This design comes from an exercise in tuning for small area and a short achievable clock period on the open sky130 flow, not from production work.
At most, simulation tests tie the RTL to the original design; equivalence was not proved.
Not every run is shown, and edits may drop behaviour that the tests do not exercise.
Only the layout flow was run in runs 3 and 4; the RTL was not checked for function there.
No activity file was given, so power comes from the tool's default toggle rates.

Figure 1. Clock tree after CTS (run 1).
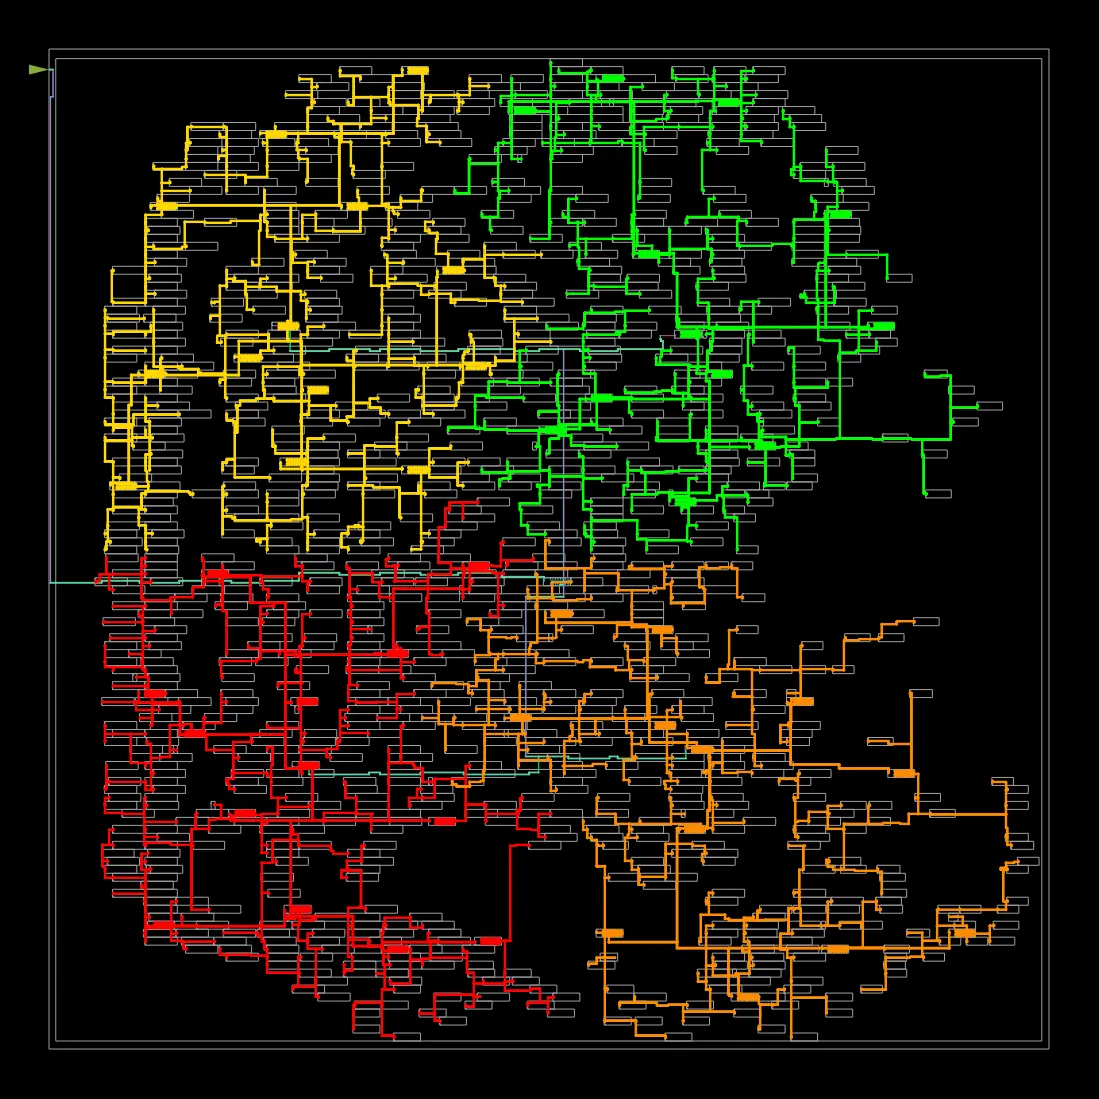
Figure 2. Met3 routing (run 1).
The bar under the picture is 100 um long.
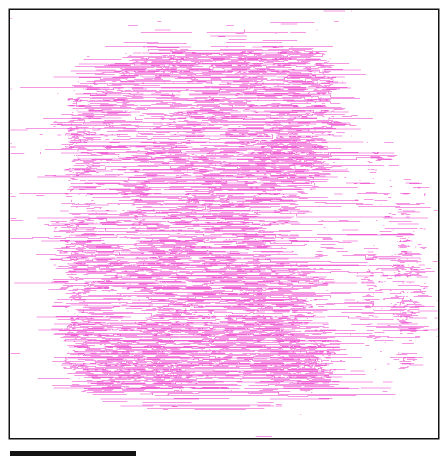
Figure 3. Gate families picked out (run 1).
The bar under the picture is 100 um long.
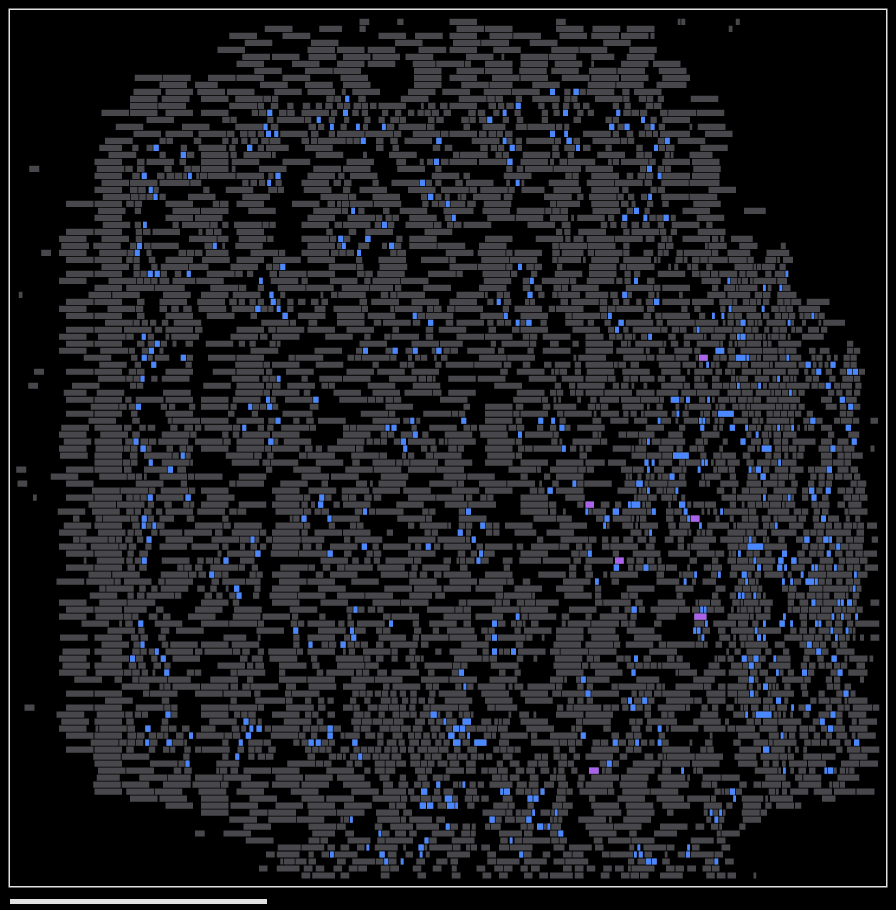
==> design.v <==
`timescale 1ns / 1ps
module Instruction_Fetch( clk,
                          reset,
                          pc
                        );
    input clk;
    input reset;
    output [31:0] pc;
    reg [31:2] pc_q;
    wire [31:2] pfx [0:5];
    assign pfx[0] = pc_q;
    genvar l, i;
    generate
        for (l = 0; l < 5; l = l + 1) begin : lvl
            for (i = 2; i < 32; i = i + 1) begin : bit_
                if (((i - 2) >> l) & 1)
                    assign pfx[l+1][i] = pfx[l][i] & pfx[l][((((i - 2) >> l) << l) - 1) + 2];
                else
                    assign pfx[l+1][i] = pfx[l][i];
            end
        end
    endgenerate
    wire [31:2] carry = {pfx[5][30:2], 1'b1};
    always @(posedge clk or posedge reset) begin
        if (reset)
            pc_q <= 30'd0;
        else
            pc_q <= pc_q ^ carry;
    end
    assign pc = {pc_q, 2'b00};
endmodule
`timescale 1ns / 1ps
module Instruction_decode( instruction,
                           rs1,
                           rs2,
                           rd,
                           is_imm,
                           inv,
                           sel_add,
                           sel_slt,
                           sel_sltu,
                           sel_xor,
                           sel_or,
                           sel_and,
                           sel_sll,
                           sel_sr,
                           arith,
                           imm
                        );
    input [31:0] instruction;
    output [4:0] rs1;
    output [4:0] rs2;
    output [4:0] rd;
    output is_imm;                       
    output inv;                          
    output sel_add, sel_slt, sel_sltu, sel_xor, sel_or, sel_and, sel_sll, sel_sr;
    output arith;                        
    output [31:0] imm;
    wire [6:0] opcode = instruction[6:0];
    wire [2:0] funct3 = instruction[14:12];
    wire [6:0] funct7 = instruction[31:25];
    assign rd  = instruction[11:7];
    assign rs1 = instruction[19:15];
    assign rs2 = instruction[24:20];
    assign imm = {{20{instruction[31]}}, instruction[31:20]};
    wire op_i = (opcode == 7'b0010011);
    wire op_r = (opcode == 7'b0110011);
    wire f7_0 = (funct7 == 7'b0000000);
    wire f7_s = (funct7 == 7'b0100000);
    wire base = op_i | (op_r & f7_0);    
    assign is_imm   = op_i;
    assign sel_add  = (funct3 == 3'b000) & (op_i | (op_r & (f7_0 | f7_s)));
    assign sel_slt  = (funct3 == 3'b010) & base;
    assign sel_sltu = (funct3 == 3'b011) & base;
    assign sel_xor  = (funct3 == 3'b100) & base;
    assign sel_or   = (funct3 == 3'b110) & base;
    assign sel_and  = (funct3 == 3'b111) & base;
    assign sel_sll  = (funct3 == 3'b001) & base;
    assign sel_sr   = (funct3 == 3'b101) & (op_i | op_r) & (f7_0 | f7_s);
    assign arith    = f7_s;
    assign inv      = ((funct3 == 3'b000) & op_r & f7_s) | sel_slt | sel_sltu;
endmodule
`timescale 1ns / 1ps
module Register_File( clk,
                      rs1,
                      rs2,
                      rd,
                      rd1,
                      rd2,
                      wd
                    );
    input clk;
    input [4:0] rs1;
    input [4:0] rs2;
    input [4:0] rd;                                                          
    input [31:0] wd;
    output reg [31:0] rd1;
    output reg [31:0] rd2;
    wire [32*32-1:0] q;
    assign q[31:0] = 32'd0;
    genvar g;
    generate
        for (g = 1; g < 32; g = g + 1) begin : x
            reg [31:0] r;
            always @(posedge clk)
                if (rd == g)
                    r <= wd;
            assign q[32*g +: 32] = r;
        end
    endgenerate
    integer k;
    always @(*) begin
        rd1 = 32'd0;
        rd2 = 32'd0;
        for (k = 1; k < 32; k = k + 1) begin
            rd1 = rd1 | ({32{rs1 == k}} & q[32*k +: 32]);
            rd2 = rd2 | ({32{rs2 == k}} & q[32*k +: 32]);
        end
    end
endmodule
`timescale 1ns / 1ps
module Execution_Unit_ALU( op1,
                           op2,
                           inv,
                           sel_add,
                           sel_slt,
                           sel_sltu,
                           sel_xor,
                           sel_or,
                           sel_and,
                           sel_sll,
                           sel_sr,
                           sh1,
                           sh2,
                           sh3,
                           sra,
                           result
                         );
    input [31:0] op1;
    input [31:0] op2;
    input inv;
    input sel_add, sel_slt, sel_sltu, sel_xor, sel_or, sel_and, sel_sll, sel_sr;
    input [7:0] sh1;                     
    input [3:0] sh2;                     
    input [1:0] sh3;                     
    input sra;                           
    output [31:0] result;
    wire [33:0] sum_x = {1'b0, op1, 1'b1} + {1'b0, op2, inv};
    wire [31:0] sum = sum_x[32:1];
    wire cout = sum_x[33];
    wire sltu = ~cout;
    wire slt  = cout ^ op1[31] ^ op2[31];
    wire fill = sra & op1[31];          
    reg [31:0] t1, t2, t3, rev;
    integer i, k;
    always @(*) begin
        for (i = 0; i < 32; i = i + 1) begin
            t1[i] = 1'b0;
            for (k = 0; k < 4; k = k + 1) begin
                t1[i] = t1[i] | (sh1[k]   & ((i + k < 32) ? op1[i + k] : fill))
                              | (sh1[4+k] & ((i + k < 32) ? op1[31 - i - k] : 1'b0));
            end
        end
        for (i = 0; i < 32; i = i + 1) begin
            t2[i] = 1'b0;
            for (k = 0; k < 4; k = k + 1)
                t2[i] = t2[i] | (sh2[k] & ((i + 4*k < 32) ? t1[i + 4*k] : fill));
        end
        for (i = 0; i < 32; i = i + 1) begin
            t3[i] = (sh3[0] & t2[i]) | (sh3[1] & ((i + 16 < 32) ? t2[i + 16] : fill));
            rev[31 - i] = t3[i];
        end
    end
    assign result = ({32{sel_add}} & sum[31:0])
                  | ({32{sel_xor}} & (op1 ^ op2))
                  | ({32{sel_or}}  & (op1 | op2))
                  | ({32{sel_and}} & (op1 & op2))
                  | ({32{sel_sr}}  & t3)
                  | ({32{sel_sll}} & rev)
                  | {31'd0, (sel_slt & slt) | (sel_sltu & sltu)};
endmodule
`timescale 1ns / 1ps
module Top_Phase1( clk,
            reset,
            imem_data,
            pc,
            wb_rd,
            wb_data
    );
    input clk;
    input reset;
    input [31:0] imem_data;                                              
    output [31:0] pc;                                                    
    output [4:0] wb_rd;                                                  
    output [31:0] wb_data;                                               
    Instruction_Fetch IF( .clk(clk),
                          .reset(reset),
                          .pc(pc)
                        );
    wire [4:0] n_rs1, n_rs2, n_rd;
    wire n_is_imm, n_inv;
    wire n_add, n_slt, n_sltu, n_xor, n_or, n_and, n_sll, n_sr, n_arith;
    wire [31:0] n_imm;
    Instruction_decode ID( .instruction(imem_data),
                           .rs1(n_rs1),
                           .rs2(n_rs2),
                           .rd(n_rd),
                           .is_imm(n_is_imm),
                           .inv(n_inv),
                           .sel_add(n_add),
                           .sel_slt(n_slt),
                           .sel_sltu(n_sltu),
                           .sel_xor(n_xor),
                           .sel_or(n_or),
                           .sel_and(n_and),
                           .sel_sll(n_sll),
                           .sel_sr(n_sr),
                           .arith(n_arith),
                           .imm(n_imm)
                         );
    reg [4:0]  rd_q;                                                     
    reg [31:0] a_q, b_q;                                                 
    reg inv_q, add_q, slt_q, sltu_q, xor_q, or_q, and_q, sll_q, sr_q, sra_q;
    reg [7:0] sh1_q;
    reg [3:0] sh2_q;
    reg [1:0] sh3_q;
    wire [31:0] alu_result;
    wire [31:0] rf1, rf2;
    Register_File RF( .clk(clk),
                      .rs1(n_rs1),
                      .rs2(n_rs2),
                      .rd(rd_q),
                      .rd1(rf1),
                      .rd2(rf2),
                      .wd(alu_result)
                    );
    wire byp1 = (rd_q != 5'd0) && (n_rs1 == rd_q);
    wire byp2 = (rd_q != 5'd0) && (n_rs2 == rd_q) && !n_is_imm;
    wire [31:0] a_d = byp1 ? alu_result : rf1;
    wire [31:0] b_slow = (n_is_imm ? n_imm : rf2) ^ {32{n_inv}};
    wire [31:0] b_d = byp2 ? (alu_result ^ {32{n_inv}}) : b_slow;
    wire [4:0] shamt = n_is_imm ? n_imm[4:0] : (byp2 ? alu_result[4:0] : rf2[4:0]);
    always @(posedge clk or posedge reset) begin
        if (reset)
            rd_q <= 5'd0;
        else
            rd_q <= n_rd;
    end
    integer j;
    always @(posedge clk) begin
        a_q    <= a_d;
        b_q    <= b_d;
        inv_q  <= n_inv;
        add_q  <= n_add;
        slt_q  <= n_slt;
        sltu_q <= n_sltu;
        xor_q  <= n_xor;
        or_q   <= n_or;
        and_q  <= n_and;
        sll_q  <= n_sll;
        sr_q   <= n_sr;
        sra_q  <= n_sr & n_arith;
        for (j = 0; j < 4; j = j + 1) begin
            sh1_q[j]   <= !n_sll && (shamt[1:0] == j);
            sh1_q[4+j] <=  n_sll && (shamt[1:0] == j);
            sh2_q[j]   <= (shamt[3:2] == j);
        end
        sh3_q[0] <= !shamt[4];
        sh3_q[1] <=  shamt[4];
    end
    Execution_Unit_ALU ALU( .op1(a_q),
                            .op2(b_q),
                            .inv(inv_q),
                            .sel_add(add_q),
                            .sel_slt(slt_q),
                            .sel_sltu(sltu_q),
                            .sel_xor(xor_q),
                            .sel_or(or_q),
                            .sel_and(and_q),
                            .sel_sll(sll_q),
                            .sel_sr(sr_q),
                            .sh1(sh1_q),
                            .sh2(sh2_q),
                            .sh3(sh3_q),
                            .sra(sra_q),
                            .result(alu_result)
                          );
    assign wb_rd   = rd_q;
    assign wb_data = alu_result;
endmodule
==> run.sh <==
#!/bin/bash
# synth_recipe.tcl (not shown) runs the flow's synth.tcl, then flattens the netlist and writes it again
# the make line also repeats each setting of config.mk as NAME=value (left out here)
make -C /OpenROAD-flow-scripts/flow DESIGN_CONFIG=/design/flow/config.mk WORK_HOME=/design/flow/orfs CLKGATE_MAP_FILE= SYNTH_SCRIPT=/design/flow/synth_recipe.tcl finish
==> config.mk <==
export PLATFORM = sky130hd
export DESIGN_NAME = Top_Phase1
export DESIGN_NICKNAME = Top_Phase1
export VERILOG_FILES = /design/flow/design.v
export SDC_FILE = /design/flow/constraint.sdc
export NUM_CORES = 4
export LEC_CHECK = 0
export CAP_MARGIN = 20
export CORE_MARGIN = 2
export CORE_UTILIZATION = 45
export CTS_CLUSTER_DIAMETER = 100
export CTS_CLUSTER_SIZE = 25
export SETUP_SLACK_MARGIN = 5
export SLEW_MARGIN = 20
export TNS_END_PERCENT = 100
==> constraint.sdc <==
create_clock -name core_clock -period 10.0 [get_ports {clk}]
set_input_delay 2.0000 -clock core_clock [delete_from_list [all_inputs] [get_ports {clk}]]
set_output_delay 2.0000 -clock core_clock [all_outputs]
set_load 0.01 [all_outputs]
==> impl_summary.txt, run 1 <==
----------------------------------------------------
[STA]
  Worst hold slack ... 453 ps
  Final setup violation count ... 0
  Highest attainable clock frequency ... 179 MHz
  Final Hold Vio Count ... 0
  Measured slew at the worst slew-check pin ... 1200 ps
  Number of pins exceeding their max-slew limit in the final report ... 0
  Final Worst Setup Slack ... 4410 ps
  Final TNS setup ... 0 ps
  Post-route minimum period ... 5590 ps
  Maximum clock skew at final layout ... 43.5 ps
  Max_slew headroom ... 0.202
  Unrepaired setup endpoints after global routing ... true
  Period utilisation layout ... 0.559

[Setup path]
  First element of the critical path ... sh1_q[0]$_DFF_P_
  Category of the most critical setup path ... flip-flop to primary output
  Critical path capture point type ... primary output
  Arrival @ worst endpoint ... 3590 ps
  Worst reg2reg startpoint ... sh3_q[0]$_DFF_P_
  Cells on worst reg2reg path ... 19
  Minimum setup slack among reg-to-reg paths ... 5250 ps
  Critical register-to-register path endpoint ... a_q[13]$_DFF_P_
  Required time of the critical path ... 8000 ps
  Maximum fanout encountered on the critical timing path ... 15
  Critical path startpoint category ... flip-flop

[CTS]
  Number of buffers on the longest clock path ... 3
  Post-cts hold buffer count ... 0
  CTS Buf Count ... 51
  Post-CTS Setup Inserts ... 207
  Clock insertion delay at the later pin of the skew report ... 730 ps
  Number of resized instances in the post-cts repair step ... 511
  TritonCTS clock tree ... built
  Clk pin slew, worst setup/hold paths ... 100 ps

[Synth]
  Library cell with the largest summed area after synthesis ... sky130_fd_sc_hd__edfxtp_1
  Area share of the largest cell type after synthesis ... 0.584
  Yosys reg bits ... 1115
  Count of unique library cells instantiated by Yosys ... 77
  Top post-synthesis cells by area ... sky130_fd_sc_hd__edfxtp_1 (58%), sky130_fd_sc_hd__a22oi_1 (10%), sky130_fd_sc_hd__a221oi_1 (3.7%), sky130_fd_sc_hd__a22o_1 (3.5%), sky130_fd_sc_hd__dfxtp_1 (3.5%)
  Synthesized-area fraction occupied by adder cells ... 0.0173
  Complex-gate fraction of the synthesized area ... 0.223
  Share of the synthesized netlist area taken by xor and xnor gates ... 0.0143
  Dominant combinational cell family by area after synthesis ... compound AO/OA/AOI/OAI gates
  Simple-gate share of the synthesized area ... 0.0759
  Syn_area_per_cell ... 12.9 um2
  Multiplexer share of the synthesized area ... 0.00120
  Async S/R FF share, synth ... 0.0314
  Number of enable-type register cells in the synthesized netlist ... 992
  Mapped Cells ... 3940
  Total standard cell area after synthesis ... 51000 um2
  Synthesis warning total ... 4
  Sequential fraction of the synthesis area ... 0.636
  Top flip-flop cell by instance count after synthesis ... sky130_fd_sc_hd__edfxtp_1

[Flow run]
  Max capacitance violation total ... 0

[Routing]
  Drt drc ... 0
  TritonRoute pass-1 iters ... 12
  Number of vias per cell after detailed routing ... 8.11
  Routed length per instance ... 46.0 um
  Number of nets with antenna violations after detailed routing ... 0
  Violation count after the first detailed-routing iteration ... 11000

[Die]
  Die Wd ... 341 um
  Initial Utilization ... 0.454
  Row count ... 123
  Die Ht ... 341 um
  Total die area ... 116000 um2
  Area inside the core boundary ... 112000 um2
  Top-Level Pins ... 103

[Hold path]
  Type of the worst min-delay path ... flip-flop to flip-flop
  WHS Endpoint ... IF.pc_q[2]$_DFF_PP0_
  Number of instances on the worst hold path ... 1
  Worst hold path startpoint ... IF.pc_q[2]$_DFF_PP0_

[Cells and area]
  Number of nets in the layout ... 4358
  End-of-flow core utilization ... 0.547
  Biggest registers after layout ... RF.x.r x992, a_q x32, b_q x32
  Layout filler cell count ... 9176
  Flip-flop count of the largest register, all copies and words added ... 992
  Largest register by flop count ... RF.x.r
  Area of all placed cells without fillers ... 61400 um2
  Most frequent cells in the layout ... sky130_fd_sc_hd__edfxtp_1 (992), sky130_fd_sc_hd__a22oi_1 (645), sky130_fd_sc_hd__buf_4 (384), sky130_fd_sc_hd__a22o_1 (204), sky130_fd_sc_hd__a221oi_1 (199)
  Layout overhead on the synthesized area ... 20.6%
  Ratio of cells with drive above 1 in the final layout ... 0.236

[Power]
  Net switching power figure ... 2.80 mW
  Internal power component ... 6.89 mW
  Share of total power in the clock network ... 0.261
  Fraction of power consumed by combinational cells ... 0.197
  Power per standard cell area ... 158 nW/um2
  Flop pwr share ... 0.542
  Fraction of power spent switching nets ... 0.289
  Static leakage ... 20.0 nW
  Maximum vdd drop ... 104 uV
  Total power ... 9.69 mW

[Place]
  Pre-CTS worst setup slack ... 3360 ps
  Post-Place Cells ... 5374
  Post-DP Area ... 54600 um2
  Final weighted congestion in routability-driven placement ... 0.984
  Placed wire-length estimate after detailed placement ... 139 mm
  Number of input and output port buffers inserted ... 100

[Global route]
  Total overflow reported by the global router ... 0
  Maximum number of pins on one net before global-route repair ... 39
  Antenna violations before repair ... 20
  Overall track demand over capacity in global routing ... 0.442
  Number of global-route vias before repair ... 42900
  First-pass GRT wire length ... 354 mm

[Run status]
  Status ... no timing/DRC/antenna violations

----------------------------------------------------
Back to the opening pictures, Figure 1:
clock sink count: 1115
maximum level of the CTS H-tree: 2
number of sequential storage elements: 1115
Clock Tree Root: sky130_fd_sc_hd__clkbuf_16

Back to the opening pictures, Figure 2:
The wires run mostly horizontal. The layer holds 20% of the routed length. The longest straight run is 202 um. 837 nets have wire on it. The layer carries 53.3 mm of wire.
met3 capacity usage during global routing: 0.246
via count: 47100
Routed Wire Length: 267 mm

Back to the opening pictures, Figure 3:
Key: purple = multiplexers [cells 6, most used mux2i_1]; blue = NAND gates [cells 443, most used nand4_1, where all over the die]
most common cell after layout, fill and taps aside: sky130_fd_sc_hd__edfxtp_1
count of non-filler cells in the finished layout: 5810

run 1: cell usage after synthesis (all sizes together), types with 16 or more instances:
master	count
nand2b	16
nor3	39
nor2	164
nand4	163
inv	92
a31oi	21
nand2	131
nor4	55
a221o	19
xor2	35
clkbuf	251
ha	69
dfxtp	88
o21ai	87
a222oi	36
xnor2	48
edfxtp	992
a22oi	680
dfrtp	35
a21o	19
a21oi	113
nand3	121
buf	79
a221oi	218
a22o	204
run 1: routing by layer:
layer,up-vias,part of all wire,track usage
li1,17000,-,-
met1,22500,0.31,0.520
met2,5669,0.39,0.609
met3,1941,0.20,0.246
met4,27,0.10,0.300
met5,-,0.0016,0.0368
run 1: critical path, stage by stage, from the launching register on:
cell                         delay, ps
sky130_fd_sc_hd__dfxtp_4           370
sky130_fd_sc_hd__buf_12            150
sky130_fd_sc_hd__a222oi_1          340
sky130_fd_sc_hd__o21ai_1           110
sky130_fd_sc_hd__a221o_1           360
sky130_fd_sc_hd__a221o_1           400
sky130_fd_sc_hd__o2bb2ai_4         180
sky130_fd_sc_hd__a221o_1           400
sky130_fd_sc_hd__a21oi_4           160
sky130_fd_sc_hd__buf_12            140
sky130_fd_sc_hd__clkinvlp_4        120
sky130_fd_sc_hd__buf_6             150
run 1: power by group through the flow:
| stage | sequential (mW) | combinational, mW | clock (mW) |
|---|---|---|---|
| final | 5.25 | 1.91 | 2.53 |
| after global routing | 5.26 | 1.94 | 2.66 |
| after CTS | 5.24 | 1.63 | 2.49 |
| after detailed placement | 5.36 | 1.20 | 0 |
| after global placement | 5.36 | 1.20 | 0 |
| after floorplan | 5.26 | 0.794 | 0 |
run 1: final cells by class:
type                            instances  area [um2]  share of cell area
Inverter                               94         407             0.00662
Antenna cell                           25        62.6             0.00102
Clock buffer                           79        1420              0.0232
Clock inverter                          5        67.6             0.00110
Timing Repair Buffer                  581        5640              0.0918
Timing Repair inverter                  7        40.0            0.000652
Sequential cell                      1115       32600               0.530
Multi-Input combinational cell       2404       19300               0.315
Tap cell                             1500        1880              0.0305
run 1: worst max path at each step:
stage | to | slack, ps | depth (start not counted)
after floorplan | wb_data[27] | 4800 | 12
final | wb_data[30] | 4410 | 11
after global routing | wb_data[19] | 4370 | 14
after detailed placement | wb_data[30] | 3360 | 11
after global placement | wb_data[30] | 3430 | 11
after CTS | wb_data[22] | 4480 | 11
Figure 4. Routed metal per tile (run 1).
The bar under the picture is 100 um long. 34 x 34 tiles, from white (low) to dark blue (high), scaled to the fullest tile. Values are wire area over tile area, all layers added.
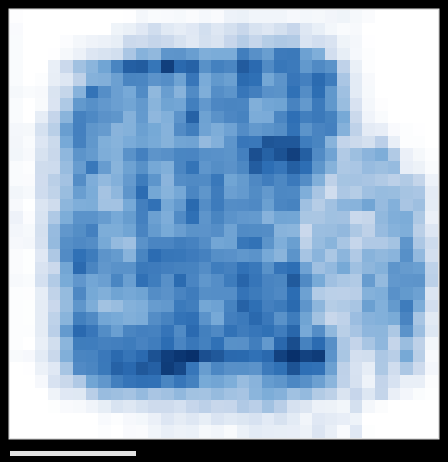

--- run 2 (diff from run 1) ---
--- a/config.mk
+++ b/config.mk
@@ -7,9 +7,7 @@
 export LEC_CHECK = 0
 export CAP_MARGIN = 20
 export CORE_MARGIN = 2
-export CORE_UTILIZATION = 45
-export CTS_CLUSTER_DIAMETER = 100
-export CTS_CLUSTER_SIZE = 25
+export CORE_UTILIZATION = 40
 export SETUP_SLACK_MARGIN = 5
 export SLEW_MARGIN = 20
 export TNS_END_PERCENT = 100
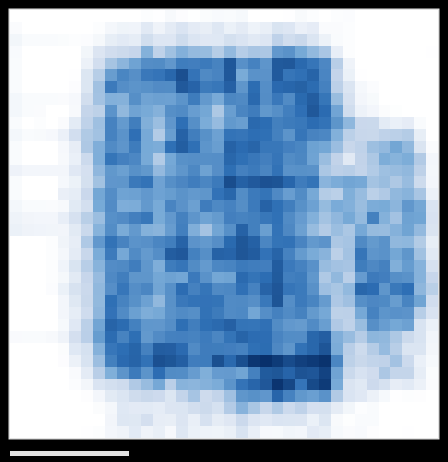
Figure 5: run 2, routed metal per tile.
The bar under the picture is 100 um long. 36 x 36 tiles, from white (low) to dark blue (high), scaled to the fullest tile. Values are wire area over tile area, all layers added.
The fullest tile reaches 1.1. The densest ninth of the die: center. 18% of the tiles are nearly empty.
via count: 48400
Routed Wire Length: 272 mm
overall track demand over capacity in global routing: 0.398
routed length per instance: 44.3 um

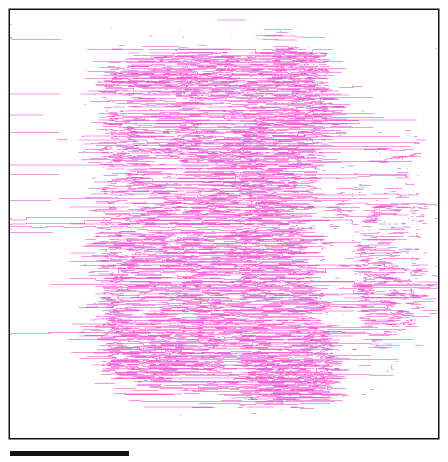
Figure 6: run 2, met3 routing.
The bar under the picture is 100 um long.
The layer carries 54.7 mm of wire. The wires run mostly horizontal. 952 nets have wire on it. The layer holds 20% of the routed length.
met3 capacity usage during global routing: 0.228

==> impl_summary.txt, run 2 <==
----------------------------------------------------
[Power]
  Main power-consuming group ... registers (unchanged)
  Share of total power in the clock network ... 0.375 (was 0.261)
  Net switching power figure ... 3.31 mW (was 2.80 mW)
  Comb power ... 2.00 mW (was 1.91 mW)
  Power consumed by the clock network ... 4.35 mW (was 2.53 mW)
  Fraction of power spent switching nets ... 0.285 (was 0.289)
  Flop pwr share ... 0.453 (was 0.542)
  Power per standard cell area ... 178 nW/um2 (was 158 nW/um2)
  Sequential power ... 5.26 mW (was 5.25 mW)
  Internal power component ... 8.30 mW (was 6.89 mW)
  Maximum vdd drop ... 143 uV (was 104 uV)
  Static leakage ... 21.8 nW (was 20.0 nW)
  Fraction of power consumed by combinational cells ... 0.172 (was 0.197)

[Synth]
  Sequential fraction of the synthesis area ... 0.636 (unchanged)
  Library cell with the largest summed area after synthesis ... sky130_fd_sc_hd__edfxtp_1 (unchanged)
  Syn_area_per_cell ... 12.9 um2 (unchanged)
  Top post-synthesis cells by area ... sky130_fd_sc_hd__edfxtp_1 (58%), sky130_fd_sc_hd__a22oi_1 (10%), sky130_fd_sc_hd__a221oi_1 (3.7%), sky130_fd_sc_hd__a22o_1 (3.5%), sky130_fd_sc_hd__dfxtp_1 (3.5%) (unchanged)
  Most common cell in the netlist ... sky130_fd_sc_hd__edfxtp_1 (unchanged)
  Cell types with the highest counts after synthesis ... sky130_fd_sc_hd__edfxtp_1 (992), sky130_fd_sc_hd__a22oi_1 (680), sky130_fd_sc_hd__clkbuf_1 (250) (unchanged)
  Yosys reg bits ... 1115 (unchanged)
  Number of enable-type register cells in the synthesized netlist ... 992 (unchanged)
  Synthesis warning total ... 4 (unchanged)
  Total standard cell area after synthesis ... 51000 um2 (unchanged)
  Top flip-flop cell by instance count after synthesis ... sky130_fd_sc_hd__edfxtp_1 (unchanged)
  Count of unique library cells instantiated by Yosys ... 77 (unchanged)
  Mapped Cells ... 3940 (unchanged)
  Async S/R FF share, synth ... 0.0314 (unchanged)
  Area share of the largest cell type after synthesis ... 0.584 (unchanged)

[Setup path]
  Cell with the largest stage delay on the worst path ... sky130_fd_sc_hd__a221o_1 (unchanged)
  Cells on worst reg2reg path ... 33 (was 19)
  Dominant delay contributor by cell family on the critical path ... compound AO/OA/AOI/OAI gates (unchanged)
  Bufs and invs on worst path ... 5 (was 4)
  Largest stage delay on the critical path ... 430 ps (was 400 ps)
  CP endpoint ... wb_data[8] (was wb_data[30])
  First element of the critical path ... sh1_q[3]$_DFF_P_ (was sh1_q[0]$_DFF_P_)
  Maximum fanout encountered on the critical timing path ... 8 (was 15)
  Minimum setup slack among reg-to-reg paths ... 4610 ps (was 5250 ps)
  Critical path capture point type ... primary output (unchanged)
  WP depth ... 12 (was 11)
  Arrival @ worst endpoint ... 3650 ps (was 3590 ps)
  Critical path startpoint category ... flip-flop (unchanged)
  Critical register-to-register path endpoint ... RF.x[24].r[2]$_DFFE_PN_ (was a_q[13]$_DFF_P_)
  Required time of the critical path ... 8000 ps (about the same)
  Worst reg2reg startpoint ... sh1_q[0]$_DFF_P_ (was sh3_q[0]$_DFF_P_)
  CP cell instances ... buf_12, a22oi_2, nand4_1, a221o_1, nand2_2, o21ai_4, a221o_1, a221oi_4, inv_2, buf_6, buf_12, buf_8 (was buf_12, a222oi_1, o21ai_1, a221o_1, a221o_1, o2bb2ai_4, a221o_1, a21oi_4, buf_12, clkinvlp_4, buf_6)
  Category of the most critical setup path ... flip-flop to primary output (unchanged)

[STA]
  Number of pins exceeding their max-slew limit in the final report ... 0 (unchanged)
  Max_slew headroom ... 0.209 (was 0.202)
  Final Hold Vio Count ... 0 (unchanged)
  Period utilisation layout ... 0.565 (was 0.559)
  Maximum clock skew at final layout ... 38.1 ps (was 43.5 ps)
  Unrepaired setup endpoints after global routing ... true (unchanged)
  Post-route minimum period ... 5650 ps (was 5590 ps)
  Highest attainable clock frequency ... 177 MHz (was 179 MHz)
  Measured slew at the worst slew-check pin ... 1180 ps (was 1200 ps)
  Final setup violation count ... 0 (unchanged)
  Final TNS setup ... 0 ps (unchanged)

[Global route]
  Highest-utilization routing layer at the global route stage ... met2 (unchanged)
  Met1 layer usage reported by global route ... 0.462 (was 0.520)
  Number of global-route vias before repair ... 44500 (was 42900)
  Global routing usage on met2 ... 0.550 (was 0.609)
  Antenna violations before repair ... 10 (was 20)
  Total overflow reported by the global router ... 0 (unchanged)
  Maximum number of pins on one net before global-route repair ... 39 (unchanged)
  First-pass GRT wire length ... 362 mm (was 354 mm)

[Routing]
  DRT met1 WL ... 84.8 mm (was 83.0 mm)
  TritonRoute pass-1 iters ... 22 (was 12)
  Violation count after the first detailed-routing iteration ... 11000 (about the same)
  Drt drc ... 0 (unchanged)
  Detailed-routed wire length on met2 ... 105 mm (was 103 mm)
  Number of vias per cell after detailed routing ... 7.86 (was 8.11)
  Detailed route wirelength on metal3 ... 54.7 mm (was 53.3 mm)
  Number of nets with antenna violations after detailed routing ... 0 (unchanged)
  Top routing layer in use ... met5 (unchanged)

[CTS]
  Post-cts hold buffer count ... 0 (unchanged)
  Clock insertion delay at the later pin of the skew report ... 760 ps (was 730 ps)
  Clk pin slew, worst setup/hold paths ... 60 ps (was 100 ps)
  Number of buffers on the longest clock path ... 3 (unchanged)
  Clock Tree Root ... sky130_fd_sc_hd__clkbuf_16 (unchanged)
  Clock sink count ... 1115 (unchanged)
  TritonCTS clock tree ... built (unchanged)

[Place]
  Post-DP Area ... 54800 um2 (was 54600 um2)
  Final weighted congestion in routability-driven placement ... 0.997 (was 0.984)
  Number of input and output port buffers inserted ... 100 (unchanged)
  Placed wire-length estimate after detailed placement ... 139 mm (about the same)

[Die]
  Top-Level Pins ... 103 (unchanged)
  Initial Utilization ... 0.404 (was 0.454)
  Die Wd ... 361 um (was 341 um)
  Die Ht ... 361 um (was 341 um)
  Area inside the core boundary ... 126000 um2 (was 112000 um2)
  Row count ... 130 (was 123)
  Total die area ... 130000 um2 (was 116000 um2)

[Cells and area]
  Ratio of cells with drive above 1 in the final layout ... 0.274 (was 0.236)
  Layout overhead on the synthesized area ... 27.6% (was 20.6%)
  Biggest registers after layout ... RF.x.r x992, a_q x32, b_q x32 (unchanged)
  Flip-flop count of the largest register, all copies and words added ... 992 (unchanged)
  Area of all placed cells without fillers ... 65000 um2 (was 61400 um2)
  Most frequent cells in the layout ... sky130_fd_sc_hd__edfxtp_1 (992), sky130_fd_sc_hd__a22oi_1 (645), sky130_fd_sc_hd__buf_4 (404), sky130_fd_sc_hd__a22o_1 (204), sky130_fd_sc_hd__a221oi_1 (193) (was sky130_fd_sc_hd__edfxtp_1 (992), sky130_fd_sc_hd__a22oi_1 (645), sky130_fd_sc_hd__buf_4 (384), sky130_fd_sc_hd__a22o_1 (204), sky130_fd_sc_hd__a221oi_1 (199))
  Most common cell after layout, fill and taps aside ... sky130_fd_sc_hd__edfxtp_1 (unchanged)
  Number of nets in the layout ... 4494 (was 4358)
  Largest register by flop count ... RF.x.r (unchanged)

[Hold path]
  Type of the worst min-delay path ... flip-flop to flip-flop (unchanged)

[Flow run]
  Max capacitance violation total ... 0 (unchanged)

[Run status]
  Status ... no timing/DRC/antenna violations (unchanged)

----------------------------------------------------
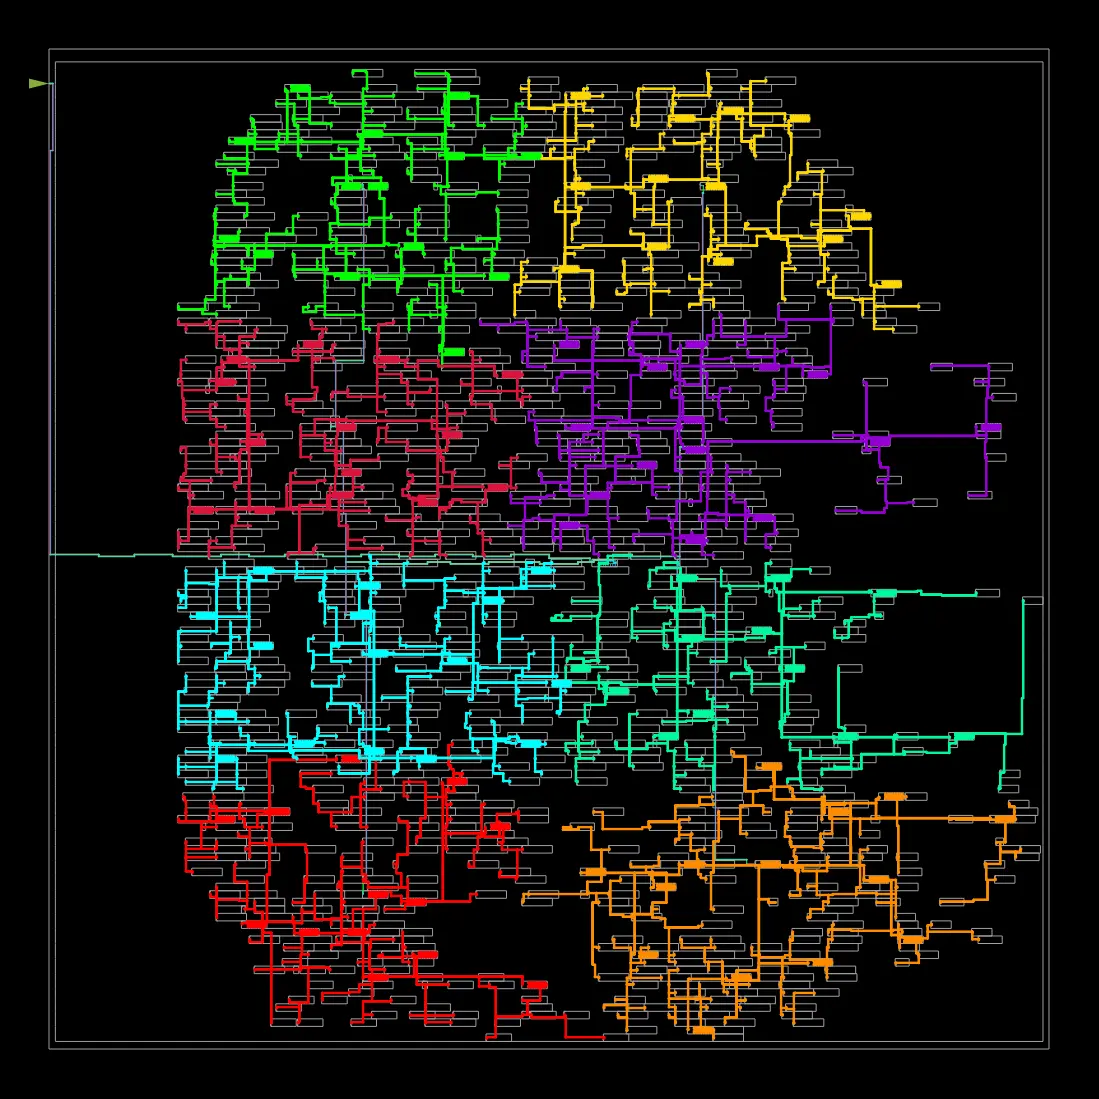
Figure 7: run 2, clock tree after CTS.
maximum level of the CTS H-tree: 3
CTS Buf Count: 112

==> run 2: cell counts after synthesis <==
Identical to the previous run, type by type.
==> run 2: stage by stage <==
stage | setup slack [ps] | hold WS (ps) | power, mW | instances | utilization
final | 4350 | 447 | 11.6 | 6151 | 0.516
after global routing | 4350 | 509 | 11.8 | 6140 | 0.516
after CTS | 4410 | 456 | 11.2 | 6015 | 0.500
after detailed placement | 3520 | 446 | 6.57 | 5529 | 0.435
after global placement | 3670 | 438 | 6.57 | 5528 | 0.435
after floorplan | 4800 | 482 | 6.06 | 3941 | -
==> run 2: cell families (layout without fill, tap and decap cells) <==
| logic type | after synthesis | after routing | share of synthesized area |
|---|---|---|---|
| and+or+nand+nor | 757 | 757 | 0.0759 |
| adders and majority gates | 70 | 70 | 0.0173 |
| buffers and inverters | 424 | 969 | 0.0323 |
| DFF | 1115 | 1115 | 0.636 |
| other | 1 | 16 | 0.0000736 |
| AOI/OAI and AO/OA | 1484 | 1485 | 0.223 |
| xor gates and xnor gates | 83 | 83 | 0.0143 |
| muxes | 6 | 6 | 0.00120 |
==> run 2: final cells by class <==
cell class	count	area [um2]
Clock buffer	132	2980
Sequential cell	1115	32600
Antenna cell	14	35.0
Fill cell	10400	61000
Multi-Input combinational cell	2403	19600
Clock inverter	79	736
Timing Repair inverter	2	13.8
Timing Repair Buffer	662	6680
Inverter	94	404
Tap cell	1650	2060
==> run 2: repair_timing <==
item | CTS | global route
pin swaps | 136 | 126
endpoints found under the setup margin | 66 | 128
gates cloned | 29 | 10
setup buffers | 246 | 112
resized for setup | 599 | 245
==> run 2: worst min path at each step <==
stage	end	cells past startpoint	start
2_1_floorplan	IF.pc_q[2]$_DFF_PP0_	1	IF.pc_q[2]$_DFF_PP0_
3_3_place_gp	IF.pc_q[2]$_DFF_PP0_	1	IF.pc_q[2]$_DFF_PP0_
3_5_place_dp	IF.pc_q[2]$_DFF_PP0_	1	IF.pc_q[2]$_DFF_PP0_
4_1_cts	IF.pc_q[2]$_DFF_PP0_	1	IF.pc_q[2]$_DFF_PP0_
5_1_grt	IF.pc_q[5]$_DFF_PP0_	1	IF.pc_q[5]$_DFF_PP0_
6_report	IF.pc_q[2]$_DFF_PP0_	1	IF.pc_q[2]$_DFF_PP0_
Figure 8. Gate families picked out (run 2).
The bar under the picture is 100 um long.
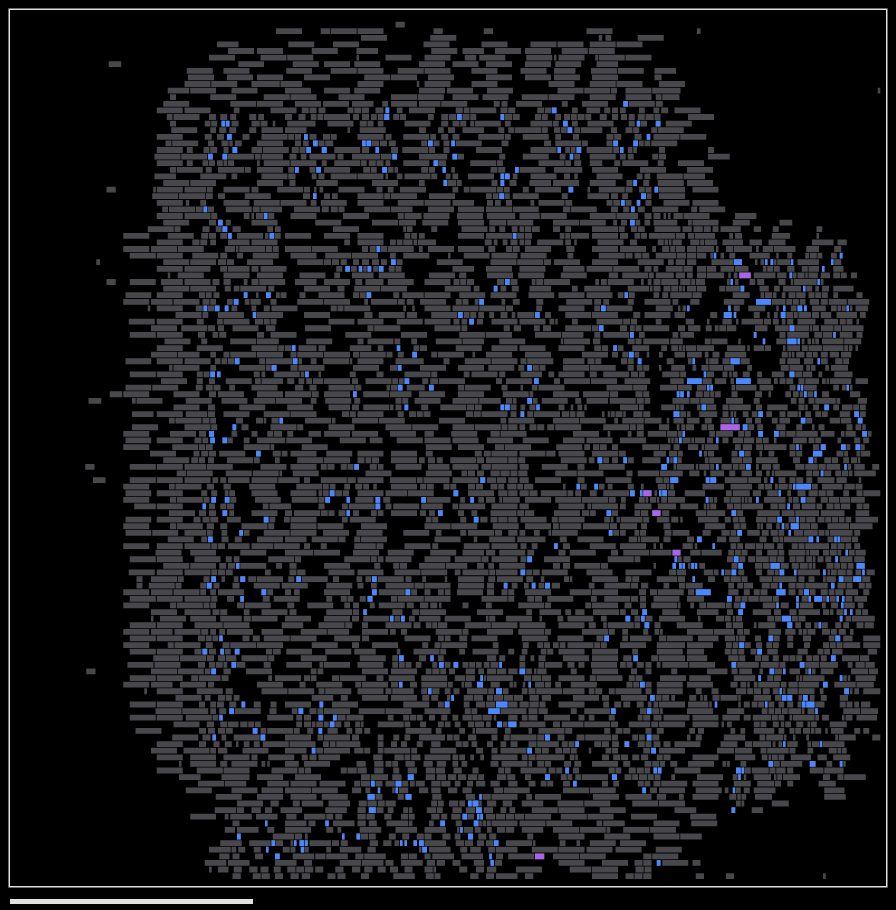

--- run 3 (diff from run 2) ---
--- a/design.v
+++ b/design.v
@@ -145,9 +145,8 @@
     input [1:0] sh3;                     
     input sra;                           
     output [31:0] result;
-    wire [33:0] sum_x = {1'b0, op1, 1'b1} + {1'b0, op2, inv};
-    wire [31:0] sum = sum_x[32:1];
-    wire cout = sum_x[33];
+    wire [32:0] sum = {1'b0, op1} + {1'b0, op2} + {32'd0, inv};
+    wire cout = sum[32];
     wire sltu = ~cout;
     wire slt  = cout ^ op1[31] ^ op2[31];
     wire fill = sra & op1[31];          
--- a/config.mk
+++ b/config.mk
@@ -8,6 +8,4 @@
 export CAP_MARGIN = 20
 export CORE_MARGIN = 2
 export CORE_UTILIZATION = 40
-export SETUP_SLACK_MARGIN = 5
 export SLEW_MARGIN = 20
-export TNS_END_PERCENT = 100
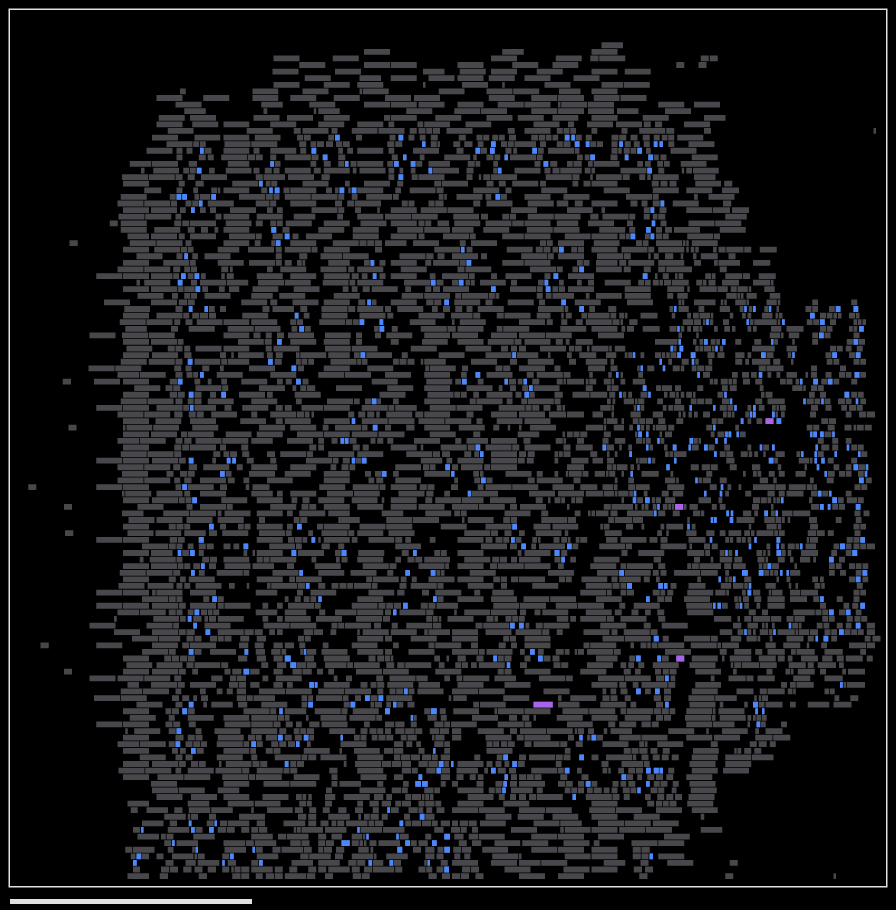
Figure 9: run 3, gate families picked out.
The bar under the picture is 100 um long.
Key: blue = NAND gates [cells 422, most used nand4_1, where all over the die]; purple = multiplexers [cells 4, most used mux2i_1]
count of non-filler cells in the finished layout: 5718
share of the final layout cell area in multi-input gates: 0.304

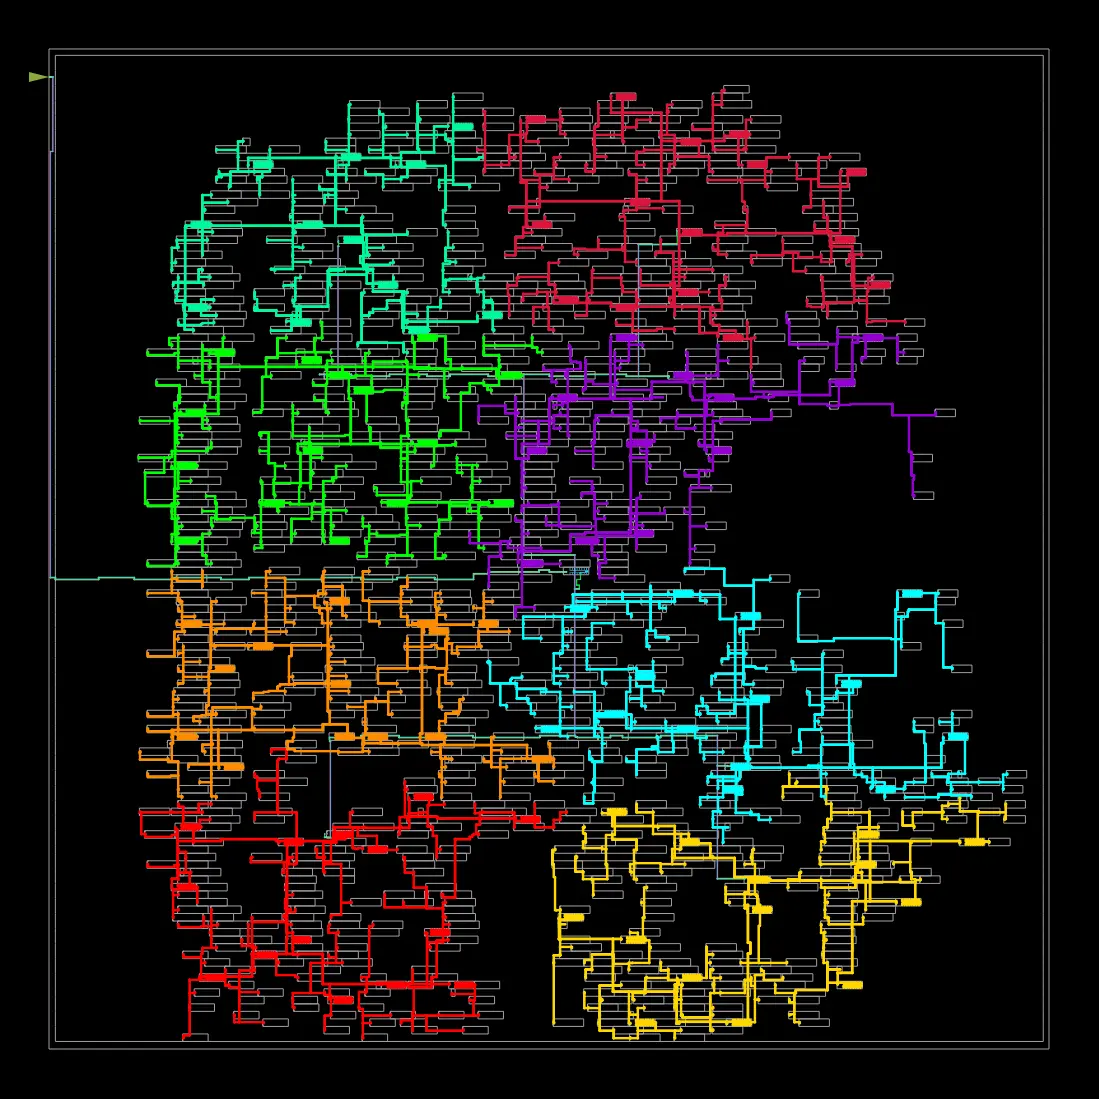
Figure 10: run 3, clock tree after CTS.
CTS Buf Count: 111

==> impl_summary.txt, run 3 <==
----------------------------------------------------
[Run status]
  Status ... no timing/DRC/antenna violations (unchanged)

[Setup path]
  Cells on worst reg2reg path ... 12 (was 33)
  Worst reg2reg startpoint ... a_q[22]$_DFF_P_ (was sh1_q[0]$_DFF_P_)
  Critical path startpoint category ... flip-flop (unchanged)
  Largest stage delay on the critical path ... 1060 ps (was 430 ps)
  Minimum setup slack among reg-to-reg paths ... 5400 ps (was 4610 ps)
  Critical register-to-register path endpoint ... a_q[0]$_DFF_P_ (was RF.x[24].r[2]$_DFFE_PN_)
  Maximum fanout encountered on the critical timing path ... 32 (was 8)
  Arrival @ worst endpoint ... 5360 ps (was 3650 ps)
  Bufs and invs on worst path ... 3 (was 5)
  Cell with the largest stage delay on the worst path ... sky130_fd_sc_hd__dfxtp_1 (was sky130_fd_sc_hd__a221o_1)
  Most common cell type on the critical path ... sky130_fd_sc_hd__a21o_1
  Required time of the critical path ... 8000 ps (about the same)
  CP cell instances ... inv_1, ha_1, a21o_1, a21o_1, a21o_1, nor4_1, and2_4, a22o_1, a21oi_1, inv_1, clkdlybuf4s50_1 (was buf_12, a22oi_2, nand4_1, a221o_1, nand2_2, o21ai_4, a221o_1, a221oi_4, inv_2, buf_6, buf_12, buf_8)
  Dominant delay contributor by cell family on the critical path ... buffers and inverters (was compound AO/OA/AOI/OAI gates)
  Category of the most critical setup path ... flip-flop to primary output (unchanged)
  Critical path capture point type ... primary output (unchanged)

[Place]
  Pre-CTS worst setup slack ... 3570 ps (was 3520 ps)
  Placed wire-length estimate after detailed placement ... 137 mm (was 139 mm)
  Number of input and output port buffers inserted ... 100 (unchanged)
  Final weighted congestion in routability-driven placement ... 0.971 (was 0.997)
  Post-Place Cells ... 5502 (was 5529)

[CTS]
  Number of buffers on the longest clock path ... 3 (unchanged)
  Maximum level of the CTS H-tree ... 3 (unchanged)
  Clock insertion delay at the later pin of the skew report ... 740 ps (was 760 ps)
  Post-cts hold buffer count ... 0 (unchanged)
  Clk pin slew, worst setup/hold paths ... 60 ps (about the same)
  Number of resized instances in the post-cts repair step ... 0 (was 599)
  Clock Tree Root ... sky130_fd_sc_hd__clkbuf_16 (unchanged)
  TritonCTS clock tree ... built (unchanged)
  Post-CTS Setup Inserts ... 0 (was 246)
  Clock sink count ... 1115 (unchanged)

[Routing]
  Number of nets with antenna violations after detailed routing ... 0 (unchanged)
  Routed length per instance ... 44.1 um (was 44.3 um)
  Drt drc ... 0 (unchanged)
  Number of vias per cell after detailed routing ... 7.81 (was 7.86)
  TritonRoute pass-1 iters ... 14 (was 22)
  Violation count after the first detailed-routing iteration ... 10500 (was 11000)

[Synth]
  Async S/R FF share, synth ... 0.0314 (unchanged)
  Yosys reg bits ... 1115 (unchanged)
  Count of unique library cells instantiated by Yosys ... 86 (was 77)
  Top post-synthesis cells by area ... sky130_fd_sc_hd__edfxtp_1 (58%), sky130_fd_sc_hd__a22oi_1 (9.8%), sky130_fd_sc_hd__a22o_1 (3.8%), sky130_fd_sc_hd__a221oi_1 (3.8%), sky130_fd_sc_hd__dfxtp_1 (3.4%) (was sky130_fd_sc_hd__edfxtp_1 (58%), sky130_fd_sc_hd__a22oi_1 (10%), sky130_fd_sc_hd__a221oi_1 (3.7%), sky130_fd_sc_hd__a22o_1 (3.5%), sky130_fd_sc_hd__dfxtp_1 (3.5%))
  Top flip-flop cell by instance count after synthesis ... sky130_fd_sc_hd__edfxtp_1 (unchanged)
  Cell types with the highest counts after synthesis ... sky130_fd_sc_hd__edfxtp_1 (992), sky130_fd_sc_hd__a22oi_1 (670), sky130_fd_sc_hd__clkbuf_1 (236) (was sky130_fd_sc_hd__edfxtp_1 (992), sky130_fd_sc_hd__a22oi_1 (680), sky130_fd_sc_hd__clkbuf_1 (250))
  Sequential fraction of the synthesis area ... 0.635 (was 0.636)
  Synthesis warning total ... 4 (unchanged)
  Library cell with the largest summed area after synthesis ... sky130_fd_sc_hd__edfxtp_1 (unchanged)
  Most common cell in the netlist ... sky130_fd_sc_hd__edfxtp_1 (unchanged)
  Mapped Cells ... 3922 (was 3940)
  Total standard cell area after synthesis ... 51100 um2 (was 51000 um2)
  Syn_area_per_cell ... 13.0 um2 (was 12.9 um2)
  Area share of the largest cell type after synthesis ... 0.583 (was 0.584)
  Number of enable-type register cells in the synthesized netlist ... 992 (unchanged)

[Hold path]
  Type of the worst min-delay path ... flip-flop to flip-flop (unchanged)
  Worst hold path startpoint ... IF.pc_q[2]$_DFF_PP0_ (unchanged)
  WHS Endpoint ... IF.pc_q[2]$_DFF_PP0_ (unchanged)
  Number of instances on the worst hold path ... 1 (unchanged)

[STA]
  Highest attainable clock frequency ... 136 MHz (was 177 MHz)
  Maximum clock skew at final layout ... 35.7 ps (was 38.1 ps)
  Unrepaired setup endpoints after global routing ... false (was true)
  Period utilisation layout ... 0.736 (was 0.565)
  Final Hold Vio Count ... 0 (unchanged)
  Measured slew at the worst slew-check pin ... 1270 ps (was 1180 ps)
  Final Worst Setup Slack ... 2640 ps (was 4350 ps)
  Final setup violation count ... 0 (unchanged)
  Post-route minimum period ... 7360 ps (was 5650 ps)
  Max_slew headroom ... 0.147 (was 0.209)
  Final TNS setup ... 0 ps (unchanged)
  Number of pins exceeding their max-slew limit in the final report ... 0 (unchanged)

[Die]
  Row count ... 131 (was 130)
  Die Ht ... 361 um (about the same)
  Area inside the core boundary ... 127000 um2 (was 126000 um2)
  Total die area ... 131000 um2 (was 130000 um2)
  Initial Utilization ... 0.402 (was 0.404)
  Die Wd ... 361 um (about the same)
  Top-Level Pins ... 103 (unchanged)

[Cells and area]
  Multi-input logic area ... 17800 um2 (was 19600 um2)
  Flip-flop count of the largest register, all copies and words added ... 992 (unchanged)
  Layout overhead on the synthesized area ... 14.5% (was 27.6%)
  Layout filler cell count ... 11200 (was 10400)
  Most frequent cells in the layout ... sky130_fd_sc_hd__edfxtp_1 (992), sky130_fd_sc_hd__a22oi_1 (670), sky130_fd_sc_hd__a22o_1 (221), sky130_fd_sc_hd__a221oi_1 (220), sky130_fd_sc_hd__nand4_1 (160) (was sky130_fd_sc_hd__edfxtp_1 (992), sky130_fd_sc_hd__a22oi_1 (645), sky130_fd_sc_hd__buf_4 (404), sky130_fd_sc_hd__a22o_1 (204), sky130_fd_sc_hd__a221oi_1 (193))
  Ratio of cells with drive above 1 in the final layout ... 0.118 (was 0.274)
  Largest register by flop count ... RF.x.r (unchanged)
  Most common cell after layout, fill and taps aside ... sky130_fd_sc_hd__edfxtp_1 (unchanged)
  Biggest registers after layout ... RF.x.r x992, a_q x32, b_q x32 (unchanged)
  Number of nets in the layout ... 4058 (was 4494)
  Sequential cell area ... 32400 um2 (was 32600 um2)

[Global route]
  Maximum number of pins on one net before global-route repair ... 37 (was 39)
  First-pass GRT wire length ... 339 mm (was 362 mm)
  Antenna violations before repair ... 14 (was 10)
  Total overflow reported by the global router ... 0 (unchanged)
  Number of global-route vias before repair ... 41500 (was 44500)
  Overall track demand over capacity in global routing ... 0.373 (was 0.398)

[Power]
  Power per standard cell area ... 186 nW/um2 (was 178 nW/um2)
  Total power ... 10.9 mW (was 11.6 mW)
  Maximum vdd drop ... 133 uV (was 143 uV)
  Static leakage ... 18.8 nW (was 21.8 nW)

[Flow run]
  Max capacitance violation total ... 0 (unchanged)

----------------------------------------------------
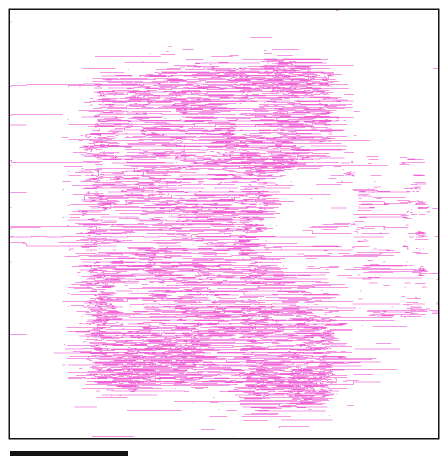
Figure 11: run 3, met3 routing.
The bar under the picture is 100 um long.
The layer carries 46.6 mm of wire. The layer holds 18% of the routed length. The wires run mostly horizontal. The longest straight run is 223 um. 683 nets have wire on it.
via count: 44600
Routed Wire Length: 252 mm

-- run 3: changes by cell type in the layout (fill, tap and decap cells not counted), moves of 34 or more --
cell                              previous run  this run
sky130_fd_sc_hd__buf_4                     404       141
sky130_fd_sc_hd__buf_6                     106         0
sky130_fd_sc_hd__a21oi_1                    81       133
sky130_fd_sc_hd__dfxtp_1                    35        82
sky130_fd_sc_hd__ha_1                       34        69
sky130_fd_sc_hd__a22oi_2                    35         1
sky130_fd_sc_hd__clkdlybuf4s50_1            66       100
-- run 3: kinds of logic after synthesis --
family                     Yosys count  share of synthesized area
xor gates and xnor gates            84                     0.0144
DFF                               1115                      0.635
and+or+nand+nor                    723                     0.0721
adders and majority gates           71                     0.0177
other                                1                  0.0000734
buffers and inverters              420                     0.0332
muxes                                4                    0.00103
AOI/OAI and AO/OA                 1504                      0.227
-- run 3: cell type report --
class                   count  area share
repair buffers            241      0.0352
well taps                1662      0.0356
clock buffers             143      0.0529
diodes                      6    0.000257
flip-flops and latches   1115       0.555
clock inverters            67      0.0110
multi-input cells        2388       0.304
inverters                  96     0.00616
-- run 3: report_power, final --
part | leakage, nW | internal (mW) | switching [mW]
logic | 6.91 | 0.380 | 0.863
registers | 10.0 | 5.13 | 0.174
clock network | 1.83 | 2.44 | 1.88
total | 18.8 | 7.95 | 2.92
-- run 3: stage by stage --
step | util | area (um2) | hold slack (ps)
floorplan | - | 51100 | 482
global placement | 0.430 | 54700 | 435
detailed placement | 0.430 | 54700 | 442
CTS | 0.459 | 58400 | 464
global route | 0.460 | 58500 | 493
finish | 0.460 | 58500 | 461
-- run 3: worst max path at each step --
stage	from	endpoint	cells past startpoint
floorplan	a_q[0]$_DFF_P_	wb_data[22]	11
global placement	a_q[0]$_DFF_P_	wb_data[24]	15
detailed placement	a_q[22]$_DFF_P_	wb_data[27]	11
CTS	a_q[0]$_DFF_P_	wb_data[24]	15
global route	a_q[0]$_DFF_P_	wb_data[24]	15
finish	a_q[22]$_DFF_P_	wb_data[27]	11
-- run 3: metal layers --
layer | wire length, um | track usage | part of all wire
met5 | 139 | 0.00185 | 0.00055
met2 | 100000 | 0.523 | 0.40
met4 | 22800 | 0.241 | 0.091
met3 | 46600 | 0.181 | 0.18
met1 | 82500 | 0.456 | 0.33
Figure 12. Where the registers sit (run 3).
The bar under the picture is 100 um long. Other sequential cells in the stronger gray, the rest of the logic in the fainter gray.
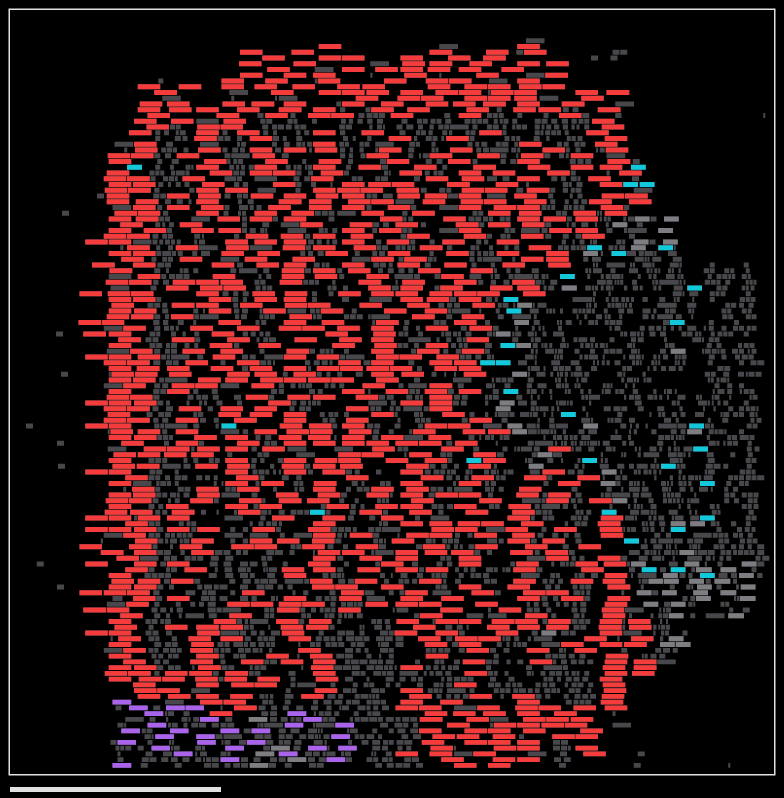

--- run 4 (diff from run 3) ---
==> design.v (replaced) <==
`timescale 1ns / 1ps
module Instruction_Fetch( clk,
                          reset,
                          imem_data,
                          instruction,
                          pc
                        );
    input clk;
    input reset;
    input [31:0] imem_data;                                              
    output [31:0] instruction;
    output [31:0] pc;
    reg [31:0] instruction;
    reg [31:0] pc;
    always@(posedge clk or posedge reset) begin
        if (reset) begin
            pc <= 0;
            instruction <= 0;
        end
        else begin
            instruction <= imem_data;                                    
            pc <= pc +4;                                                 
        end
    end
endmodule
`timescale 1ns / 1ps
module Instruction_decode( instruction,
                           rs1,
                           rs2,
                           rd,
                           opcode,
                           funct3,
                           funct7,
                           imm
                        );
    input [31:0] instruction;
    output [4:0] rs1;                                            
    output [4:0] rs2;                                            
    output [4:0] rd;                                             
    output [6:0] opcode;                                         
    output [2:0] funct3;
    output [6:0] funct7;
    output [31:0] imm;                                           
    assign opcode = instruction [6:0];
    assign rd     = instruction [11:7];
    assign funct3 = instruction[14:12];
    assign rs1    = instruction[19:15];
    assign rs2    = instruction[24:20];
    assign funct7 = instruction[31:25];
    assign imm = {{20{instruction[31]}}, instruction[31:20]};    
endmodule
`timescale 1ns / 1ps
module Register_File( clk,
                      we,
                      rs1,
                      rs2,
                      rd,
                      rd1,
                      rd2,
                      wd
                    );
    input clk;
    input we;                                                                
    input [4:0] rs1;
    input [4:0] rs2;
    input [4:0] rd;
    input [31:0] wd;                                                         
    output [31:0] rd1;
    output [31:0] rd2;
    reg [31:0] regfile [0:31];
    assign rd1 = (rs1 == 0) ? 0 : regfile[rs1];
    assign rd2 = (rs2 == 0) ? 0 : regfile[rs2];
    always@(posedge clk) begin
        if (rd !== 0 && we) begin
            regfile[rd] <= wd;
        end
    end
endmodule
`timescale 1ns / 1ps
module Execution_Unit_ALU( op1,
                           op2,
                           opcode,
                           funct3,
                           funct7,
                           result
                         );
    input [31:0] op1;
    input [31:0] op2;
    input [6:0] opcode;
    input [2:0] funct3;
    input [6:0] funct7;
    output reg [31:0] result;
    always@(*) begin
        case(opcode)
            7'b0010011: begin 
                case (funct3)
                    3'b000: result = op1 + op2;                                                      
                    3'b010: result = ($signed(op1) < $signed(op2)) ? 32'b1 : 32'b0;                  
                    3'b011: result = (op1 < op2) ? 32'b1 : 32'b0;                                    
                    3'b100: result = op1 ^ op2;                                                      
                    3'b110: result = op1 | op2;                                                      
                    3'b111: result = op1 & op2;                                                      
                    3'b001: result = op1 << op2[4:0];                                                
                    3'b101: begin
                                if (funct7 == 7'b0000000)
                                    result = op1 >> op2[4:0];                                        
                                else if (funct7 == 7'b0100000)
                                    result = $signed(op1) >>> op2[4:0];                              
                                else
                                    result = 32'b0;                                                  
                            end
                    default: result = 32'b0;                                                         
                endcase
            end
            7'b0110011 : begin
                case ({funct7, funct3})
                    10'b0000000000: result = op1 + op2;                                              
                    10'b0100000000: result = op1 - op2;                                              
                    10'b0000000111: result = op1 & op2;                                              
                    10'b0000000110: result = op1 | op2;                                              
                    10'b0000000100: result = op1 ^ op2;                                              
                    10'b0000000001: result = op1 << op2[4:0];                                        
                    10'b0000000101: result = op1 >> op2[4:0];                                        
                    10'b0100000101: result = $signed(op1) >>> op2[4:0];                              
                    10'b0000000010: result = ($signed(op1) < $signed(op2)) ? 32'b1 : 32'b0;          
                    10'b0000000011: result = (op1 < op2) ? 32'b1 : 32'b0;                            
                    default: result = 32'b0;                                                         
                endcase
            end
            default : result = 32'b0;
        endcase
    end     
endmodule
`timescale 1ns / 1ps
module Top_Phase1( clk,
            reset,
            imem_data,
            pc,
            wb_rd,
            wb_data
    );
    input clk;
    input reset;
    input [31:0] imem_data;                                              
    output [31:0] pc;                                                    
    output [4:0] wb_rd;                                                  
    output [31:0] wb_data;                                               
    wire [31:0] instruction;
    wire [6:0] opcode;
    wire [6:0] funct7;
    wire [2:0] funct3;
    wire [4:0] rs1;
    wire [4:0] rs2;
    wire [4:0] rd;
    wire [31:0] rd1, rd2, imm, alu_result;
    Instruction_Fetch IF( .clk(clk),
                       .reset(reset),
                       .imem_data(imem_data),
                       .instruction(instruction),
                       .pc(pc)
                        );
    Instruction_decode ID( .instruction(instruction),
                        .rs1(rs1),
                        .rs2(rs2),
                        .rd(rd),
                        .opcode(opcode),
                        .funct3(funct3),
                        .funct7(funct7),
                        .imm(imm)
                        );
    Register_File RF( .clk(clk),
                   .we(1'b1),                                            
                   .rs1(rs1),
                   .rs2(rs2),
                   .rd(rd),
                   .rd1(rd1),
                   .rd2(rd2),
                   .wd(alu_result)
                    );
    Execution_Unit_ALU ALU( .op1(rd1),
                        .op2((opcode == 7'b0010011) ? imm : rd2),        
                        .opcode(opcode),
                        .funct3(funct3),
                        .funct7(funct7),
                        .result(alu_result)
                         );
    assign wb_rd   = rd;
    assign wb_data = alu_result;
endmodule
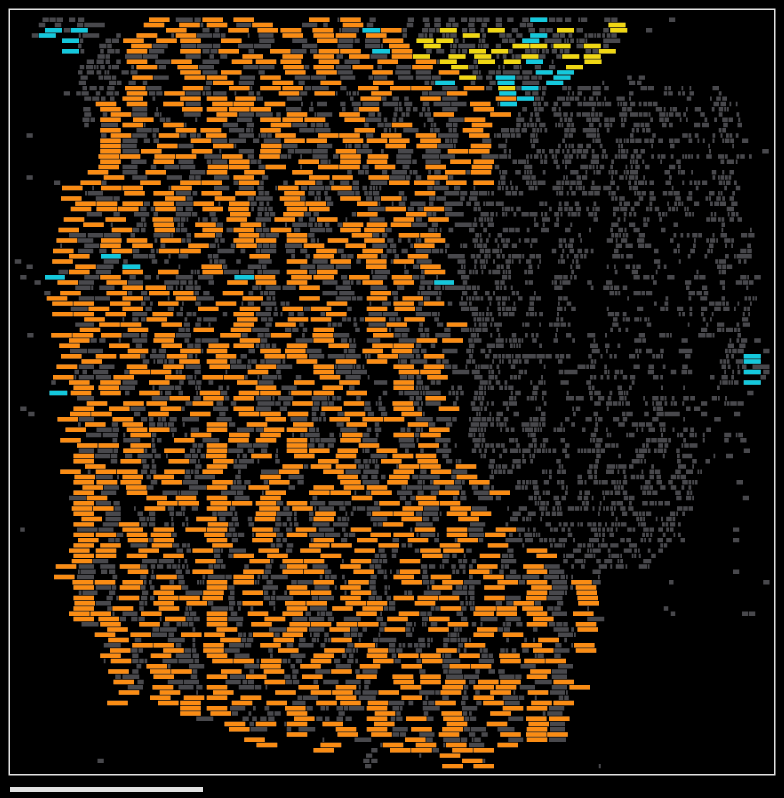
Figure 13: run 4, where the registers sit.
The bar under the picture is 100 um long. Other cells in gray.
Key: yellow = IF.pc [placed flops 30]; orange = RF.regfile [placed flops 1024]; cyan = IF.instruction [placed flops 32]
sequential cell area: 32300 um2
sequential power: 5.02 mW
flip-flop and latch share of the layout cell area: 0.464

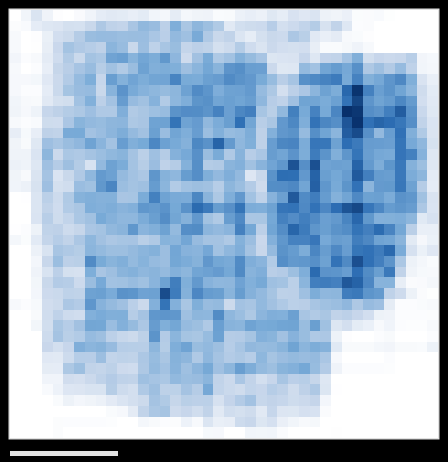
Figure 14: run 4, routed metal per tile.
The bar under the picture is 100 um long. 40 x 40 tiles, from white (low) to dark blue (high), scaled to the fullest tile. Values are wire area over tile area, all layers added.
The fullest tile reaches 0.85. 24% of the tiles are over half the peak. 14% of the tiles are nearly empty. The mean over all tiles is 0.28.
Routed Wire Length: 255 mm
routed length per instance: 36.8 um

==> impl_summary.txt, run 4 <==
----------------------------------------------------
[Die]
  Initial Utilization ... 0.403 (was 0.402)
  Area inside the core boundary ... 152000 um2 (was 127000 um2)
  Die Wd ... 395 um (was 361 um)
  Die Ht ... 395 um (was 361 um)
  Top-Level Pins ... 103 (unchanged)
  Total die area ... 156000 um2 (was 131000 um2)

[Synth]
  Yosys reg bits ... 1086 (was 1115)
  Count of unique library cells instantiated by Yosys ... 97 (was 86)
  Synthesis warning total ... 3 (was 4)
  Mapped Cells ... 4625 (was 3922)
  Async S/R FF share, synth ... 0.0571 (was 0.0314)
  Sequential fraction of the synthesis area ... 0.527 (was 0.635)
  Top post-synthesis cells by area ... sky130_fd_sc_hd__edfxtp_1 (50%), sky130_fd_sc_hd__mux4_2 (12%), sky130_fd_sc_hd__mux2i_1 (8.1%), sky130_fd_sc_hd__a22oi_1 (2.7%), sky130_fd_sc_hd__dfrtp_1 (2.5%) (was sky130_fd_sc_hd__edfxtp_1 (58%), sky130_fd_sc_hd__a22oi_1 (9.8%), sky130_fd_sc_hd__a22o_1 (3.8%), sky130_fd_sc_hd__a221oi_1 (3.8%), sky130_fd_sc_hd__dfxtp_1 (3.4%))
  Total standard cell area after synthesis ... 61300 um2 (was 51100 um2)
  Area share of the largest cell type after synthesis ... 0.502 (was 0.583)
  Most common cell in the netlist ... sky130_fd_sc_hd__edfxtp_1 (unchanged)
  Top flip-flop cell by instance count after synthesis ... sky130_fd_sc_hd__edfxtp_1 (unchanged)
  Cell types with the highest counts after synthesis ... sky130_fd_sc_hd__edfxtp_1 (1024), sky130_fd_sc_hd__mux2i_1 (498), sky130_fd_sc_hd__mux4_2 (333) (was sky130_fd_sc_hd__edfxtp_1 (992), sky130_fd_sc_hd__a22oi_1 (670), sky130_fd_sc_hd__clkbuf_1 (236))
  Library cell with the largest summed area after synthesis ... sky130_fd_sc_hd__edfxtp_1 (unchanged)
  Number of enable-type register cells in the synthesized netlist ... 1024 (was 992)

[Global route]
  Total overflow reported by the global router ... 0 (unchanged)
  Antenna violations before repair ... 7 (was 14)
  Maximum number of pins on one net before global-route repair ... 73 (was 37)
  Overall track demand over capacity in global routing ... 0.319 (was 0.373)
  First-pass GRT wire length ... 353 mm (was 339 mm)

[Setup path]
  Most common cell type on the critical path ... sky130_fd_sc_hd__buf_4 (was sky130_fd_sc_hd__a21o_1)
  Required time of the critical path ... 8000 ps (about the same)
  Largest stage delay on the critical path ... 750 ps (was 1060 ps)
  Category of the most critical setup path ... flip-flop to primary output (unchanged)
  Critical path startpoint category ... flip-flop (unchanged)
  Maximum fanout encountered on the critical timing path ... 70 (was 32)
  Cell with the largest stage delay on the worst path ... sky130_fd_sc_hd__o211ai_1 (was sky130_fd_sc_hd__dfxtp_1)
  CP cell instances ... buf_16, buf_6, mux4_2, a221oi_1, nand3_2, nand2_1, inv_1, ha_2, nand2b_1, a21oi_1, o21bai_1, a21oi_1, nor3_1, buf_4, o21ai_0, a221o_1, xnor2_1, o2111ai_1, nor2_1, o21a_1, o211ai_1, buf_4, buf_4 (was inv_1, ha_1, a21o_1, a21o_1, a21o_1, nor4_1, and2_4, a22o_1, a21oi_1, inv_1, clkdlybuf4s50_1)
  First element of the critical path ... IF.instruction[17]$_DFF_PP0_ (was a_q[22]$_DFF_P_)
  Minimum setup slack among reg-to-reg paths ... 2520 ps (was 5400 ps)
  Worst reg2reg startpoint ... IF.instruction[17]$_DFF_PP0_ (was a_q[22]$_DFF_P_)
  Bufs and invs on worst path ... 6 (was 3)
  Arrival @ worst endpoint ... 7870 ps (was 5360 ps)
  Dominant delay contributor by cell family on the critical path ... compound AO/OA/AOI/OAI gates (was buffers and inverters)

[STA]
  Final Hold Vio Count ... 0 (unchanged)
  Period utilisation layout ... 0.987 (was 0.736)
  Maximum clock skew at final layout ... 91.4 ps (was 35.7 ps)
  Measured slew at the worst slew-check pin ... 1280 ps (was 1270 ps)
  Unrepaired setup endpoints after global routing ... false (unchanged)
  Number of pins exceeding their max-slew limit in the final report ... 0 (unchanged)
  Final setup violation count ... 0 (unchanged)
  Post-route minimum period ... 9870 ps (was 7360 ps)
  Highest attainable clock frequency ... 101 MHz (was 136 MHz)
  Worst hold slack ... 480 ps (was 461 ps)

[Routing]
  Drt drc ... 0 (unchanged)
  TritonRoute pass-1 iters ... 6 (was 14)
  Number of nets with antenna violations after detailed routing ... 0 (unchanged)
  Number of vias per cell after detailed routing ... 6.69 (was 7.81)
  Violation count after the first detailed-routing iteration ... 6662 (was 10500)

[Place]
  Placed wire-length estimate after detailed placement ... 167 mm (was 137 mm)
  Number of input and output port buffers inserted ... 100 (unchanged)
  Final weighted congestion in routability-driven placement ... 1.04 (was 0.971)

[Cells and area]
  Number of nets in the layout ... 4947 (was 4058)
  Layout overhead on the synthesized area ... 13.7% (was 14.5%)
  Most frequent cells in the layout ... sky130_fd_sc_hd__edfxtp_1 (1024), sky130_fd_sc_hd__mux2i_1 (498), sky130_fd_sc_hd__mux4_2 (333), sky130_fd_sc_hd__buf_4 (277), sky130_fd_sc_hd__nand2_1 (251) (was sky130_fd_sc_hd__edfxtp_1 (992), sky130_fd_sc_hd__a22oi_1 (670), sky130_fd_sc_hd__a22o_1 (221), sky130_fd_sc_hd__a221oi_1 (220), sky130_fd_sc_hd__nand4_1 (160))
  Biggest registers after layout ... RF.regfile x1024, IF.instruction x32, IF.pc x30 (was RF.x.r x992, a_q x32, b_q x32)
  Most common cell after layout, fill and taps aside ... sky130_fd_sc_hd__edfxtp_1 (unchanged)
  Flip-flop count of the largest register, all copies and words added ... 1024 (was 992)
  Ratio of cells with drive above 1 in the final layout ... 0.196 (was 0.118)

[CTS]
  Clock Tree Root ... sky130_fd_sc_hd__clkbuf_16 (unchanged)
  Clock insertion delay at the later pin of the skew report ... 780 ps (was 740 ps)
  Number of buffers on the longest clock path ... 3 (unchanged)
  Maximum level of the CTS H-tree ... 3 (unchanged)
  TritonCTS clock tree ... built (unchanged)
  Clk pin slew, worst setup/hold paths ... 60 ps (about the same)
  CTS Buf Count ... 115 (was 111)

[Power]
  Maximum vdd drop ... 167 uV (was 133 uV)
  Static leakage ... 24.4 nW (was 18.8 nW)
  Power per standard cell area ... 166 nW/um2 (was 186 nW/um2)

[Run status]
  Status ... no timing/DRC/antenna violations (unchanged)

[Flow run]
  Max capacitance violation total ... 0 (unchanged)

[Hold path]
  Worst hold path startpoint ... IF.pc[31]$_DFF_PP0_ (was IF.pc_q[2]$_DFF_PP0_)
  Type of the worst min-delay path ... flip-flop to flip-flop (unchanged)

----------------------------------------------------
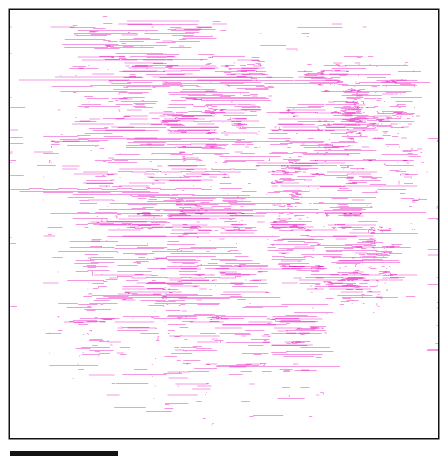
Figure 15: run 4, met3 routing.
The bar under the picture is 100 um long.
The wires run mostly horizontal. The longest straight run is 208 um. The layer holds 11% of the routed length. The layer carries 27.0 mm of wire.
met3 capacity usage during global routing: 0.0718
via count: 46400

-- run 4: worst paths after layout --
path,to,depth (start not counted)
min in group asynchronous,IF.instruction[9]$_DFF_PP0_,2
max reg2reg,RF.regfile[12][29]$_DFFE_PP_,23
max,wb_data[29],23
min,IF.pc[31]$_DFF_PP0_,1
max in group asynchronous,IF.instruction[21]$_DFF_PP0_,3
min reg2reg,IF.pc[31]$_DFF_PP0_,1
-- run 4: routing by layer --
layer  vias to the layer above  global-route usage  share of wire
li1                      18900                   -              -
met3                       699              0.0718           0.11
met4                         4               0.161          0.059
met5                         -                   0       0.000086
met2                      3058               0.496           0.45
met1                     23800               0.419           0.38
-- run 4: cells by family after synthesis --
logic type	Yosys count	synth area share
compound gates	1138	0.127
fa+ha+maj	103	0.0213
xor+xnor	69	0.00986
simple gates	884	0.0668
other cells	1	0.0000612
buf+inv	473	0.0363
mux	871	0.211
flops	1086	0.527
-- run 4: layout make-up --
cell class,count,area (um2)
Antenna cell,2,5.00
Clock buffer,150,3050
Sequential cell,1086,32300
Tap cell,2030,2540
Clock inverter,61,477
Fill cell,13600,82400
Timing Repair Buffer,402,3540
Inverter,106,403
Multi-Input combinational cell,3099,27300
-- run 4: timing repair --
action	4_1_cts	5_1_grt
pin swaps	1	2
setup buffers	1	17
endpoints found under the setup margin	7	10
hold buffers	0	0
resized for setup	4	12
-- run 4: power breakdown --
| group | switching [mW] | total, mW | internal, mW | leakage (nW) |
|---|---|---|---|---|
| combinational | 1.65 | 2.48 | 0.836 | 12.7 |
| clock | 1.85 | 4.06 | 2.21 | 1.71 |
| sequential | 0.0424 | 5.02 | 4.98 | 9.93 |
| total | 3.54 | 11.6 | 8.02 | 24.4 |
-- run 4: through the flow --
step / utilization / instance area (um2) / power (mW) / worst slack, ps / instances
3_5_place_dp: 0.433 / 65900 / 7.48 / 508 / 6705
5_1_grt: 0.458 / 69700 / 11.8 / 12.7 / 6934
4_1_cts: 0.457 / 69500 / 11.5 / 52.9 / 6917
6_report: 0.458 / 69700 / 11.6 / 133 / 6936
3_3_place_gp: 0.433 / 65900 / 7.50 / 309 / 6705
2_1_floorplan: - / 61400 / 6.57 / 1280 / 4658
Figure 16. Clock tree after CTS (run 4).
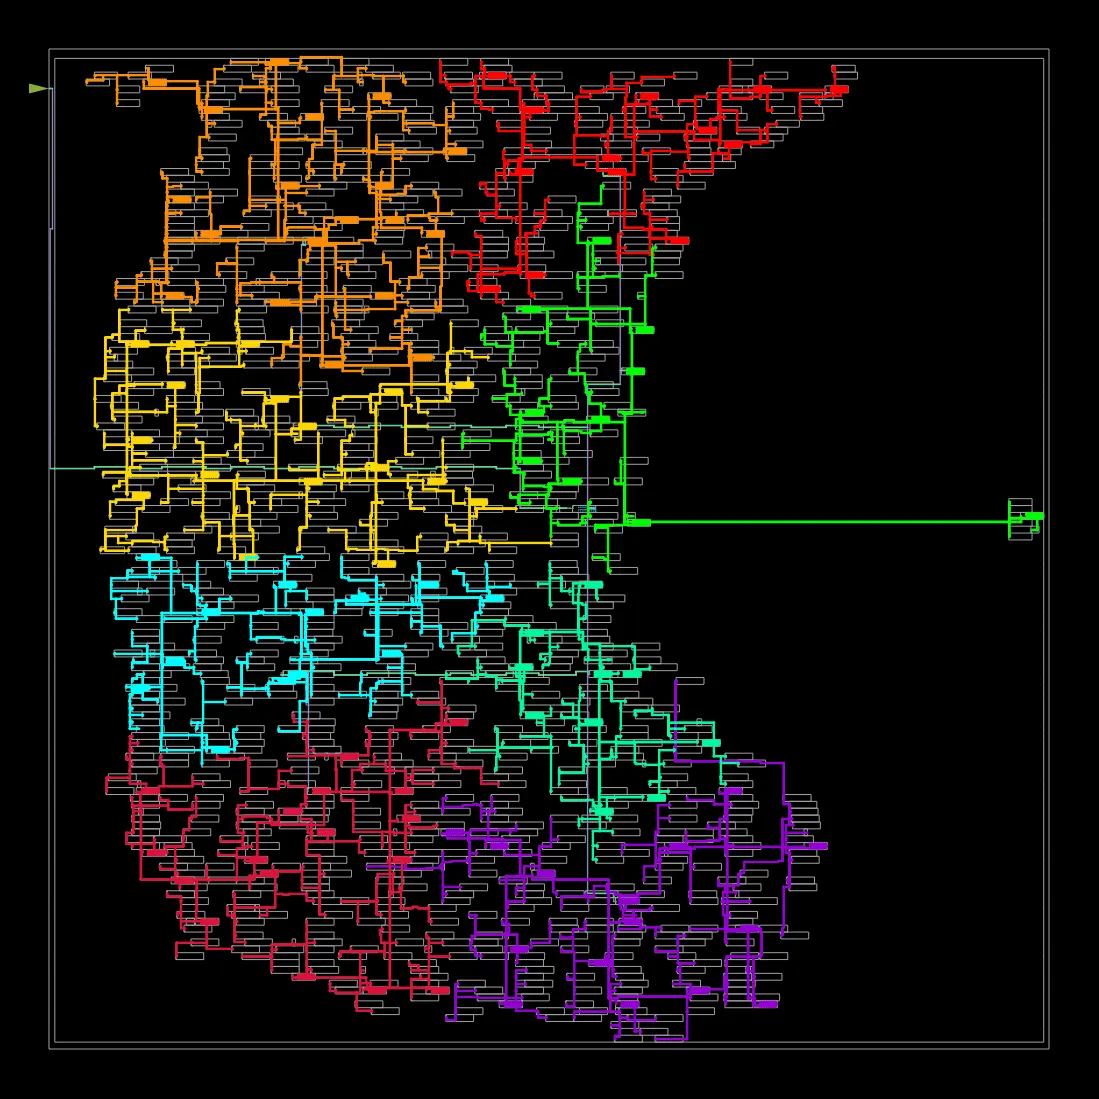

## Run 5: files that changed since run 4, shown whole
==> design.v <==
`timescale 1ns / 1ps
module Instruction_Fetch( clk,
                          reset,
                          pc
                        );
    input clk;
    input reset;
    output [31:0] pc;
    reg [31:2] pc_q;
    wire [31:2] pfx [0:5];
    assign pfx[0] = pc_q;
    genvar l, i;
    generate
        for (l = 0; l < 5; l = l + 1) begin : lvl
            for (i = 2; i < 32; i = i + 1) begin : bit_
                if (((i - 2) >> l) & 1)
                    assign pfx[l+1][i] = pfx[l][i] & pfx[l][((((i - 2) >> l) << l) - 1) + 2];
                else
                    assign pfx[l+1][i] = pfx[l][i];
            end
        end
    endgenerate
    wire [31:2] carry = {pfx[5][30:2], 1'b1};
    always @(posedge clk or posedge reset) begin
        if (reset)
            pc_q <= 30'd0;
        else
            pc_q <= pc_q ^ carry;
    end
    assign pc = {pc_q, 2'b00};
endmodule
`timescale 1ns / 1ps
module Instruction_decode( instruction,
                           rs1,
                           rs2,
                           rd,
                           is_imm,
                           inv,
                           sel_add,
                           sel_slt,
                           sel_sltu,
                           sel_xor,
                           sel_or,
                           sel_and,
                           sel_sll,
                           sel_sr,
                           arith,
                           imm
                        );
    input [31:0] instruction;
    output [4:0] rs1;
    output [4:0] rs2;
    output [4:0] rd;
    output is_imm;                       
    output inv;                          
    output sel_add, sel_slt, sel_sltu, sel_xor, sel_or, sel_and, sel_sll, sel_sr;
    output arith;                        
    output [31:0] imm;
    wire [6:0] opcode = instruction[6:0];
    wire [2:0] funct3 = instruction[14:12];
    wire [6:0] funct7 = instruction[31:25];
    assign rd  = instruction[11:7];
    assign rs1 = instruction[19:15];
    assign rs2 = instruction[24:20];
    assign imm = {{20{instruction[31]}}, instruction[31:20]};
    wire op_i = (opcode == 7'b0010011);
    wire op_r = (opcode == 7'b0110011);
    wire f7_0 = (funct7 == 7'b0000000);
    wire f7_s = (funct7 == 7'b0100000);
    wire base = op_i | (op_r & f7_0);    
    assign is_imm   = op_i;
    assign sel_add  = (funct3 == 3'b000) & (op_i | (op_r & (f7_0 | f7_s)));
    assign sel_slt  = (funct3 == 3'b010) & base;
    assign sel_sltu = (funct3 == 3'b011) & base;
    assign sel_xor  = (funct3 == 3'b100) & base;
    assign sel_or   = (funct3 == 3'b110) & base;
    assign sel_and  = (funct3 == 3'b111) & base;
    assign sel_sll  = (funct3 == 3'b001) & base;
    assign sel_sr   = (funct3 == 3'b101) & (op_i | op_r) & (f7_0 | f7_s);
    assign arith    = f7_s;
    assign inv      = ((funct3 == 3'b000) & op_r & f7_s) | sel_slt | sel_sltu;
endmodule
`timescale 1ns / 1ps
module Register_File( clk,
                      rs1,
                      rs2,
                      rd,
                      rd1,
                      rd2,
                      wd
                    );
    input clk;
    input [4:0] rs1;
    input [4:0] rs2;
    input [4:0] rd;                                                          
    input [31:0] wd;
    output reg [31:0] rd1;
    output reg [31:0] rd2;
    wire [32*32-1:0] q;
    assign q[31:0] = 32'd0;
    genvar g;
    generate
        for (g = 1; g < 32; g = g + 1) begin : x
            reg [31:0] r;
            always @(posedge clk)
                if (rd == g)
                    r <= wd;
            assign q[32*g +: 32] = r;
        end
    endgenerate
    integer k;
    always @(*) begin
        rd1 = 32'd0;
        rd2 = 32'd0;
        for (k = 1; k < 32; k = k + 1) begin
            rd1 = rd1 | ({32{rs1 == k}} & q[32*k +: 32]);
            rd2 = rd2 | ({32{rs2 == k}} & q[32*k +: 32]);
        end
    end
endmodule
`timescale 1ns / 1ps
module Execution_Unit_ALU( gen,
                           prop,
                           inv,
                           cmp1,
                           cmp0,
                           sel_add,
                           sel_xor,
                           sel_or,
                           sel_and,
                           sel_sll,
                           sel_sr,
                           sh1,
                           sh2,
                           fill,
                           result
                         );
    input [31:0] gen;
    input [31:0] prop;
    input inv;
    input cmp1;                          
    input cmp0;                          
    input sel_add, sel_xor, sel_or, sel_and, sel_sll, sel_sr;
    input [31:0] sh1;                    
    input [7:0] sh2;                     
    input fill;                          
    output [31:0] result;
    wire [32:0] c;                       
    Carry_Prefix CP( .g(gen), .p(prop), .cin(inv), .c(c) );
    wire [31:0] sum = prop ^ c[31:0];
    wire cmp = c[32] ? cmp1 : cmp0;
    reg [31:0] u, rev;
    integer i, k;
    always @(*) begin
        for (i = 0; i < 32; i = i + 1) begin
            u[i] = 1'b0;
            for (k = 0; k < 8; k = k + 1)
                u[i] = u[i] | (sh2[k] & ((i + 4*k < 32) ? sh1[i + 4*k] : fill));
            rev[31 - i] = u[i];
        end
    end
    assign result = ({32{sel_add}} & sum)
                  | ({32{sel_xor}} & prop)
                  | ({32{sel_or}}  & (prop | gen))
                  | ({32{sel_and}} & gen)
                  | ({32{sel_sr}}  & u)
                  | ({32{sel_sll}} & rev)
                  | {31'd0, cmp};
endmodule
module Carry_Prefix( g, p, cin, c );
    input [31:0] g;
    input [31:0] p;
    input cin;
    output [32:0] c;
    wire [32:0] gg [0:6];
    wire [32:0] pp [0:6];
    assign gg[0] = {g, cin};
    assign pp[0] = {p, 1'b0};
    genvar l, i;
    generate
        for (l = 0; l < 6; l = l + 1) begin : lvl
            for (i = 0; i <= 32; i = i + 1) begin : b_
                if (i >= (1 << l)) begin
                    assign gg[l+1][i] = gg[l][i] | (pp[l][i] & gg[l][i - (1 << l)]);
                    assign pp[l+1][i] = pp[l][i] & pp[l][i - (1 << l)];
                end else begin
                    assign gg[l+1][i] = gg[l][i];
                    assign pp[l+1][i] = pp[l][i];
                end
            end
        end
    endgenerate
    assign c = gg[6];
endmodule
`timescale 1ns / 1ps
module Top_Phase1( clk,
            reset,
            imem_data,
            pc,
            wb_rd,
            wb_data
    );
    input clk;
    input reset;
    input [31:0] imem_data;                                              
    output [31:0] pc;                                                    
    output [4:0] wb_rd;                                                  
    output [31:0] wb_data;                                               
    Instruction_Fetch IF( .clk(clk),
                          .reset(reset),
                          .pc(pc)
                        );
    wire [4:0] n_rs1, n_rs2, n_rd;
    wire n_is_imm, n_inv;
    wire n_add, n_slt, n_sltu, n_xor, n_or, n_and, n_sll, n_sr, n_arith;
    wire [31:0] n_imm;
    Instruction_decode ID( .instruction(imem_data),
                           .rs1(n_rs1),
                           .rs2(n_rs2),
                           .rd(n_rd),
                           .is_imm(n_is_imm),
                           .inv(n_inv),
                           .sel_add(n_add),
                           .sel_slt(n_slt),
                           .sel_sltu(n_sltu),
                           .sel_xor(n_xor),
                           .sel_or(n_or),
                           .sel_and(n_and),
                           .sel_sll(n_sll),
                           .sel_sr(n_sr),
                           .arith(n_arith),
                           .imm(n_imm)
                         );
    reg [4:0]  rd_q;                                                     
    reg [31:0] sh1_q;                                                    
    reg [7:0] sh2_q;                                                     
    reg fill_q;                                                          
    reg [31:0] g_q, p_q;                                                 
    reg inv_q, cmp1_q, cmp0_q, add_q, xor_q, or_q, and_q, sll_q, sr_q;
    wire [31:0] alu_result;
    wire [31:0] rf1, rf2;
    Register_File RF( .clk(clk),
                      .rs1(n_rs1),
                      .rs2(n_rs2),
                      .rd(rd_q),
                      .rd1(rf1),
                      .rd2(rf2),
                      .wd(alu_result)
                    );
    wire byp1 = (rd_q != 5'd0) && (n_rs1 == rd_q);
    wire byp2 = (rd_q != 5'd0) && (n_rs2 == rd_q) && !n_is_imm;
    wire [31:0] a_d = byp1 ? alu_result : rf1;
    wire [31:0] b_slow = (n_is_imm ? n_imm : rf2) ^ {32{n_inv}};
    wire [31:0] b_d = byp2 ? (alu_result ^ {32{n_inv}}) : b_slow;
    wire [4:0] shamt = n_is_imm ? n_imm[4:0] : (byp2 ? alu_result[4:0] : rf2[4:0]);
    always @(posedge clk or posedge reset) begin
        if (reset)
            rd_q <= 5'd0;
        else
            rd_q <= n_rd;
    end
    wire sx = a_d[31] ^ b_d[31];
    wire n_fill = n_sr & n_arith & a_d[31];
    reg [31:0] x, t1;
    integer i, k;
    always @(*) begin
        for (i = 0; i < 32; i = i + 1)
            x[i] = n_sll ? a_d[31 - i] : a_d[i];
        for (i = 0; i < 32; i = i + 1) begin
            t1[i] = 1'b0;
            for (k = 0; k < 4; k = k + 1)
                t1[i] = t1[i] | ((shamt[1:0] == k) & ((i + k < 32) ? x[i + k] : n_fill));
        end
    end
    integer j;
    always @(posedge clk) begin
        sh1_q  <= t1;
        fill_q <= n_fill;
        for (j = 0; j < 8; j = j + 1)
            sh2_q[j] <= (shamt[4:2] == j);
        g_q    <= a_d & b_d;
        p_q    <= a_d ^ b_d;
        inv_q  <= n_inv;
        cmp1_q <= n_slt & !sx;
        cmp0_q <= (n_slt & sx) | n_sltu;
        add_q  <= n_add;
        xor_q  <= n_xor;
        or_q   <= n_or;
        and_q  <= n_and;
        sll_q  <= n_sll;
        sr_q   <= n_sr;
    end
    Execution_Unit_ALU ALU( .gen(g_q),
                            .prop(p_q),
                            .inv(inv_q),
                            .cmp1(cmp1_q),
                            .cmp0(cmp0_q),
                            .sel_add(add_q),
                            .sel_xor(xor_q),
                            .sel_or(or_q),
                            .sel_and(and_q),
                            .sel_sll(sll_q),
                            .sel_sr(sr_q),
                            .sh1(sh1_q),
                            .sh2(sh2_q),
                            .fill(fill_q),
                            .result(alu_result)
                          );
    assign wb_rd   = rd_q;
    assign wb_data = alu_result;
endmodule
==> config.mk <==
export PLATFORM = sky130hd
export DESIGN_NAME = Top_Phase1
export DESIGN_NICKNAME = Top_Phase1
export VERILOG_FILES = /design/flow/design.v
export SDC_FILE = /design/flow/constraint.sdc
export NUM_CORES = 4
export LEC_CHECK = 0
export CAP_MARGIN = 30
export CORE_MARGIN = 2
export CORE_UTILIZATION = 40
export CTS_CLUSTER_DIAMETER = 100
export CTS_CLUSTER_SIZE = 20
export PLACE_DENSITY = 0.75
export SETUP_SLACK_MARGIN = 5
export SLEW_MARGIN = 30
export TNS_END_PERCENT = 5
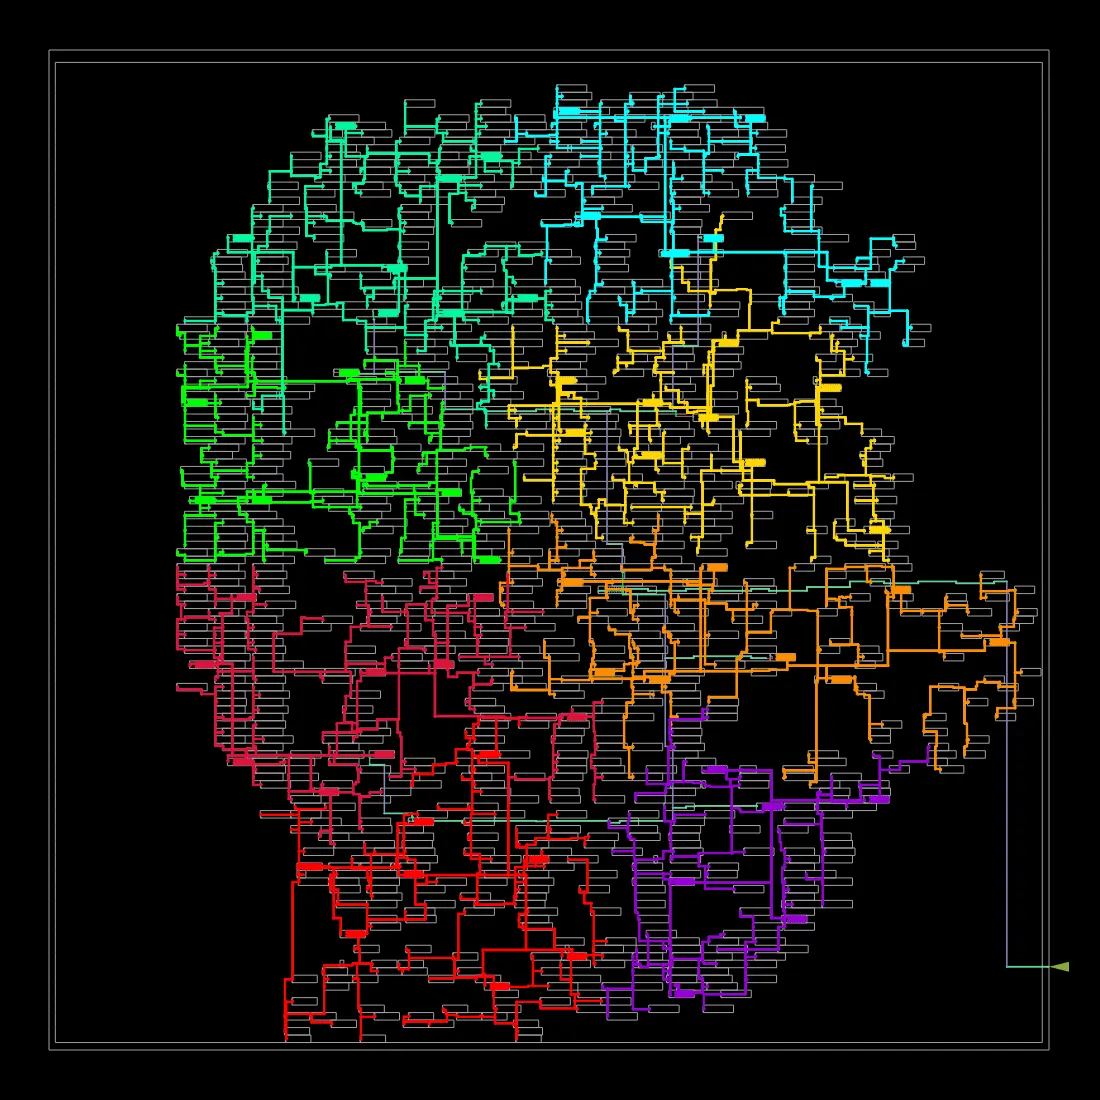
Figure 17: run 5, clock tree after CTS.
number of sequential storage elements: 1141
clock sink count: 1141
CTS Buf Count: 67

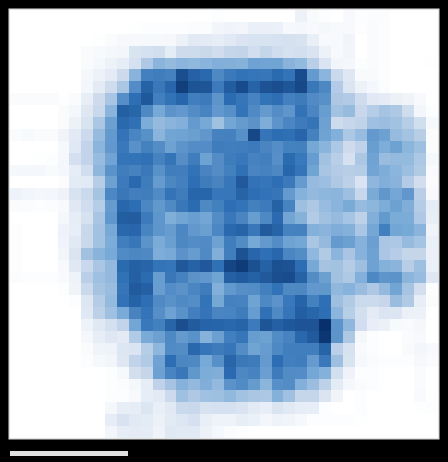
Figure 18: run 5, routed metal per tile.
The bar under the picture is 100 um long. 36 x 36 tiles, from white (low) to dark blue (high), scaled to the fullest tile. Values are wire area over tile area, all layers added.
The densest ninth of the die: center. 35% of the tiles are over half the peak. 25% of the tiles are nearly empty. The mean over all tiles is 0.39. The emptiest ninth of the die: lower left. The fullest tile reaches 1.2.
overall track demand over capacity in global routing: 0.372
via count: 47100

==> impl_summary.txt, run 5 <==
----------------------------------------------------
[Run status]
  Status ... no timing/DRC/antenna violations (unchanged)

[STA]
  Max_slew headroom ... 0.225 (was 0.146)
  Highest attainable clock frequency ... 185 MHz (was 101 MHz)
  Unrepaired setup endpoints after global routing ... true (was false)
  Number of pins exceeding their max-slew limit in the final report ... 0 (unchanged)
  Post-route minimum period ... 5390 ps (was 9870 ps)
  Final setup violation count ... 0 (unchanged)
  Measured slew at the worst slew-check pin ... 1150 ps (was 1280 ps)
  Maximum clock skew at final layout ... 44.5 ps (was 91.4 ps)
  Final Hold Vio Count ... 0 (unchanged)
  Final TNS setup ... 0 ps (unchanged)
  Period utilisation layout ... 0.539 (was 0.987)

[Global route]
  Met1 layer usage reported by global route ... 0.433 (was 0.419)
  Maximum number of pins on one net before global-route repair ... 59 (was 73)
  Total overflow reported by the global router ... 0 (unchanged)
  Antenna violations before repair ... 26 (was 7)
  Highest-utilization routing layer at the global route stage ... met2 (unchanged)
  Number of global-route vias before repair ... 43100 (was 44700)
  Global routing usage on met2 ... 0.499 (was 0.496)
  First-pass GRT wire length ... 343 mm (was 353 mm)

[Routing]
  Drt drc ... 0 (unchanged)
  Violation count after the first detailed-routing iteration ... 13600 (was 6662)
  DRT met1 WL ... 78.7 mm (was 97.4 mm)
  Number of nets with antenna violations after detailed routing ... 0 (unchanged)
  Top routing layer in use ... met5 (unchanged)
  Routed length per instance ... 42.3 um (was 36.8 um)
  Detailed route wirelength on metal3 ... 52.3 mm (was 27.0 mm)
  Number of vias per cell after detailed routing ... 7.83 (was 6.69)
  TritonRoute pass-1 iters ... 17 (was 6)
  Detailed-routed wire length on met2 ... 95.7 mm (was 116 mm)

[CTS]
  Maximum level of the CTS H-tree ... 3 (unchanged)
  Post-cts hold buffer count ... 0 (unchanged)
  TritonCTS clock tree ... built (unchanged)
  Clock Tree Root ... sky130_fd_sc_hd__clkbuf_16 (unchanged)
  Number of buffers on the longest clock path ... 3 (unchanged)
  Clock insertion delay at the later pin of the skew report ... 710 ps (was 780 ps)
  Clk pin slew, worst setup/hold paths ... 90 ps (was 60 ps)

[Place]
  Post-DP Area ... 55500 um2 (was 65900 um2)
  Post-Place Cells ... 5733 (was 6705)
  Final weighted congestion in routability-driven placement ... 1.05 (was 1.04)
  Placed wire-length estimate after detailed placement ... 138 mm (was 167 mm)
  Number of input and output port buffers inserted ... 100 (unchanged)

[Cells and area]
  Layout filler cell count ... 11100 (was 13600)
  Ratio of cells with drive above 1 in the final layout ... 0.158 (was 0.196)
  Most frequent cells in the layout ... sky130_fd_sc_hd__edfxtp_1 (992), sky130_fd_sc_hd__a22oi_1 (899), sky130_fd_sc_hd__nand2_1 (321), sky130_fd_sc_hd__buf_4 (235), sky130_fd_sc_hd__nand3_1 (138) (was sky130_fd_sc_hd__edfxtp_1 (1024), sky130_fd_sc_hd__mux2i_1 (498), sky130_fd_sc_hd__mux4_2 (333), sky130_fd_sc_hd__buf_4 (277), sky130_fd_sc_hd__nand2_1 (251))
  Most common cell after layout, fill and taps aside ... sky130_fd_sc_hd__edfxtp_1 (unchanged)
  Area of all placed cells without fillers ... 60000 um2 (was 69700 um2)
  Flip-flop count of the largest register, all copies and words added ... 992 (was 1024)
  Largest register by flop count ... RF.x.r (was RF.regfile)
  Number of nets in the layout ... 4378 (was 4947)
  Count of non-filler cells in the finished layout ... 6017 (was 6936)
  Layout overhead on the synthesized area ... 16.1% (was 13.7%)

[Synth]
  Yosys reg bits ... 1141 (was 1086)
  Top flip-flop cell by instance count after synthesis ... sky130_fd_sc_hd__edfxtp_1 (unchanged)
  Area share of the largest cell type after synthesis ... 0.576 (was 0.502)
  Syn_area_per_cell ... 12.5 um2 (was 13.2 um2)
  Count of unique library cells instantiated by Yosys ... 92 (was 97)
  Library cell with the largest summed area after synthesis ... sky130_fd_sc_hd__edfxtp_1 (unchanged)
  Async S/R FF share, synth ... 0.0307 (was 0.0571)
  Most common cell in the netlist ... sky130_fd_sc_hd__edfxtp_1 (unchanged)
  Total standard cell area after synthesis ... 51700 um2 (was 61300 um2)
  Number of enable-type register cells in the synthesized netlist ... 992 (was 1024)
  Cell types with the highest counts after synthesis ... sky130_fd_sc_hd__edfxtp_1 (992), sky130_fd_sc_hd__a22oi_1 (901), sky130_fd_sc_hd__nand2_1 (328) (was sky130_fd_sc_hd__edfxtp_1 (1024), sky130_fd_sc_hd__mux2i_1 (498), sky130_fd_sc_hd__mux4_2 (333))
  Sequential fraction of the synthesis area ... 0.637 (was 0.527)
  Synthesis warning total ... 5 (was 3)
  Mapped Cells ... 4126 (was 4625)
  Top post-synthesis cells by area ... sky130_fd_sc_hd__edfxtp_1 (58%), sky130_fd_sc_hd__a22oi_1 (13%), sky130_fd_sc_hd__dfxtp_1 (4.4%), sky130_fd_sc_hd__nand2_1 (2.4%), sky130_fd_sc_hd__clkbuf_1 (1.8%) (was sky130_fd_sc_hd__edfxtp_1 (50%), sky130_fd_sc_hd__mux4_2 (12%), sky130_fd_sc_hd__mux2i_1 (8.1%), sky130_fd_sc_hd__a22oi_1 (2.7%), sky130_fd_sc_hd__dfrtp_1 (2.5%))

[Die]
  Top-Level Pins ... 103 (unchanged)
  Die Ht ... 364 um (was 395 um)
  Total die area ... 132000 um2 (was 156000 um2)
  Area inside the core boundary ... 128000 um2 (was 152000 um2)
  Initial Utilization ... 0.404 (was 0.403)
  Die Wd ... 364 um (was 395 um)
  Row count ... 131 (was 143)

[Power]
  Flop pwr share ... 0.563 (was 0.434)
  Net switching power figure ... 2.78 mW (was 3.54 mW)
  Internal power component ... 7.02 mW (was 8.02 mW)
  Maximum vdd drop ... 148 uV (was 167 uV)
  Share of total power in the clock network ... 0.295 (was 0.351)
  Fraction of power spent switching nets ... 0.283 (was 0.306)
  Static leakage ... 20.2 nW (was 24.4 nW)
  Fraction of power consumed by combinational cells ... 0.142 (was 0.215)
  Power per standard cell area ... 163 nW/um2 (was 166 nW/um2)
  Total power ... 9.80 mW (was 11.6 mW)

[Setup path]
  Critical register-to-register path endpoint ... p_q[6]$_DFF_P_ (was RF.regfile[12][29]$_DFFE_PP_)
  CP cell instances ... ha_4, o211ai_1, nand2_2, a31o_4, a21oi_4, a31oi_4, xnor2_2, a21oi_4, clkinvlp_4, buf_6 (was buf_16, buf_6, mux4_2, a221oi_1, nand3_2, nand2_1, inv_1, ha_2, nand2b_1, a21oi_1, o21bai_1, a21oi_1, nor3_1, buf_4, o21ai_0, a221o_1, xnor2_1, o2111ai_1, nor2_1, o21a_1, o211ai_1, buf_4, buf_4)
  Cell with the largest stage delay on the worst path ... sky130_fd_sc_hd__dfxtp_2 (was sky130_fd_sc_hd__o211ai_1)
  Most common cell type on the critical path ... sky130_fd_sc_hd__a21oi_4 (was sky130_fd_sc_hd__buf_4)
  Category of the most critical setup path ... flip-flop to primary output (unchanged)
  Minimum setup slack among reg-to-reg paths ... 5060 ps (was 2520 ps)
  Required time of the critical path ... 8000 ps (about the same)
  Largest stage delay on the critical path ... 350 ps (was 750 ps)
  Critical path capture point type ... primary output (unchanged)
  Critical path startpoint category ... flip-flop (unchanged)
  Arrival @ worst endpoint ... 3390 ps (was 7870 ps)
  Worst reg2reg startpoint ... sh2_q[7]$_DFF_P_ (was IF.instruction[17]$_DFF_PP0_)
  Maximum fanout encountered on the critical timing path ... 4 (was 70)
  Cells on worst reg2reg path ... 29 (was 23)

[Hold path]
  Type of the worst min-delay path ... flip-flop to flip-flop (unchanged)
  Number of instances on the worst hold path ... 1 (unchanged)
  Worst hold path startpoint ... IF.pc_q[2]$_DFF_PP0_ (was IF.pc[31]$_DFF_PP0_)
  WHS Endpoint ... IF.pc_q[2]$_DFF_PP0_ (was IF.pc[31]$_DFF_PP0_)

[Flow run]
  Max capacitance violation total ... 0 (unchanged)

----------------------------------------------------
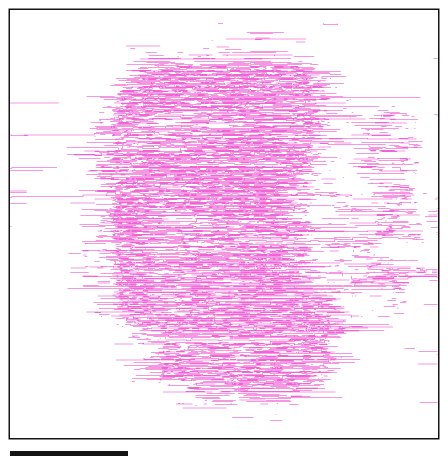
Figure 19: run 5, met3 routing.
The bar under the picture is 100 um long.
The longest straight run is 178 um. The layer holds 21% of the routed length. The layer carries 52.3 mm of wire. 956 nets have wire on it.
Routed Wire Length: 255 mm
met3 capacity usage during global routing: 0.231

[run 5: logic make-up (layout without fill, tap and decap cells)]
family                     Yosys count  count (layout)  synth area share
muxes                               72              72            0.0146
adders and majority gates           38              38           0.00920
buffers and inverters              349             552            0.0266
DFF                               1141            1141             0.637
and+or+nand+nor                   1090            1095             0.105
AOI/OAI and AO/OA                 1360            1361             0.195
xor gates and xnor gates            75              75            0.0127
other                                1              21         0.0000725
[run 5: area by class of cell]
class	instances	area, um2	area share
Sequential cell	1141	33000	0.550
Timing Repair Buffer	409	3870	0.0644
Multi-Input combinational cell	2643	19000	0.316
Timing Repair inverter	2	11.3	0.000188
Clock buffer	96	1850	0.0308
Inverter	42	171	0.00286
Clock inverter	3	41.3	0.000688
Tap cell	1662	2080	0.0347
Antenna cell	19	47.5	0.000792
[run 5: power groups by stage]
stage                     clock network [mW]  registers (mW)  logic (mW)
after CTS                               2.85            5.49        1.25
after global routing                    3.03            5.52        1.41
after global placement                     0            5.61        1.13
final                                   2.89            5.52        1.39
after floorplan                            0            5.46       0.746
after detailed placement                   0            5.60        1.14
[run 5: worst max-delay path by stage]
| stage | depth (start not counted) | to | slack [ps] | startpoint |
|---|---|---|---|---|
| after floorplan | 7 | wb_data[15] | 4980 | p_q[0]$_DFF_P_ |
| after global placement | 11 | sh1_q[8]$_DFF_P_ | 3440 | imem_data[19] |
| after detailed placement | 12 | sh1_q[14]$_DFF_P_ | 3330 | imem_data[19] |
| after CTS | 7 | wb_data[26] | 4650 | sh2_q[5]$_DFF_P_ |
| after global routing | 9 | wb_data[8] | 4590 | g_q[0]$_DFF_P_ |
| final | 10 | wb_data[25] | 4610 | p_q[0]$_DFF_P_ |
[run 5: what timing repair did]
item	CTS	global route
endpoints found under the setup margin	139	132
cloned	15	2
pin swaps	55	36
setup buffers	110	37
resized for setup	225	165
[run 5: worst max-delay path: cells and delay by family (launching register included)]
family	cells	cell delay, ps
xor+xnor	1	200
buf+inv	2	410
fa+ha+maj	1	160
simple gates	1	250
flops	1	350
compound gates	5	1320
[run 5: through the flow]
stage                     hold WS, ps  setup WS [ps]   util
after floorplan                   482           4980      -
after global placement            437           3440  0.434
after detailed placement          443           3330  0.434
after CTS                         456           4650  0.462
after global routing              476           4590  0.469
final                             449           4610  0.469
Figure 20. Where the registers sit (run 5).
The bar under the picture is 100 um long. Other sequential cells in the stronger gray, the rest of the logic in the fainter gray.
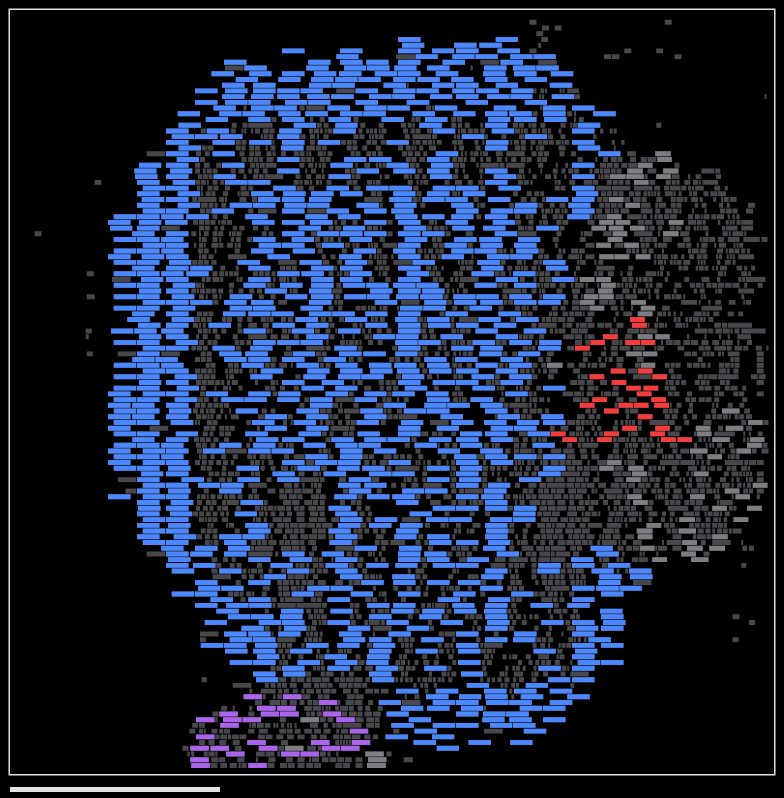

--- run 6 (diff from run 5) ---
--- a/config.mk
+++ b/config.mk
@@ -7,10 +7,9 @@
 export LEC_CHECK = 0
 export CAP_MARGIN = 30
 export CORE_MARGIN = 2
-export CORE_UTILIZATION = 40
+export CORE_UTILIZATION = 45
 export CTS_CLUSTER_DIAMETER = 100
 export CTS_CLUSTER_SIZE = 20
-export PLACE_DENSITY = 0.75
 export SETUP_SLACK_MARGIN = 5
 export SLEW_MARGIN = 30
 export TNS_END_PERCENT = 5
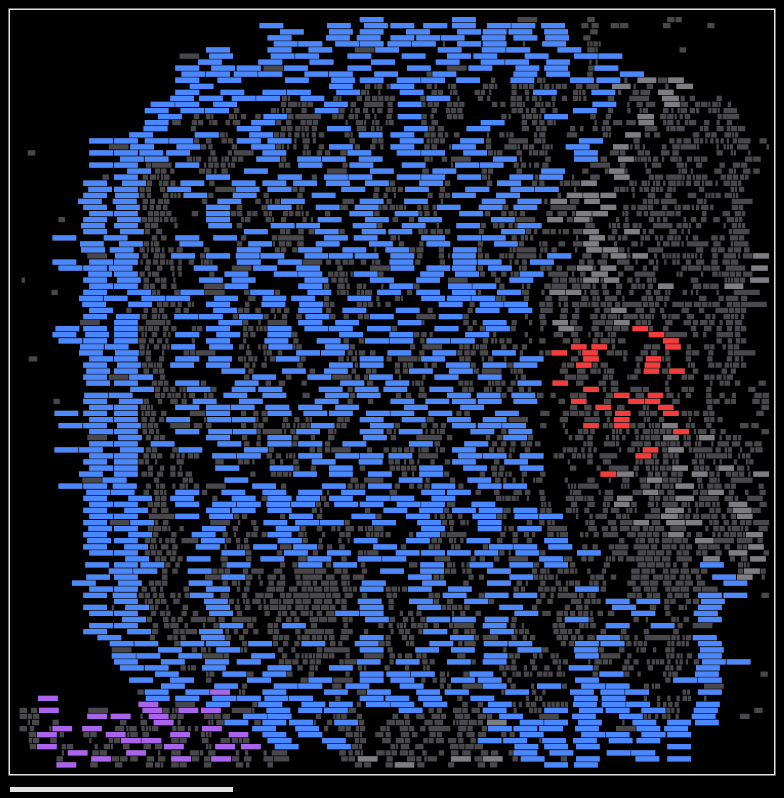
Figure 21: run 6, where the registers sit.
The bar under the picture is 100 um long. Other sequential cells in the stronger gray, the rest of the logic in the fainter gray.
Key: blue = RF.x.r [placed flops 992]; purple = IF.pc_q [placed flops 30, where lower left]; red = sh1_q [placed flops 32, where middle right]
flip-flop and latch share of the layout cell area: 0.546
sequential power: 5.52 mW
sequential cell area: 33000 um2
end-of-flow core utilization: 0.530

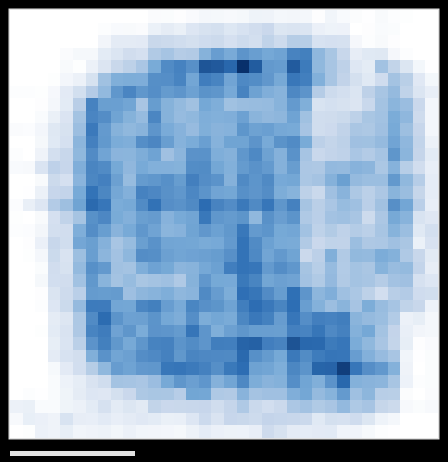
Figure 22: run 6, routed metal per tile.
The bar under the picture is 100 um long. 34 x 34 tiles, from white (low) to dark blue (high), scaled to the fullest tile. Values are wire area over tile area, all layers added.
The fullest tile reaches 1.3. 12% of the tiles are nearly empty. 32% of the tiles are over half the peak.
overall track demand over capacity in global routing: 0.444
via count: 47200
Routed Wire Length: 271 mm
routed length per instance: 45.6 um

==> impl_summary.txt, run 6 <==
----------------------------------------------------
[Run status]
  Status ... no timing/DRC/antenna violations (unchanged)

[Place]
  Post-Place Cells ... 5613 (was 5733)
  Placed wire-length estimate after detailed placement ... 153 mm (was 138 mm)
  Final weighted congestion in routability-driven placement ... 0.997 (was 1.05)
  Number of input and output port buffers inserted ... 100 (unchanged)
  Post-DP Area ... 55600 um2 (was 55500 um2)

[Setup path]
  Maximum fanout encountered on the critical timing path ... 16 (was 4)
  Critical path startpoint category ... flip-flop (unchanged)
  Category of the most critical setup path ... flip-flop to flip-flop (was flip-flop to primary output)
  Largest stage delay on the critical path ... 480 ps (was 350 ps)
  Required time of the critical path ... 10440 ps (was 8000 ps)
  First element of the critical path ... sh2_q[4]$_DFF_P_ (was p_q[0]$_DFF_P_)
  Cell with the largest stage delay on the worst path ... sky130_fd_sc_hd__or4_4 (was sky130_fd_sc_hd__dfxtp_2)
  Worst reg2reg startpoint ... sh2_q[4]$_DFF_P_ (was sh2_q[7]$_DFF_P_)
  Most common cell type on the critical path ... sky130_fd_sc_hd__buf_4 (was sky130_fd_sc_hd__a21oi_4)
  Critical path capture point type ... flip-flop (was primary output)
  Arrival @ worst endpoint ... 5830 ps (was 3390 ps)

[Global route]
  First-pass GRT wire length ... 358 mm (was 343 mm)
  Maximum number of pins on one net before global-route repair ... 41 (was 59)
  Number of global-route vias before repair ... 42800 (was 43100)
  Total overflow reported by the global router ... 0 (unchanged)

[Routing]
  Number of nets with antenna violations after detailed routing ... 0 (unchanged)
  Number of vias per cell after detailed routing ... 7.95 (was 7.83)
  TritonRoute pass-1 iters ... 17 (unchanged)
  Drt drc ... 0 (unchanged)
  Violation count after the first detailed-routing iteration ... 10900 (was 13600)

[Power]
  Static leakage ... 20.6 nW (was 20.2 nW)
  Maximum vdd drop ... 129 uV (was 148 uV)
  Power per standard cell area ... 164 nW/um2 (was 163 nW/um2)
  Total power ... 9.90 mW (was 9.80 mW)
  Fraction of power consumed by combinational cells ... 0.142 (about the same)
  Internal power component ... 7.05 mW (was 7.02 mW)
  Fraction of power spent switching nets ... 0.288 (was 0.283)
  Flop pwr share ... 0.558 (was 0.563)
  Share of total power in the clock network ... 0.300 (was 0.295)
  Net switching power figure ... 2.86 mW (was 2.78 mW)

[Synth]
  Top flip-flop cell by instance count after synthesis ... sky130_fd_sc_hd__edfxtp_1 (unchanged)
  Yosys reg bits ... 1141 (unchanged)
  Library cell with the largest summed area after synthesis ... sky130_fd_sc_hd__edfxtp_1 (unchanged)
  Total standard cell area after synthesis ... 51700 um2 (unchanged)
  Syn_area_per_cell ... 12.5 um2 (unchanged)
  Number of enable-type register cells in the synthesized netlist ... 992 (unchanged)
  Most common cell in the netlist ... sky130_fd_sc_hd__edfxtp_1 (unchanged)
  Synthesis warning total ... 5 (unchanged)
  Area share of the largest cell type after synthesis ... 0.576 (unchanged)
  Count of unique library cells instantiated by Yosys ... 92 (unchanged)
  Top post-synthesis cells by area ... sky130_fd_sc_hd__edfxtp_1 (58%), sky130_fd_sc_hd__a22oi_1 (13%), sky130_fd_sc_hd__dfxtp_1 (4.4%), sky130_fd_sc_hd__nand2_1 (2.4%), sky130_fd_sc_hd__clkbuf_1 (1.8%) (unchanged)
  Sequential fraction of the synthesis area ... 0.637 (unchanged)
  Cell types with the highest counts after synthesis ... sky130_fd_sc_hd__edfxtp_1 (992), sky130_fd_sc_hd__a22oi_1 (901), sky130_fd_sc_hd__nand2_1 (328) (unchanged)
  Mapped Cells ... 4126 (unchanged)
  Async S/R FF share, synth ... 0.0307 (unchanged)

[Cells and area]
  Count of non-filler cells in the finished layout ... 5939 (was 6017)
  Layout overhead on the synthesized area ... 17.0% (was 16.1%)
  Flip-flop count of the largest register, all copies and words added ... 992 (unchanged)
  Most frequent cells in the layout ... sky130_fd_sc_hd__edfxtp_1 (992), sky130_fd_sc_hd__a22oi_1 (900), sky130_fd_sc_hd__nand2_1 (318), sky130_fd_sc_hd__buf_4 (297), sky130_fd_sc_hd__nand3_1 (139) (was sky130_fd_sc_hd__edfxtp_1 (992), sky130_fd_sc_hd__a22oi_1 (899), sky130_fd_sc_hd__nand2_1 (321), sky130_fd_sc_hd__buf_4 (235), sky130_fd_sc_hd__nand3_1 (138))
  Ratio of cells with drive above 1 in the final layout ... 0.171 (was 0.158)
  Most common cell after layout, fill and taps aside ... sky130_fd_sc_hd__edfxtp_1 (unchanged)
  Area of all placed cells without fillers ... 60500 um2 (was 60000 um2)
  Number of nets in the layout ... 4444 (was 4378)
  Largest register by flop count ... RF.x.r (unchanged)

[STA]
  Final Hold Vio Count ... 0 (unchanged)
  Final setup violation count ... 0 (unchanged)
  Number of pins exceeding their max-slew limit in the final report ... 0 (unchanged)
  Highest attainable clock frequency ... 186 MHz (was 185 MHz)
  Period utilisation layout ... 0.539 (about the same)
  Final TNS setup ... 0 ps (unchanged)
  Post-route minimum period ... 5390 ps (about the same)
  Measured slew at the worst slew-check pin ... 1200 ps (was 1150 ps)
  Max_slew headroom ... 0.203 (was 0.225)
  Unrepaired setup endpoints after global routing ... true (unchanged)
  Maximum clock skew at final layout ... 39.3 ps (was 44.5 ps)

[Flow run]
  Max capacitance violation total ... 0 (unchanged)

[Die]
  Die Wd ... 343 um (was 364 um)
  Area inside the core boundary ... 114000 um2 (was 128000 um2)
  Top-Level Pins ... 103 (unchanged)
  Initial Utilization ... 0.453 (was 0.404)
  Row count ... 124 (was 131)
  Die Ht ... 343 um (was 364 um)

[CTS]
  Clock insertion delay at the later pin of the skew report ... 700 ps (was 710 ps)
  CTS Buf Count ... 68 (was 67)
  Maximum level of the CTS H-tree ... 3 (unchanged)
  TritonCTS clock tree ... built (unchanged)
  Post-cts hold buffer count ... 0 (unchanged)
  Number of buffers on the longest clock path ... 3 (unchanged)
  Clock Tree Root ... sky130_fd_sc_hd__clkbuf_16 (unchanged)
  Clk pin slew, worst setup/hold paths ... 90 ps (about the same)
  Clock sink count ... 1141 (unchanged)

[Hold path]
  Type of the worst min-delay path ... flip-flop to flip-flop (unchanged)
  Worst hold path startpoint ... IF.pc_q[31]$_DFF_PP0_ (was IF.pc_q[2]$_DFF_PP0_)

----------------------------------------------------
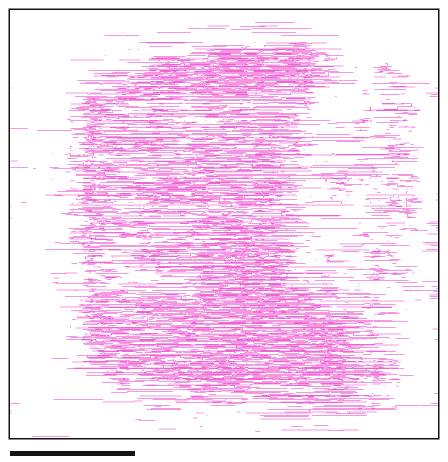
Figure 23: run 6, met3 routing.
The bar under the picture is 100 um long.
The layer holds 19% of the routed length. 950 nets have wire on it. The longest straight run is 191 um.
met3 capacity usage during global routing: 0.227

[run 6: logic make-up (layout without fill, tap and decap cells)]
family,after synthesis,count (layout),share of synthesized area
AO/OA/AOI/OAI,1360,1361,0.195
XOR/XNOR,75,75,0.0127
adder cells (fa/ha/maj),38,38,0.00920
buffers and inverters,349,626,0.0266
flip-flops,1141,1141,0.637
multiplexers,72,72,0.0146
other,1,21,0.0000725
AND/OR/NAND/NOR,1090,1093,0.105
[run 6: area by class of cell]
cell class                      count  area (um2)
Multi-Input combinational cell   2641       18800
Antenna cell                       19        47.5
Clock inverter                     11        98.8
Timing Repair Buffer              477        4580
Sequential cell                  1141       33000
Tap cell                         1512        1890
Fill cell                        9705       53700
Clock buffer                       95        1850
Timing Repair inverter              1        5.00
Inverter                           42         179
[run 6: through the flow]
stage	hold WS (ps)	setup WS, ps
2_1_floorplan	482	4980
3_3_place_gp	439	3010
3_5_place_dp	470	3090
4_1_cts	482	4600
5_1_grt	495	4530
6_report	476	4610
[run 6: final timing paths]
path / end / slack [ps] / cells after the start
setup / recovery: RF.x[3].r[0]$_DFFE_PN_ / 4610 / 30
max in group asynchronous: IF.pc_q[6]$_DFF_PP0_ / 7910 / 3
setup reg to reg: RF.x[3].r[0]$_DFFE_PN_ / 4610 / 30
hold / removal: IF.pc_q[31]$_DFF_PP0_ / 480 / 1
min in group asynchronous: rd_q[0]$_DFF_PP0_ / 1750 / 3
hold reg to reg: IF.pc_q[31]$_DFF_PP0_ / 480 / 1
[run 6: critical path: cells and delay by family (launching register included)]
kind	cells	cell delay (ps)
buffers and inverters	25	3350
AND/OR/NAND/NOR	3	750
flip-flops	1	340
AO/OA/AOI/OAI	2	690
[run 6: power groups by stage]
stage / combinational (mW) / sequential [mW] / clock (mW)
after detailed placement: 1.18 / 5.61 / 0
after global placement: 1.17 / 5.61 / 0
after global routing: 1.43 / 5.53 / 3.10
final: 1.41 / 5.52 / 2.97
after CTS: 1.28 / 5.50 / 2.93
after floorplan: 0.746 / 5.46 / 0
[run 6: per-layer routing]
layer	GRT usage	wire length [um]
met3	0.227	50600
met5	0.0184	510
met4	0.283	25300
met2	0.617	106000
met1	0.542	88300
[run 6: what timing repair did]
action / CTS / global route
gates resized for setup: 253 / 114
pin swaps: 67 / 29
cloned: 13 / 6
setup endpoints to repair: 139 / 152
setup buffers: 126 / 56

## re-timing with driven ports
In the flow no input, the clock included, has a driving cell. The finished layouts below were timed again as built, in two steps.
Step 1 (the two cells are an assumption about what drives the block):
set clk [get_ports {clk}]
set_driving_cell -lib_cell sky130_fd_sc_hd__clkbuf_16 $clk
set_driving_cell -lib_cell sky130_fd_sc_hd__buf_2 [delete_from_list [all_inputs] $clk]
Step 2 also shifts input and output timing later by t, the mid clock arrival at the registers, as if the neighbouring blocks saw the same clock.
a / b / c = ideal ports / drivers / drivers and shift; a / b = the first two.
run	t, ns	setup WS [ns]	worst setup path at the end	latest minus earliest clock arrival (ns)	slew at the worst register clock pin (ns)
run 1	0.782	4.407 / 4.332 / 3.966	input to register	0.043 / 0.043	0.12 / 0.12
run 2	0.821	4.345 / 4.269 / 4.070	input to register	0.038 / 0.038	0.07 / 0.07
run 3	0.802	2.636 / 2.559 / 3.361	register to output	0.035 / 0.036	0.07 / 0.07
run 4	0.807	0.133 / 0.057 / 0.864	register to output	0.091 / 0.091	0.07 / 0.07
run 5	0.764	4.608 / 4.530 / 3.946	input to register	0.046 / 0.045	0.10 / 0.10
run 6	0.764	4.614 / 4.533 / 4.103	input to register	0.041 / 0.041	0.10 / 0.10
After both steps setup and hold are still met in every run listed. For run 5, which loses most, drivers alone change the setup slack by -0.078 ns; drivers and shift together by -0.662 ns.
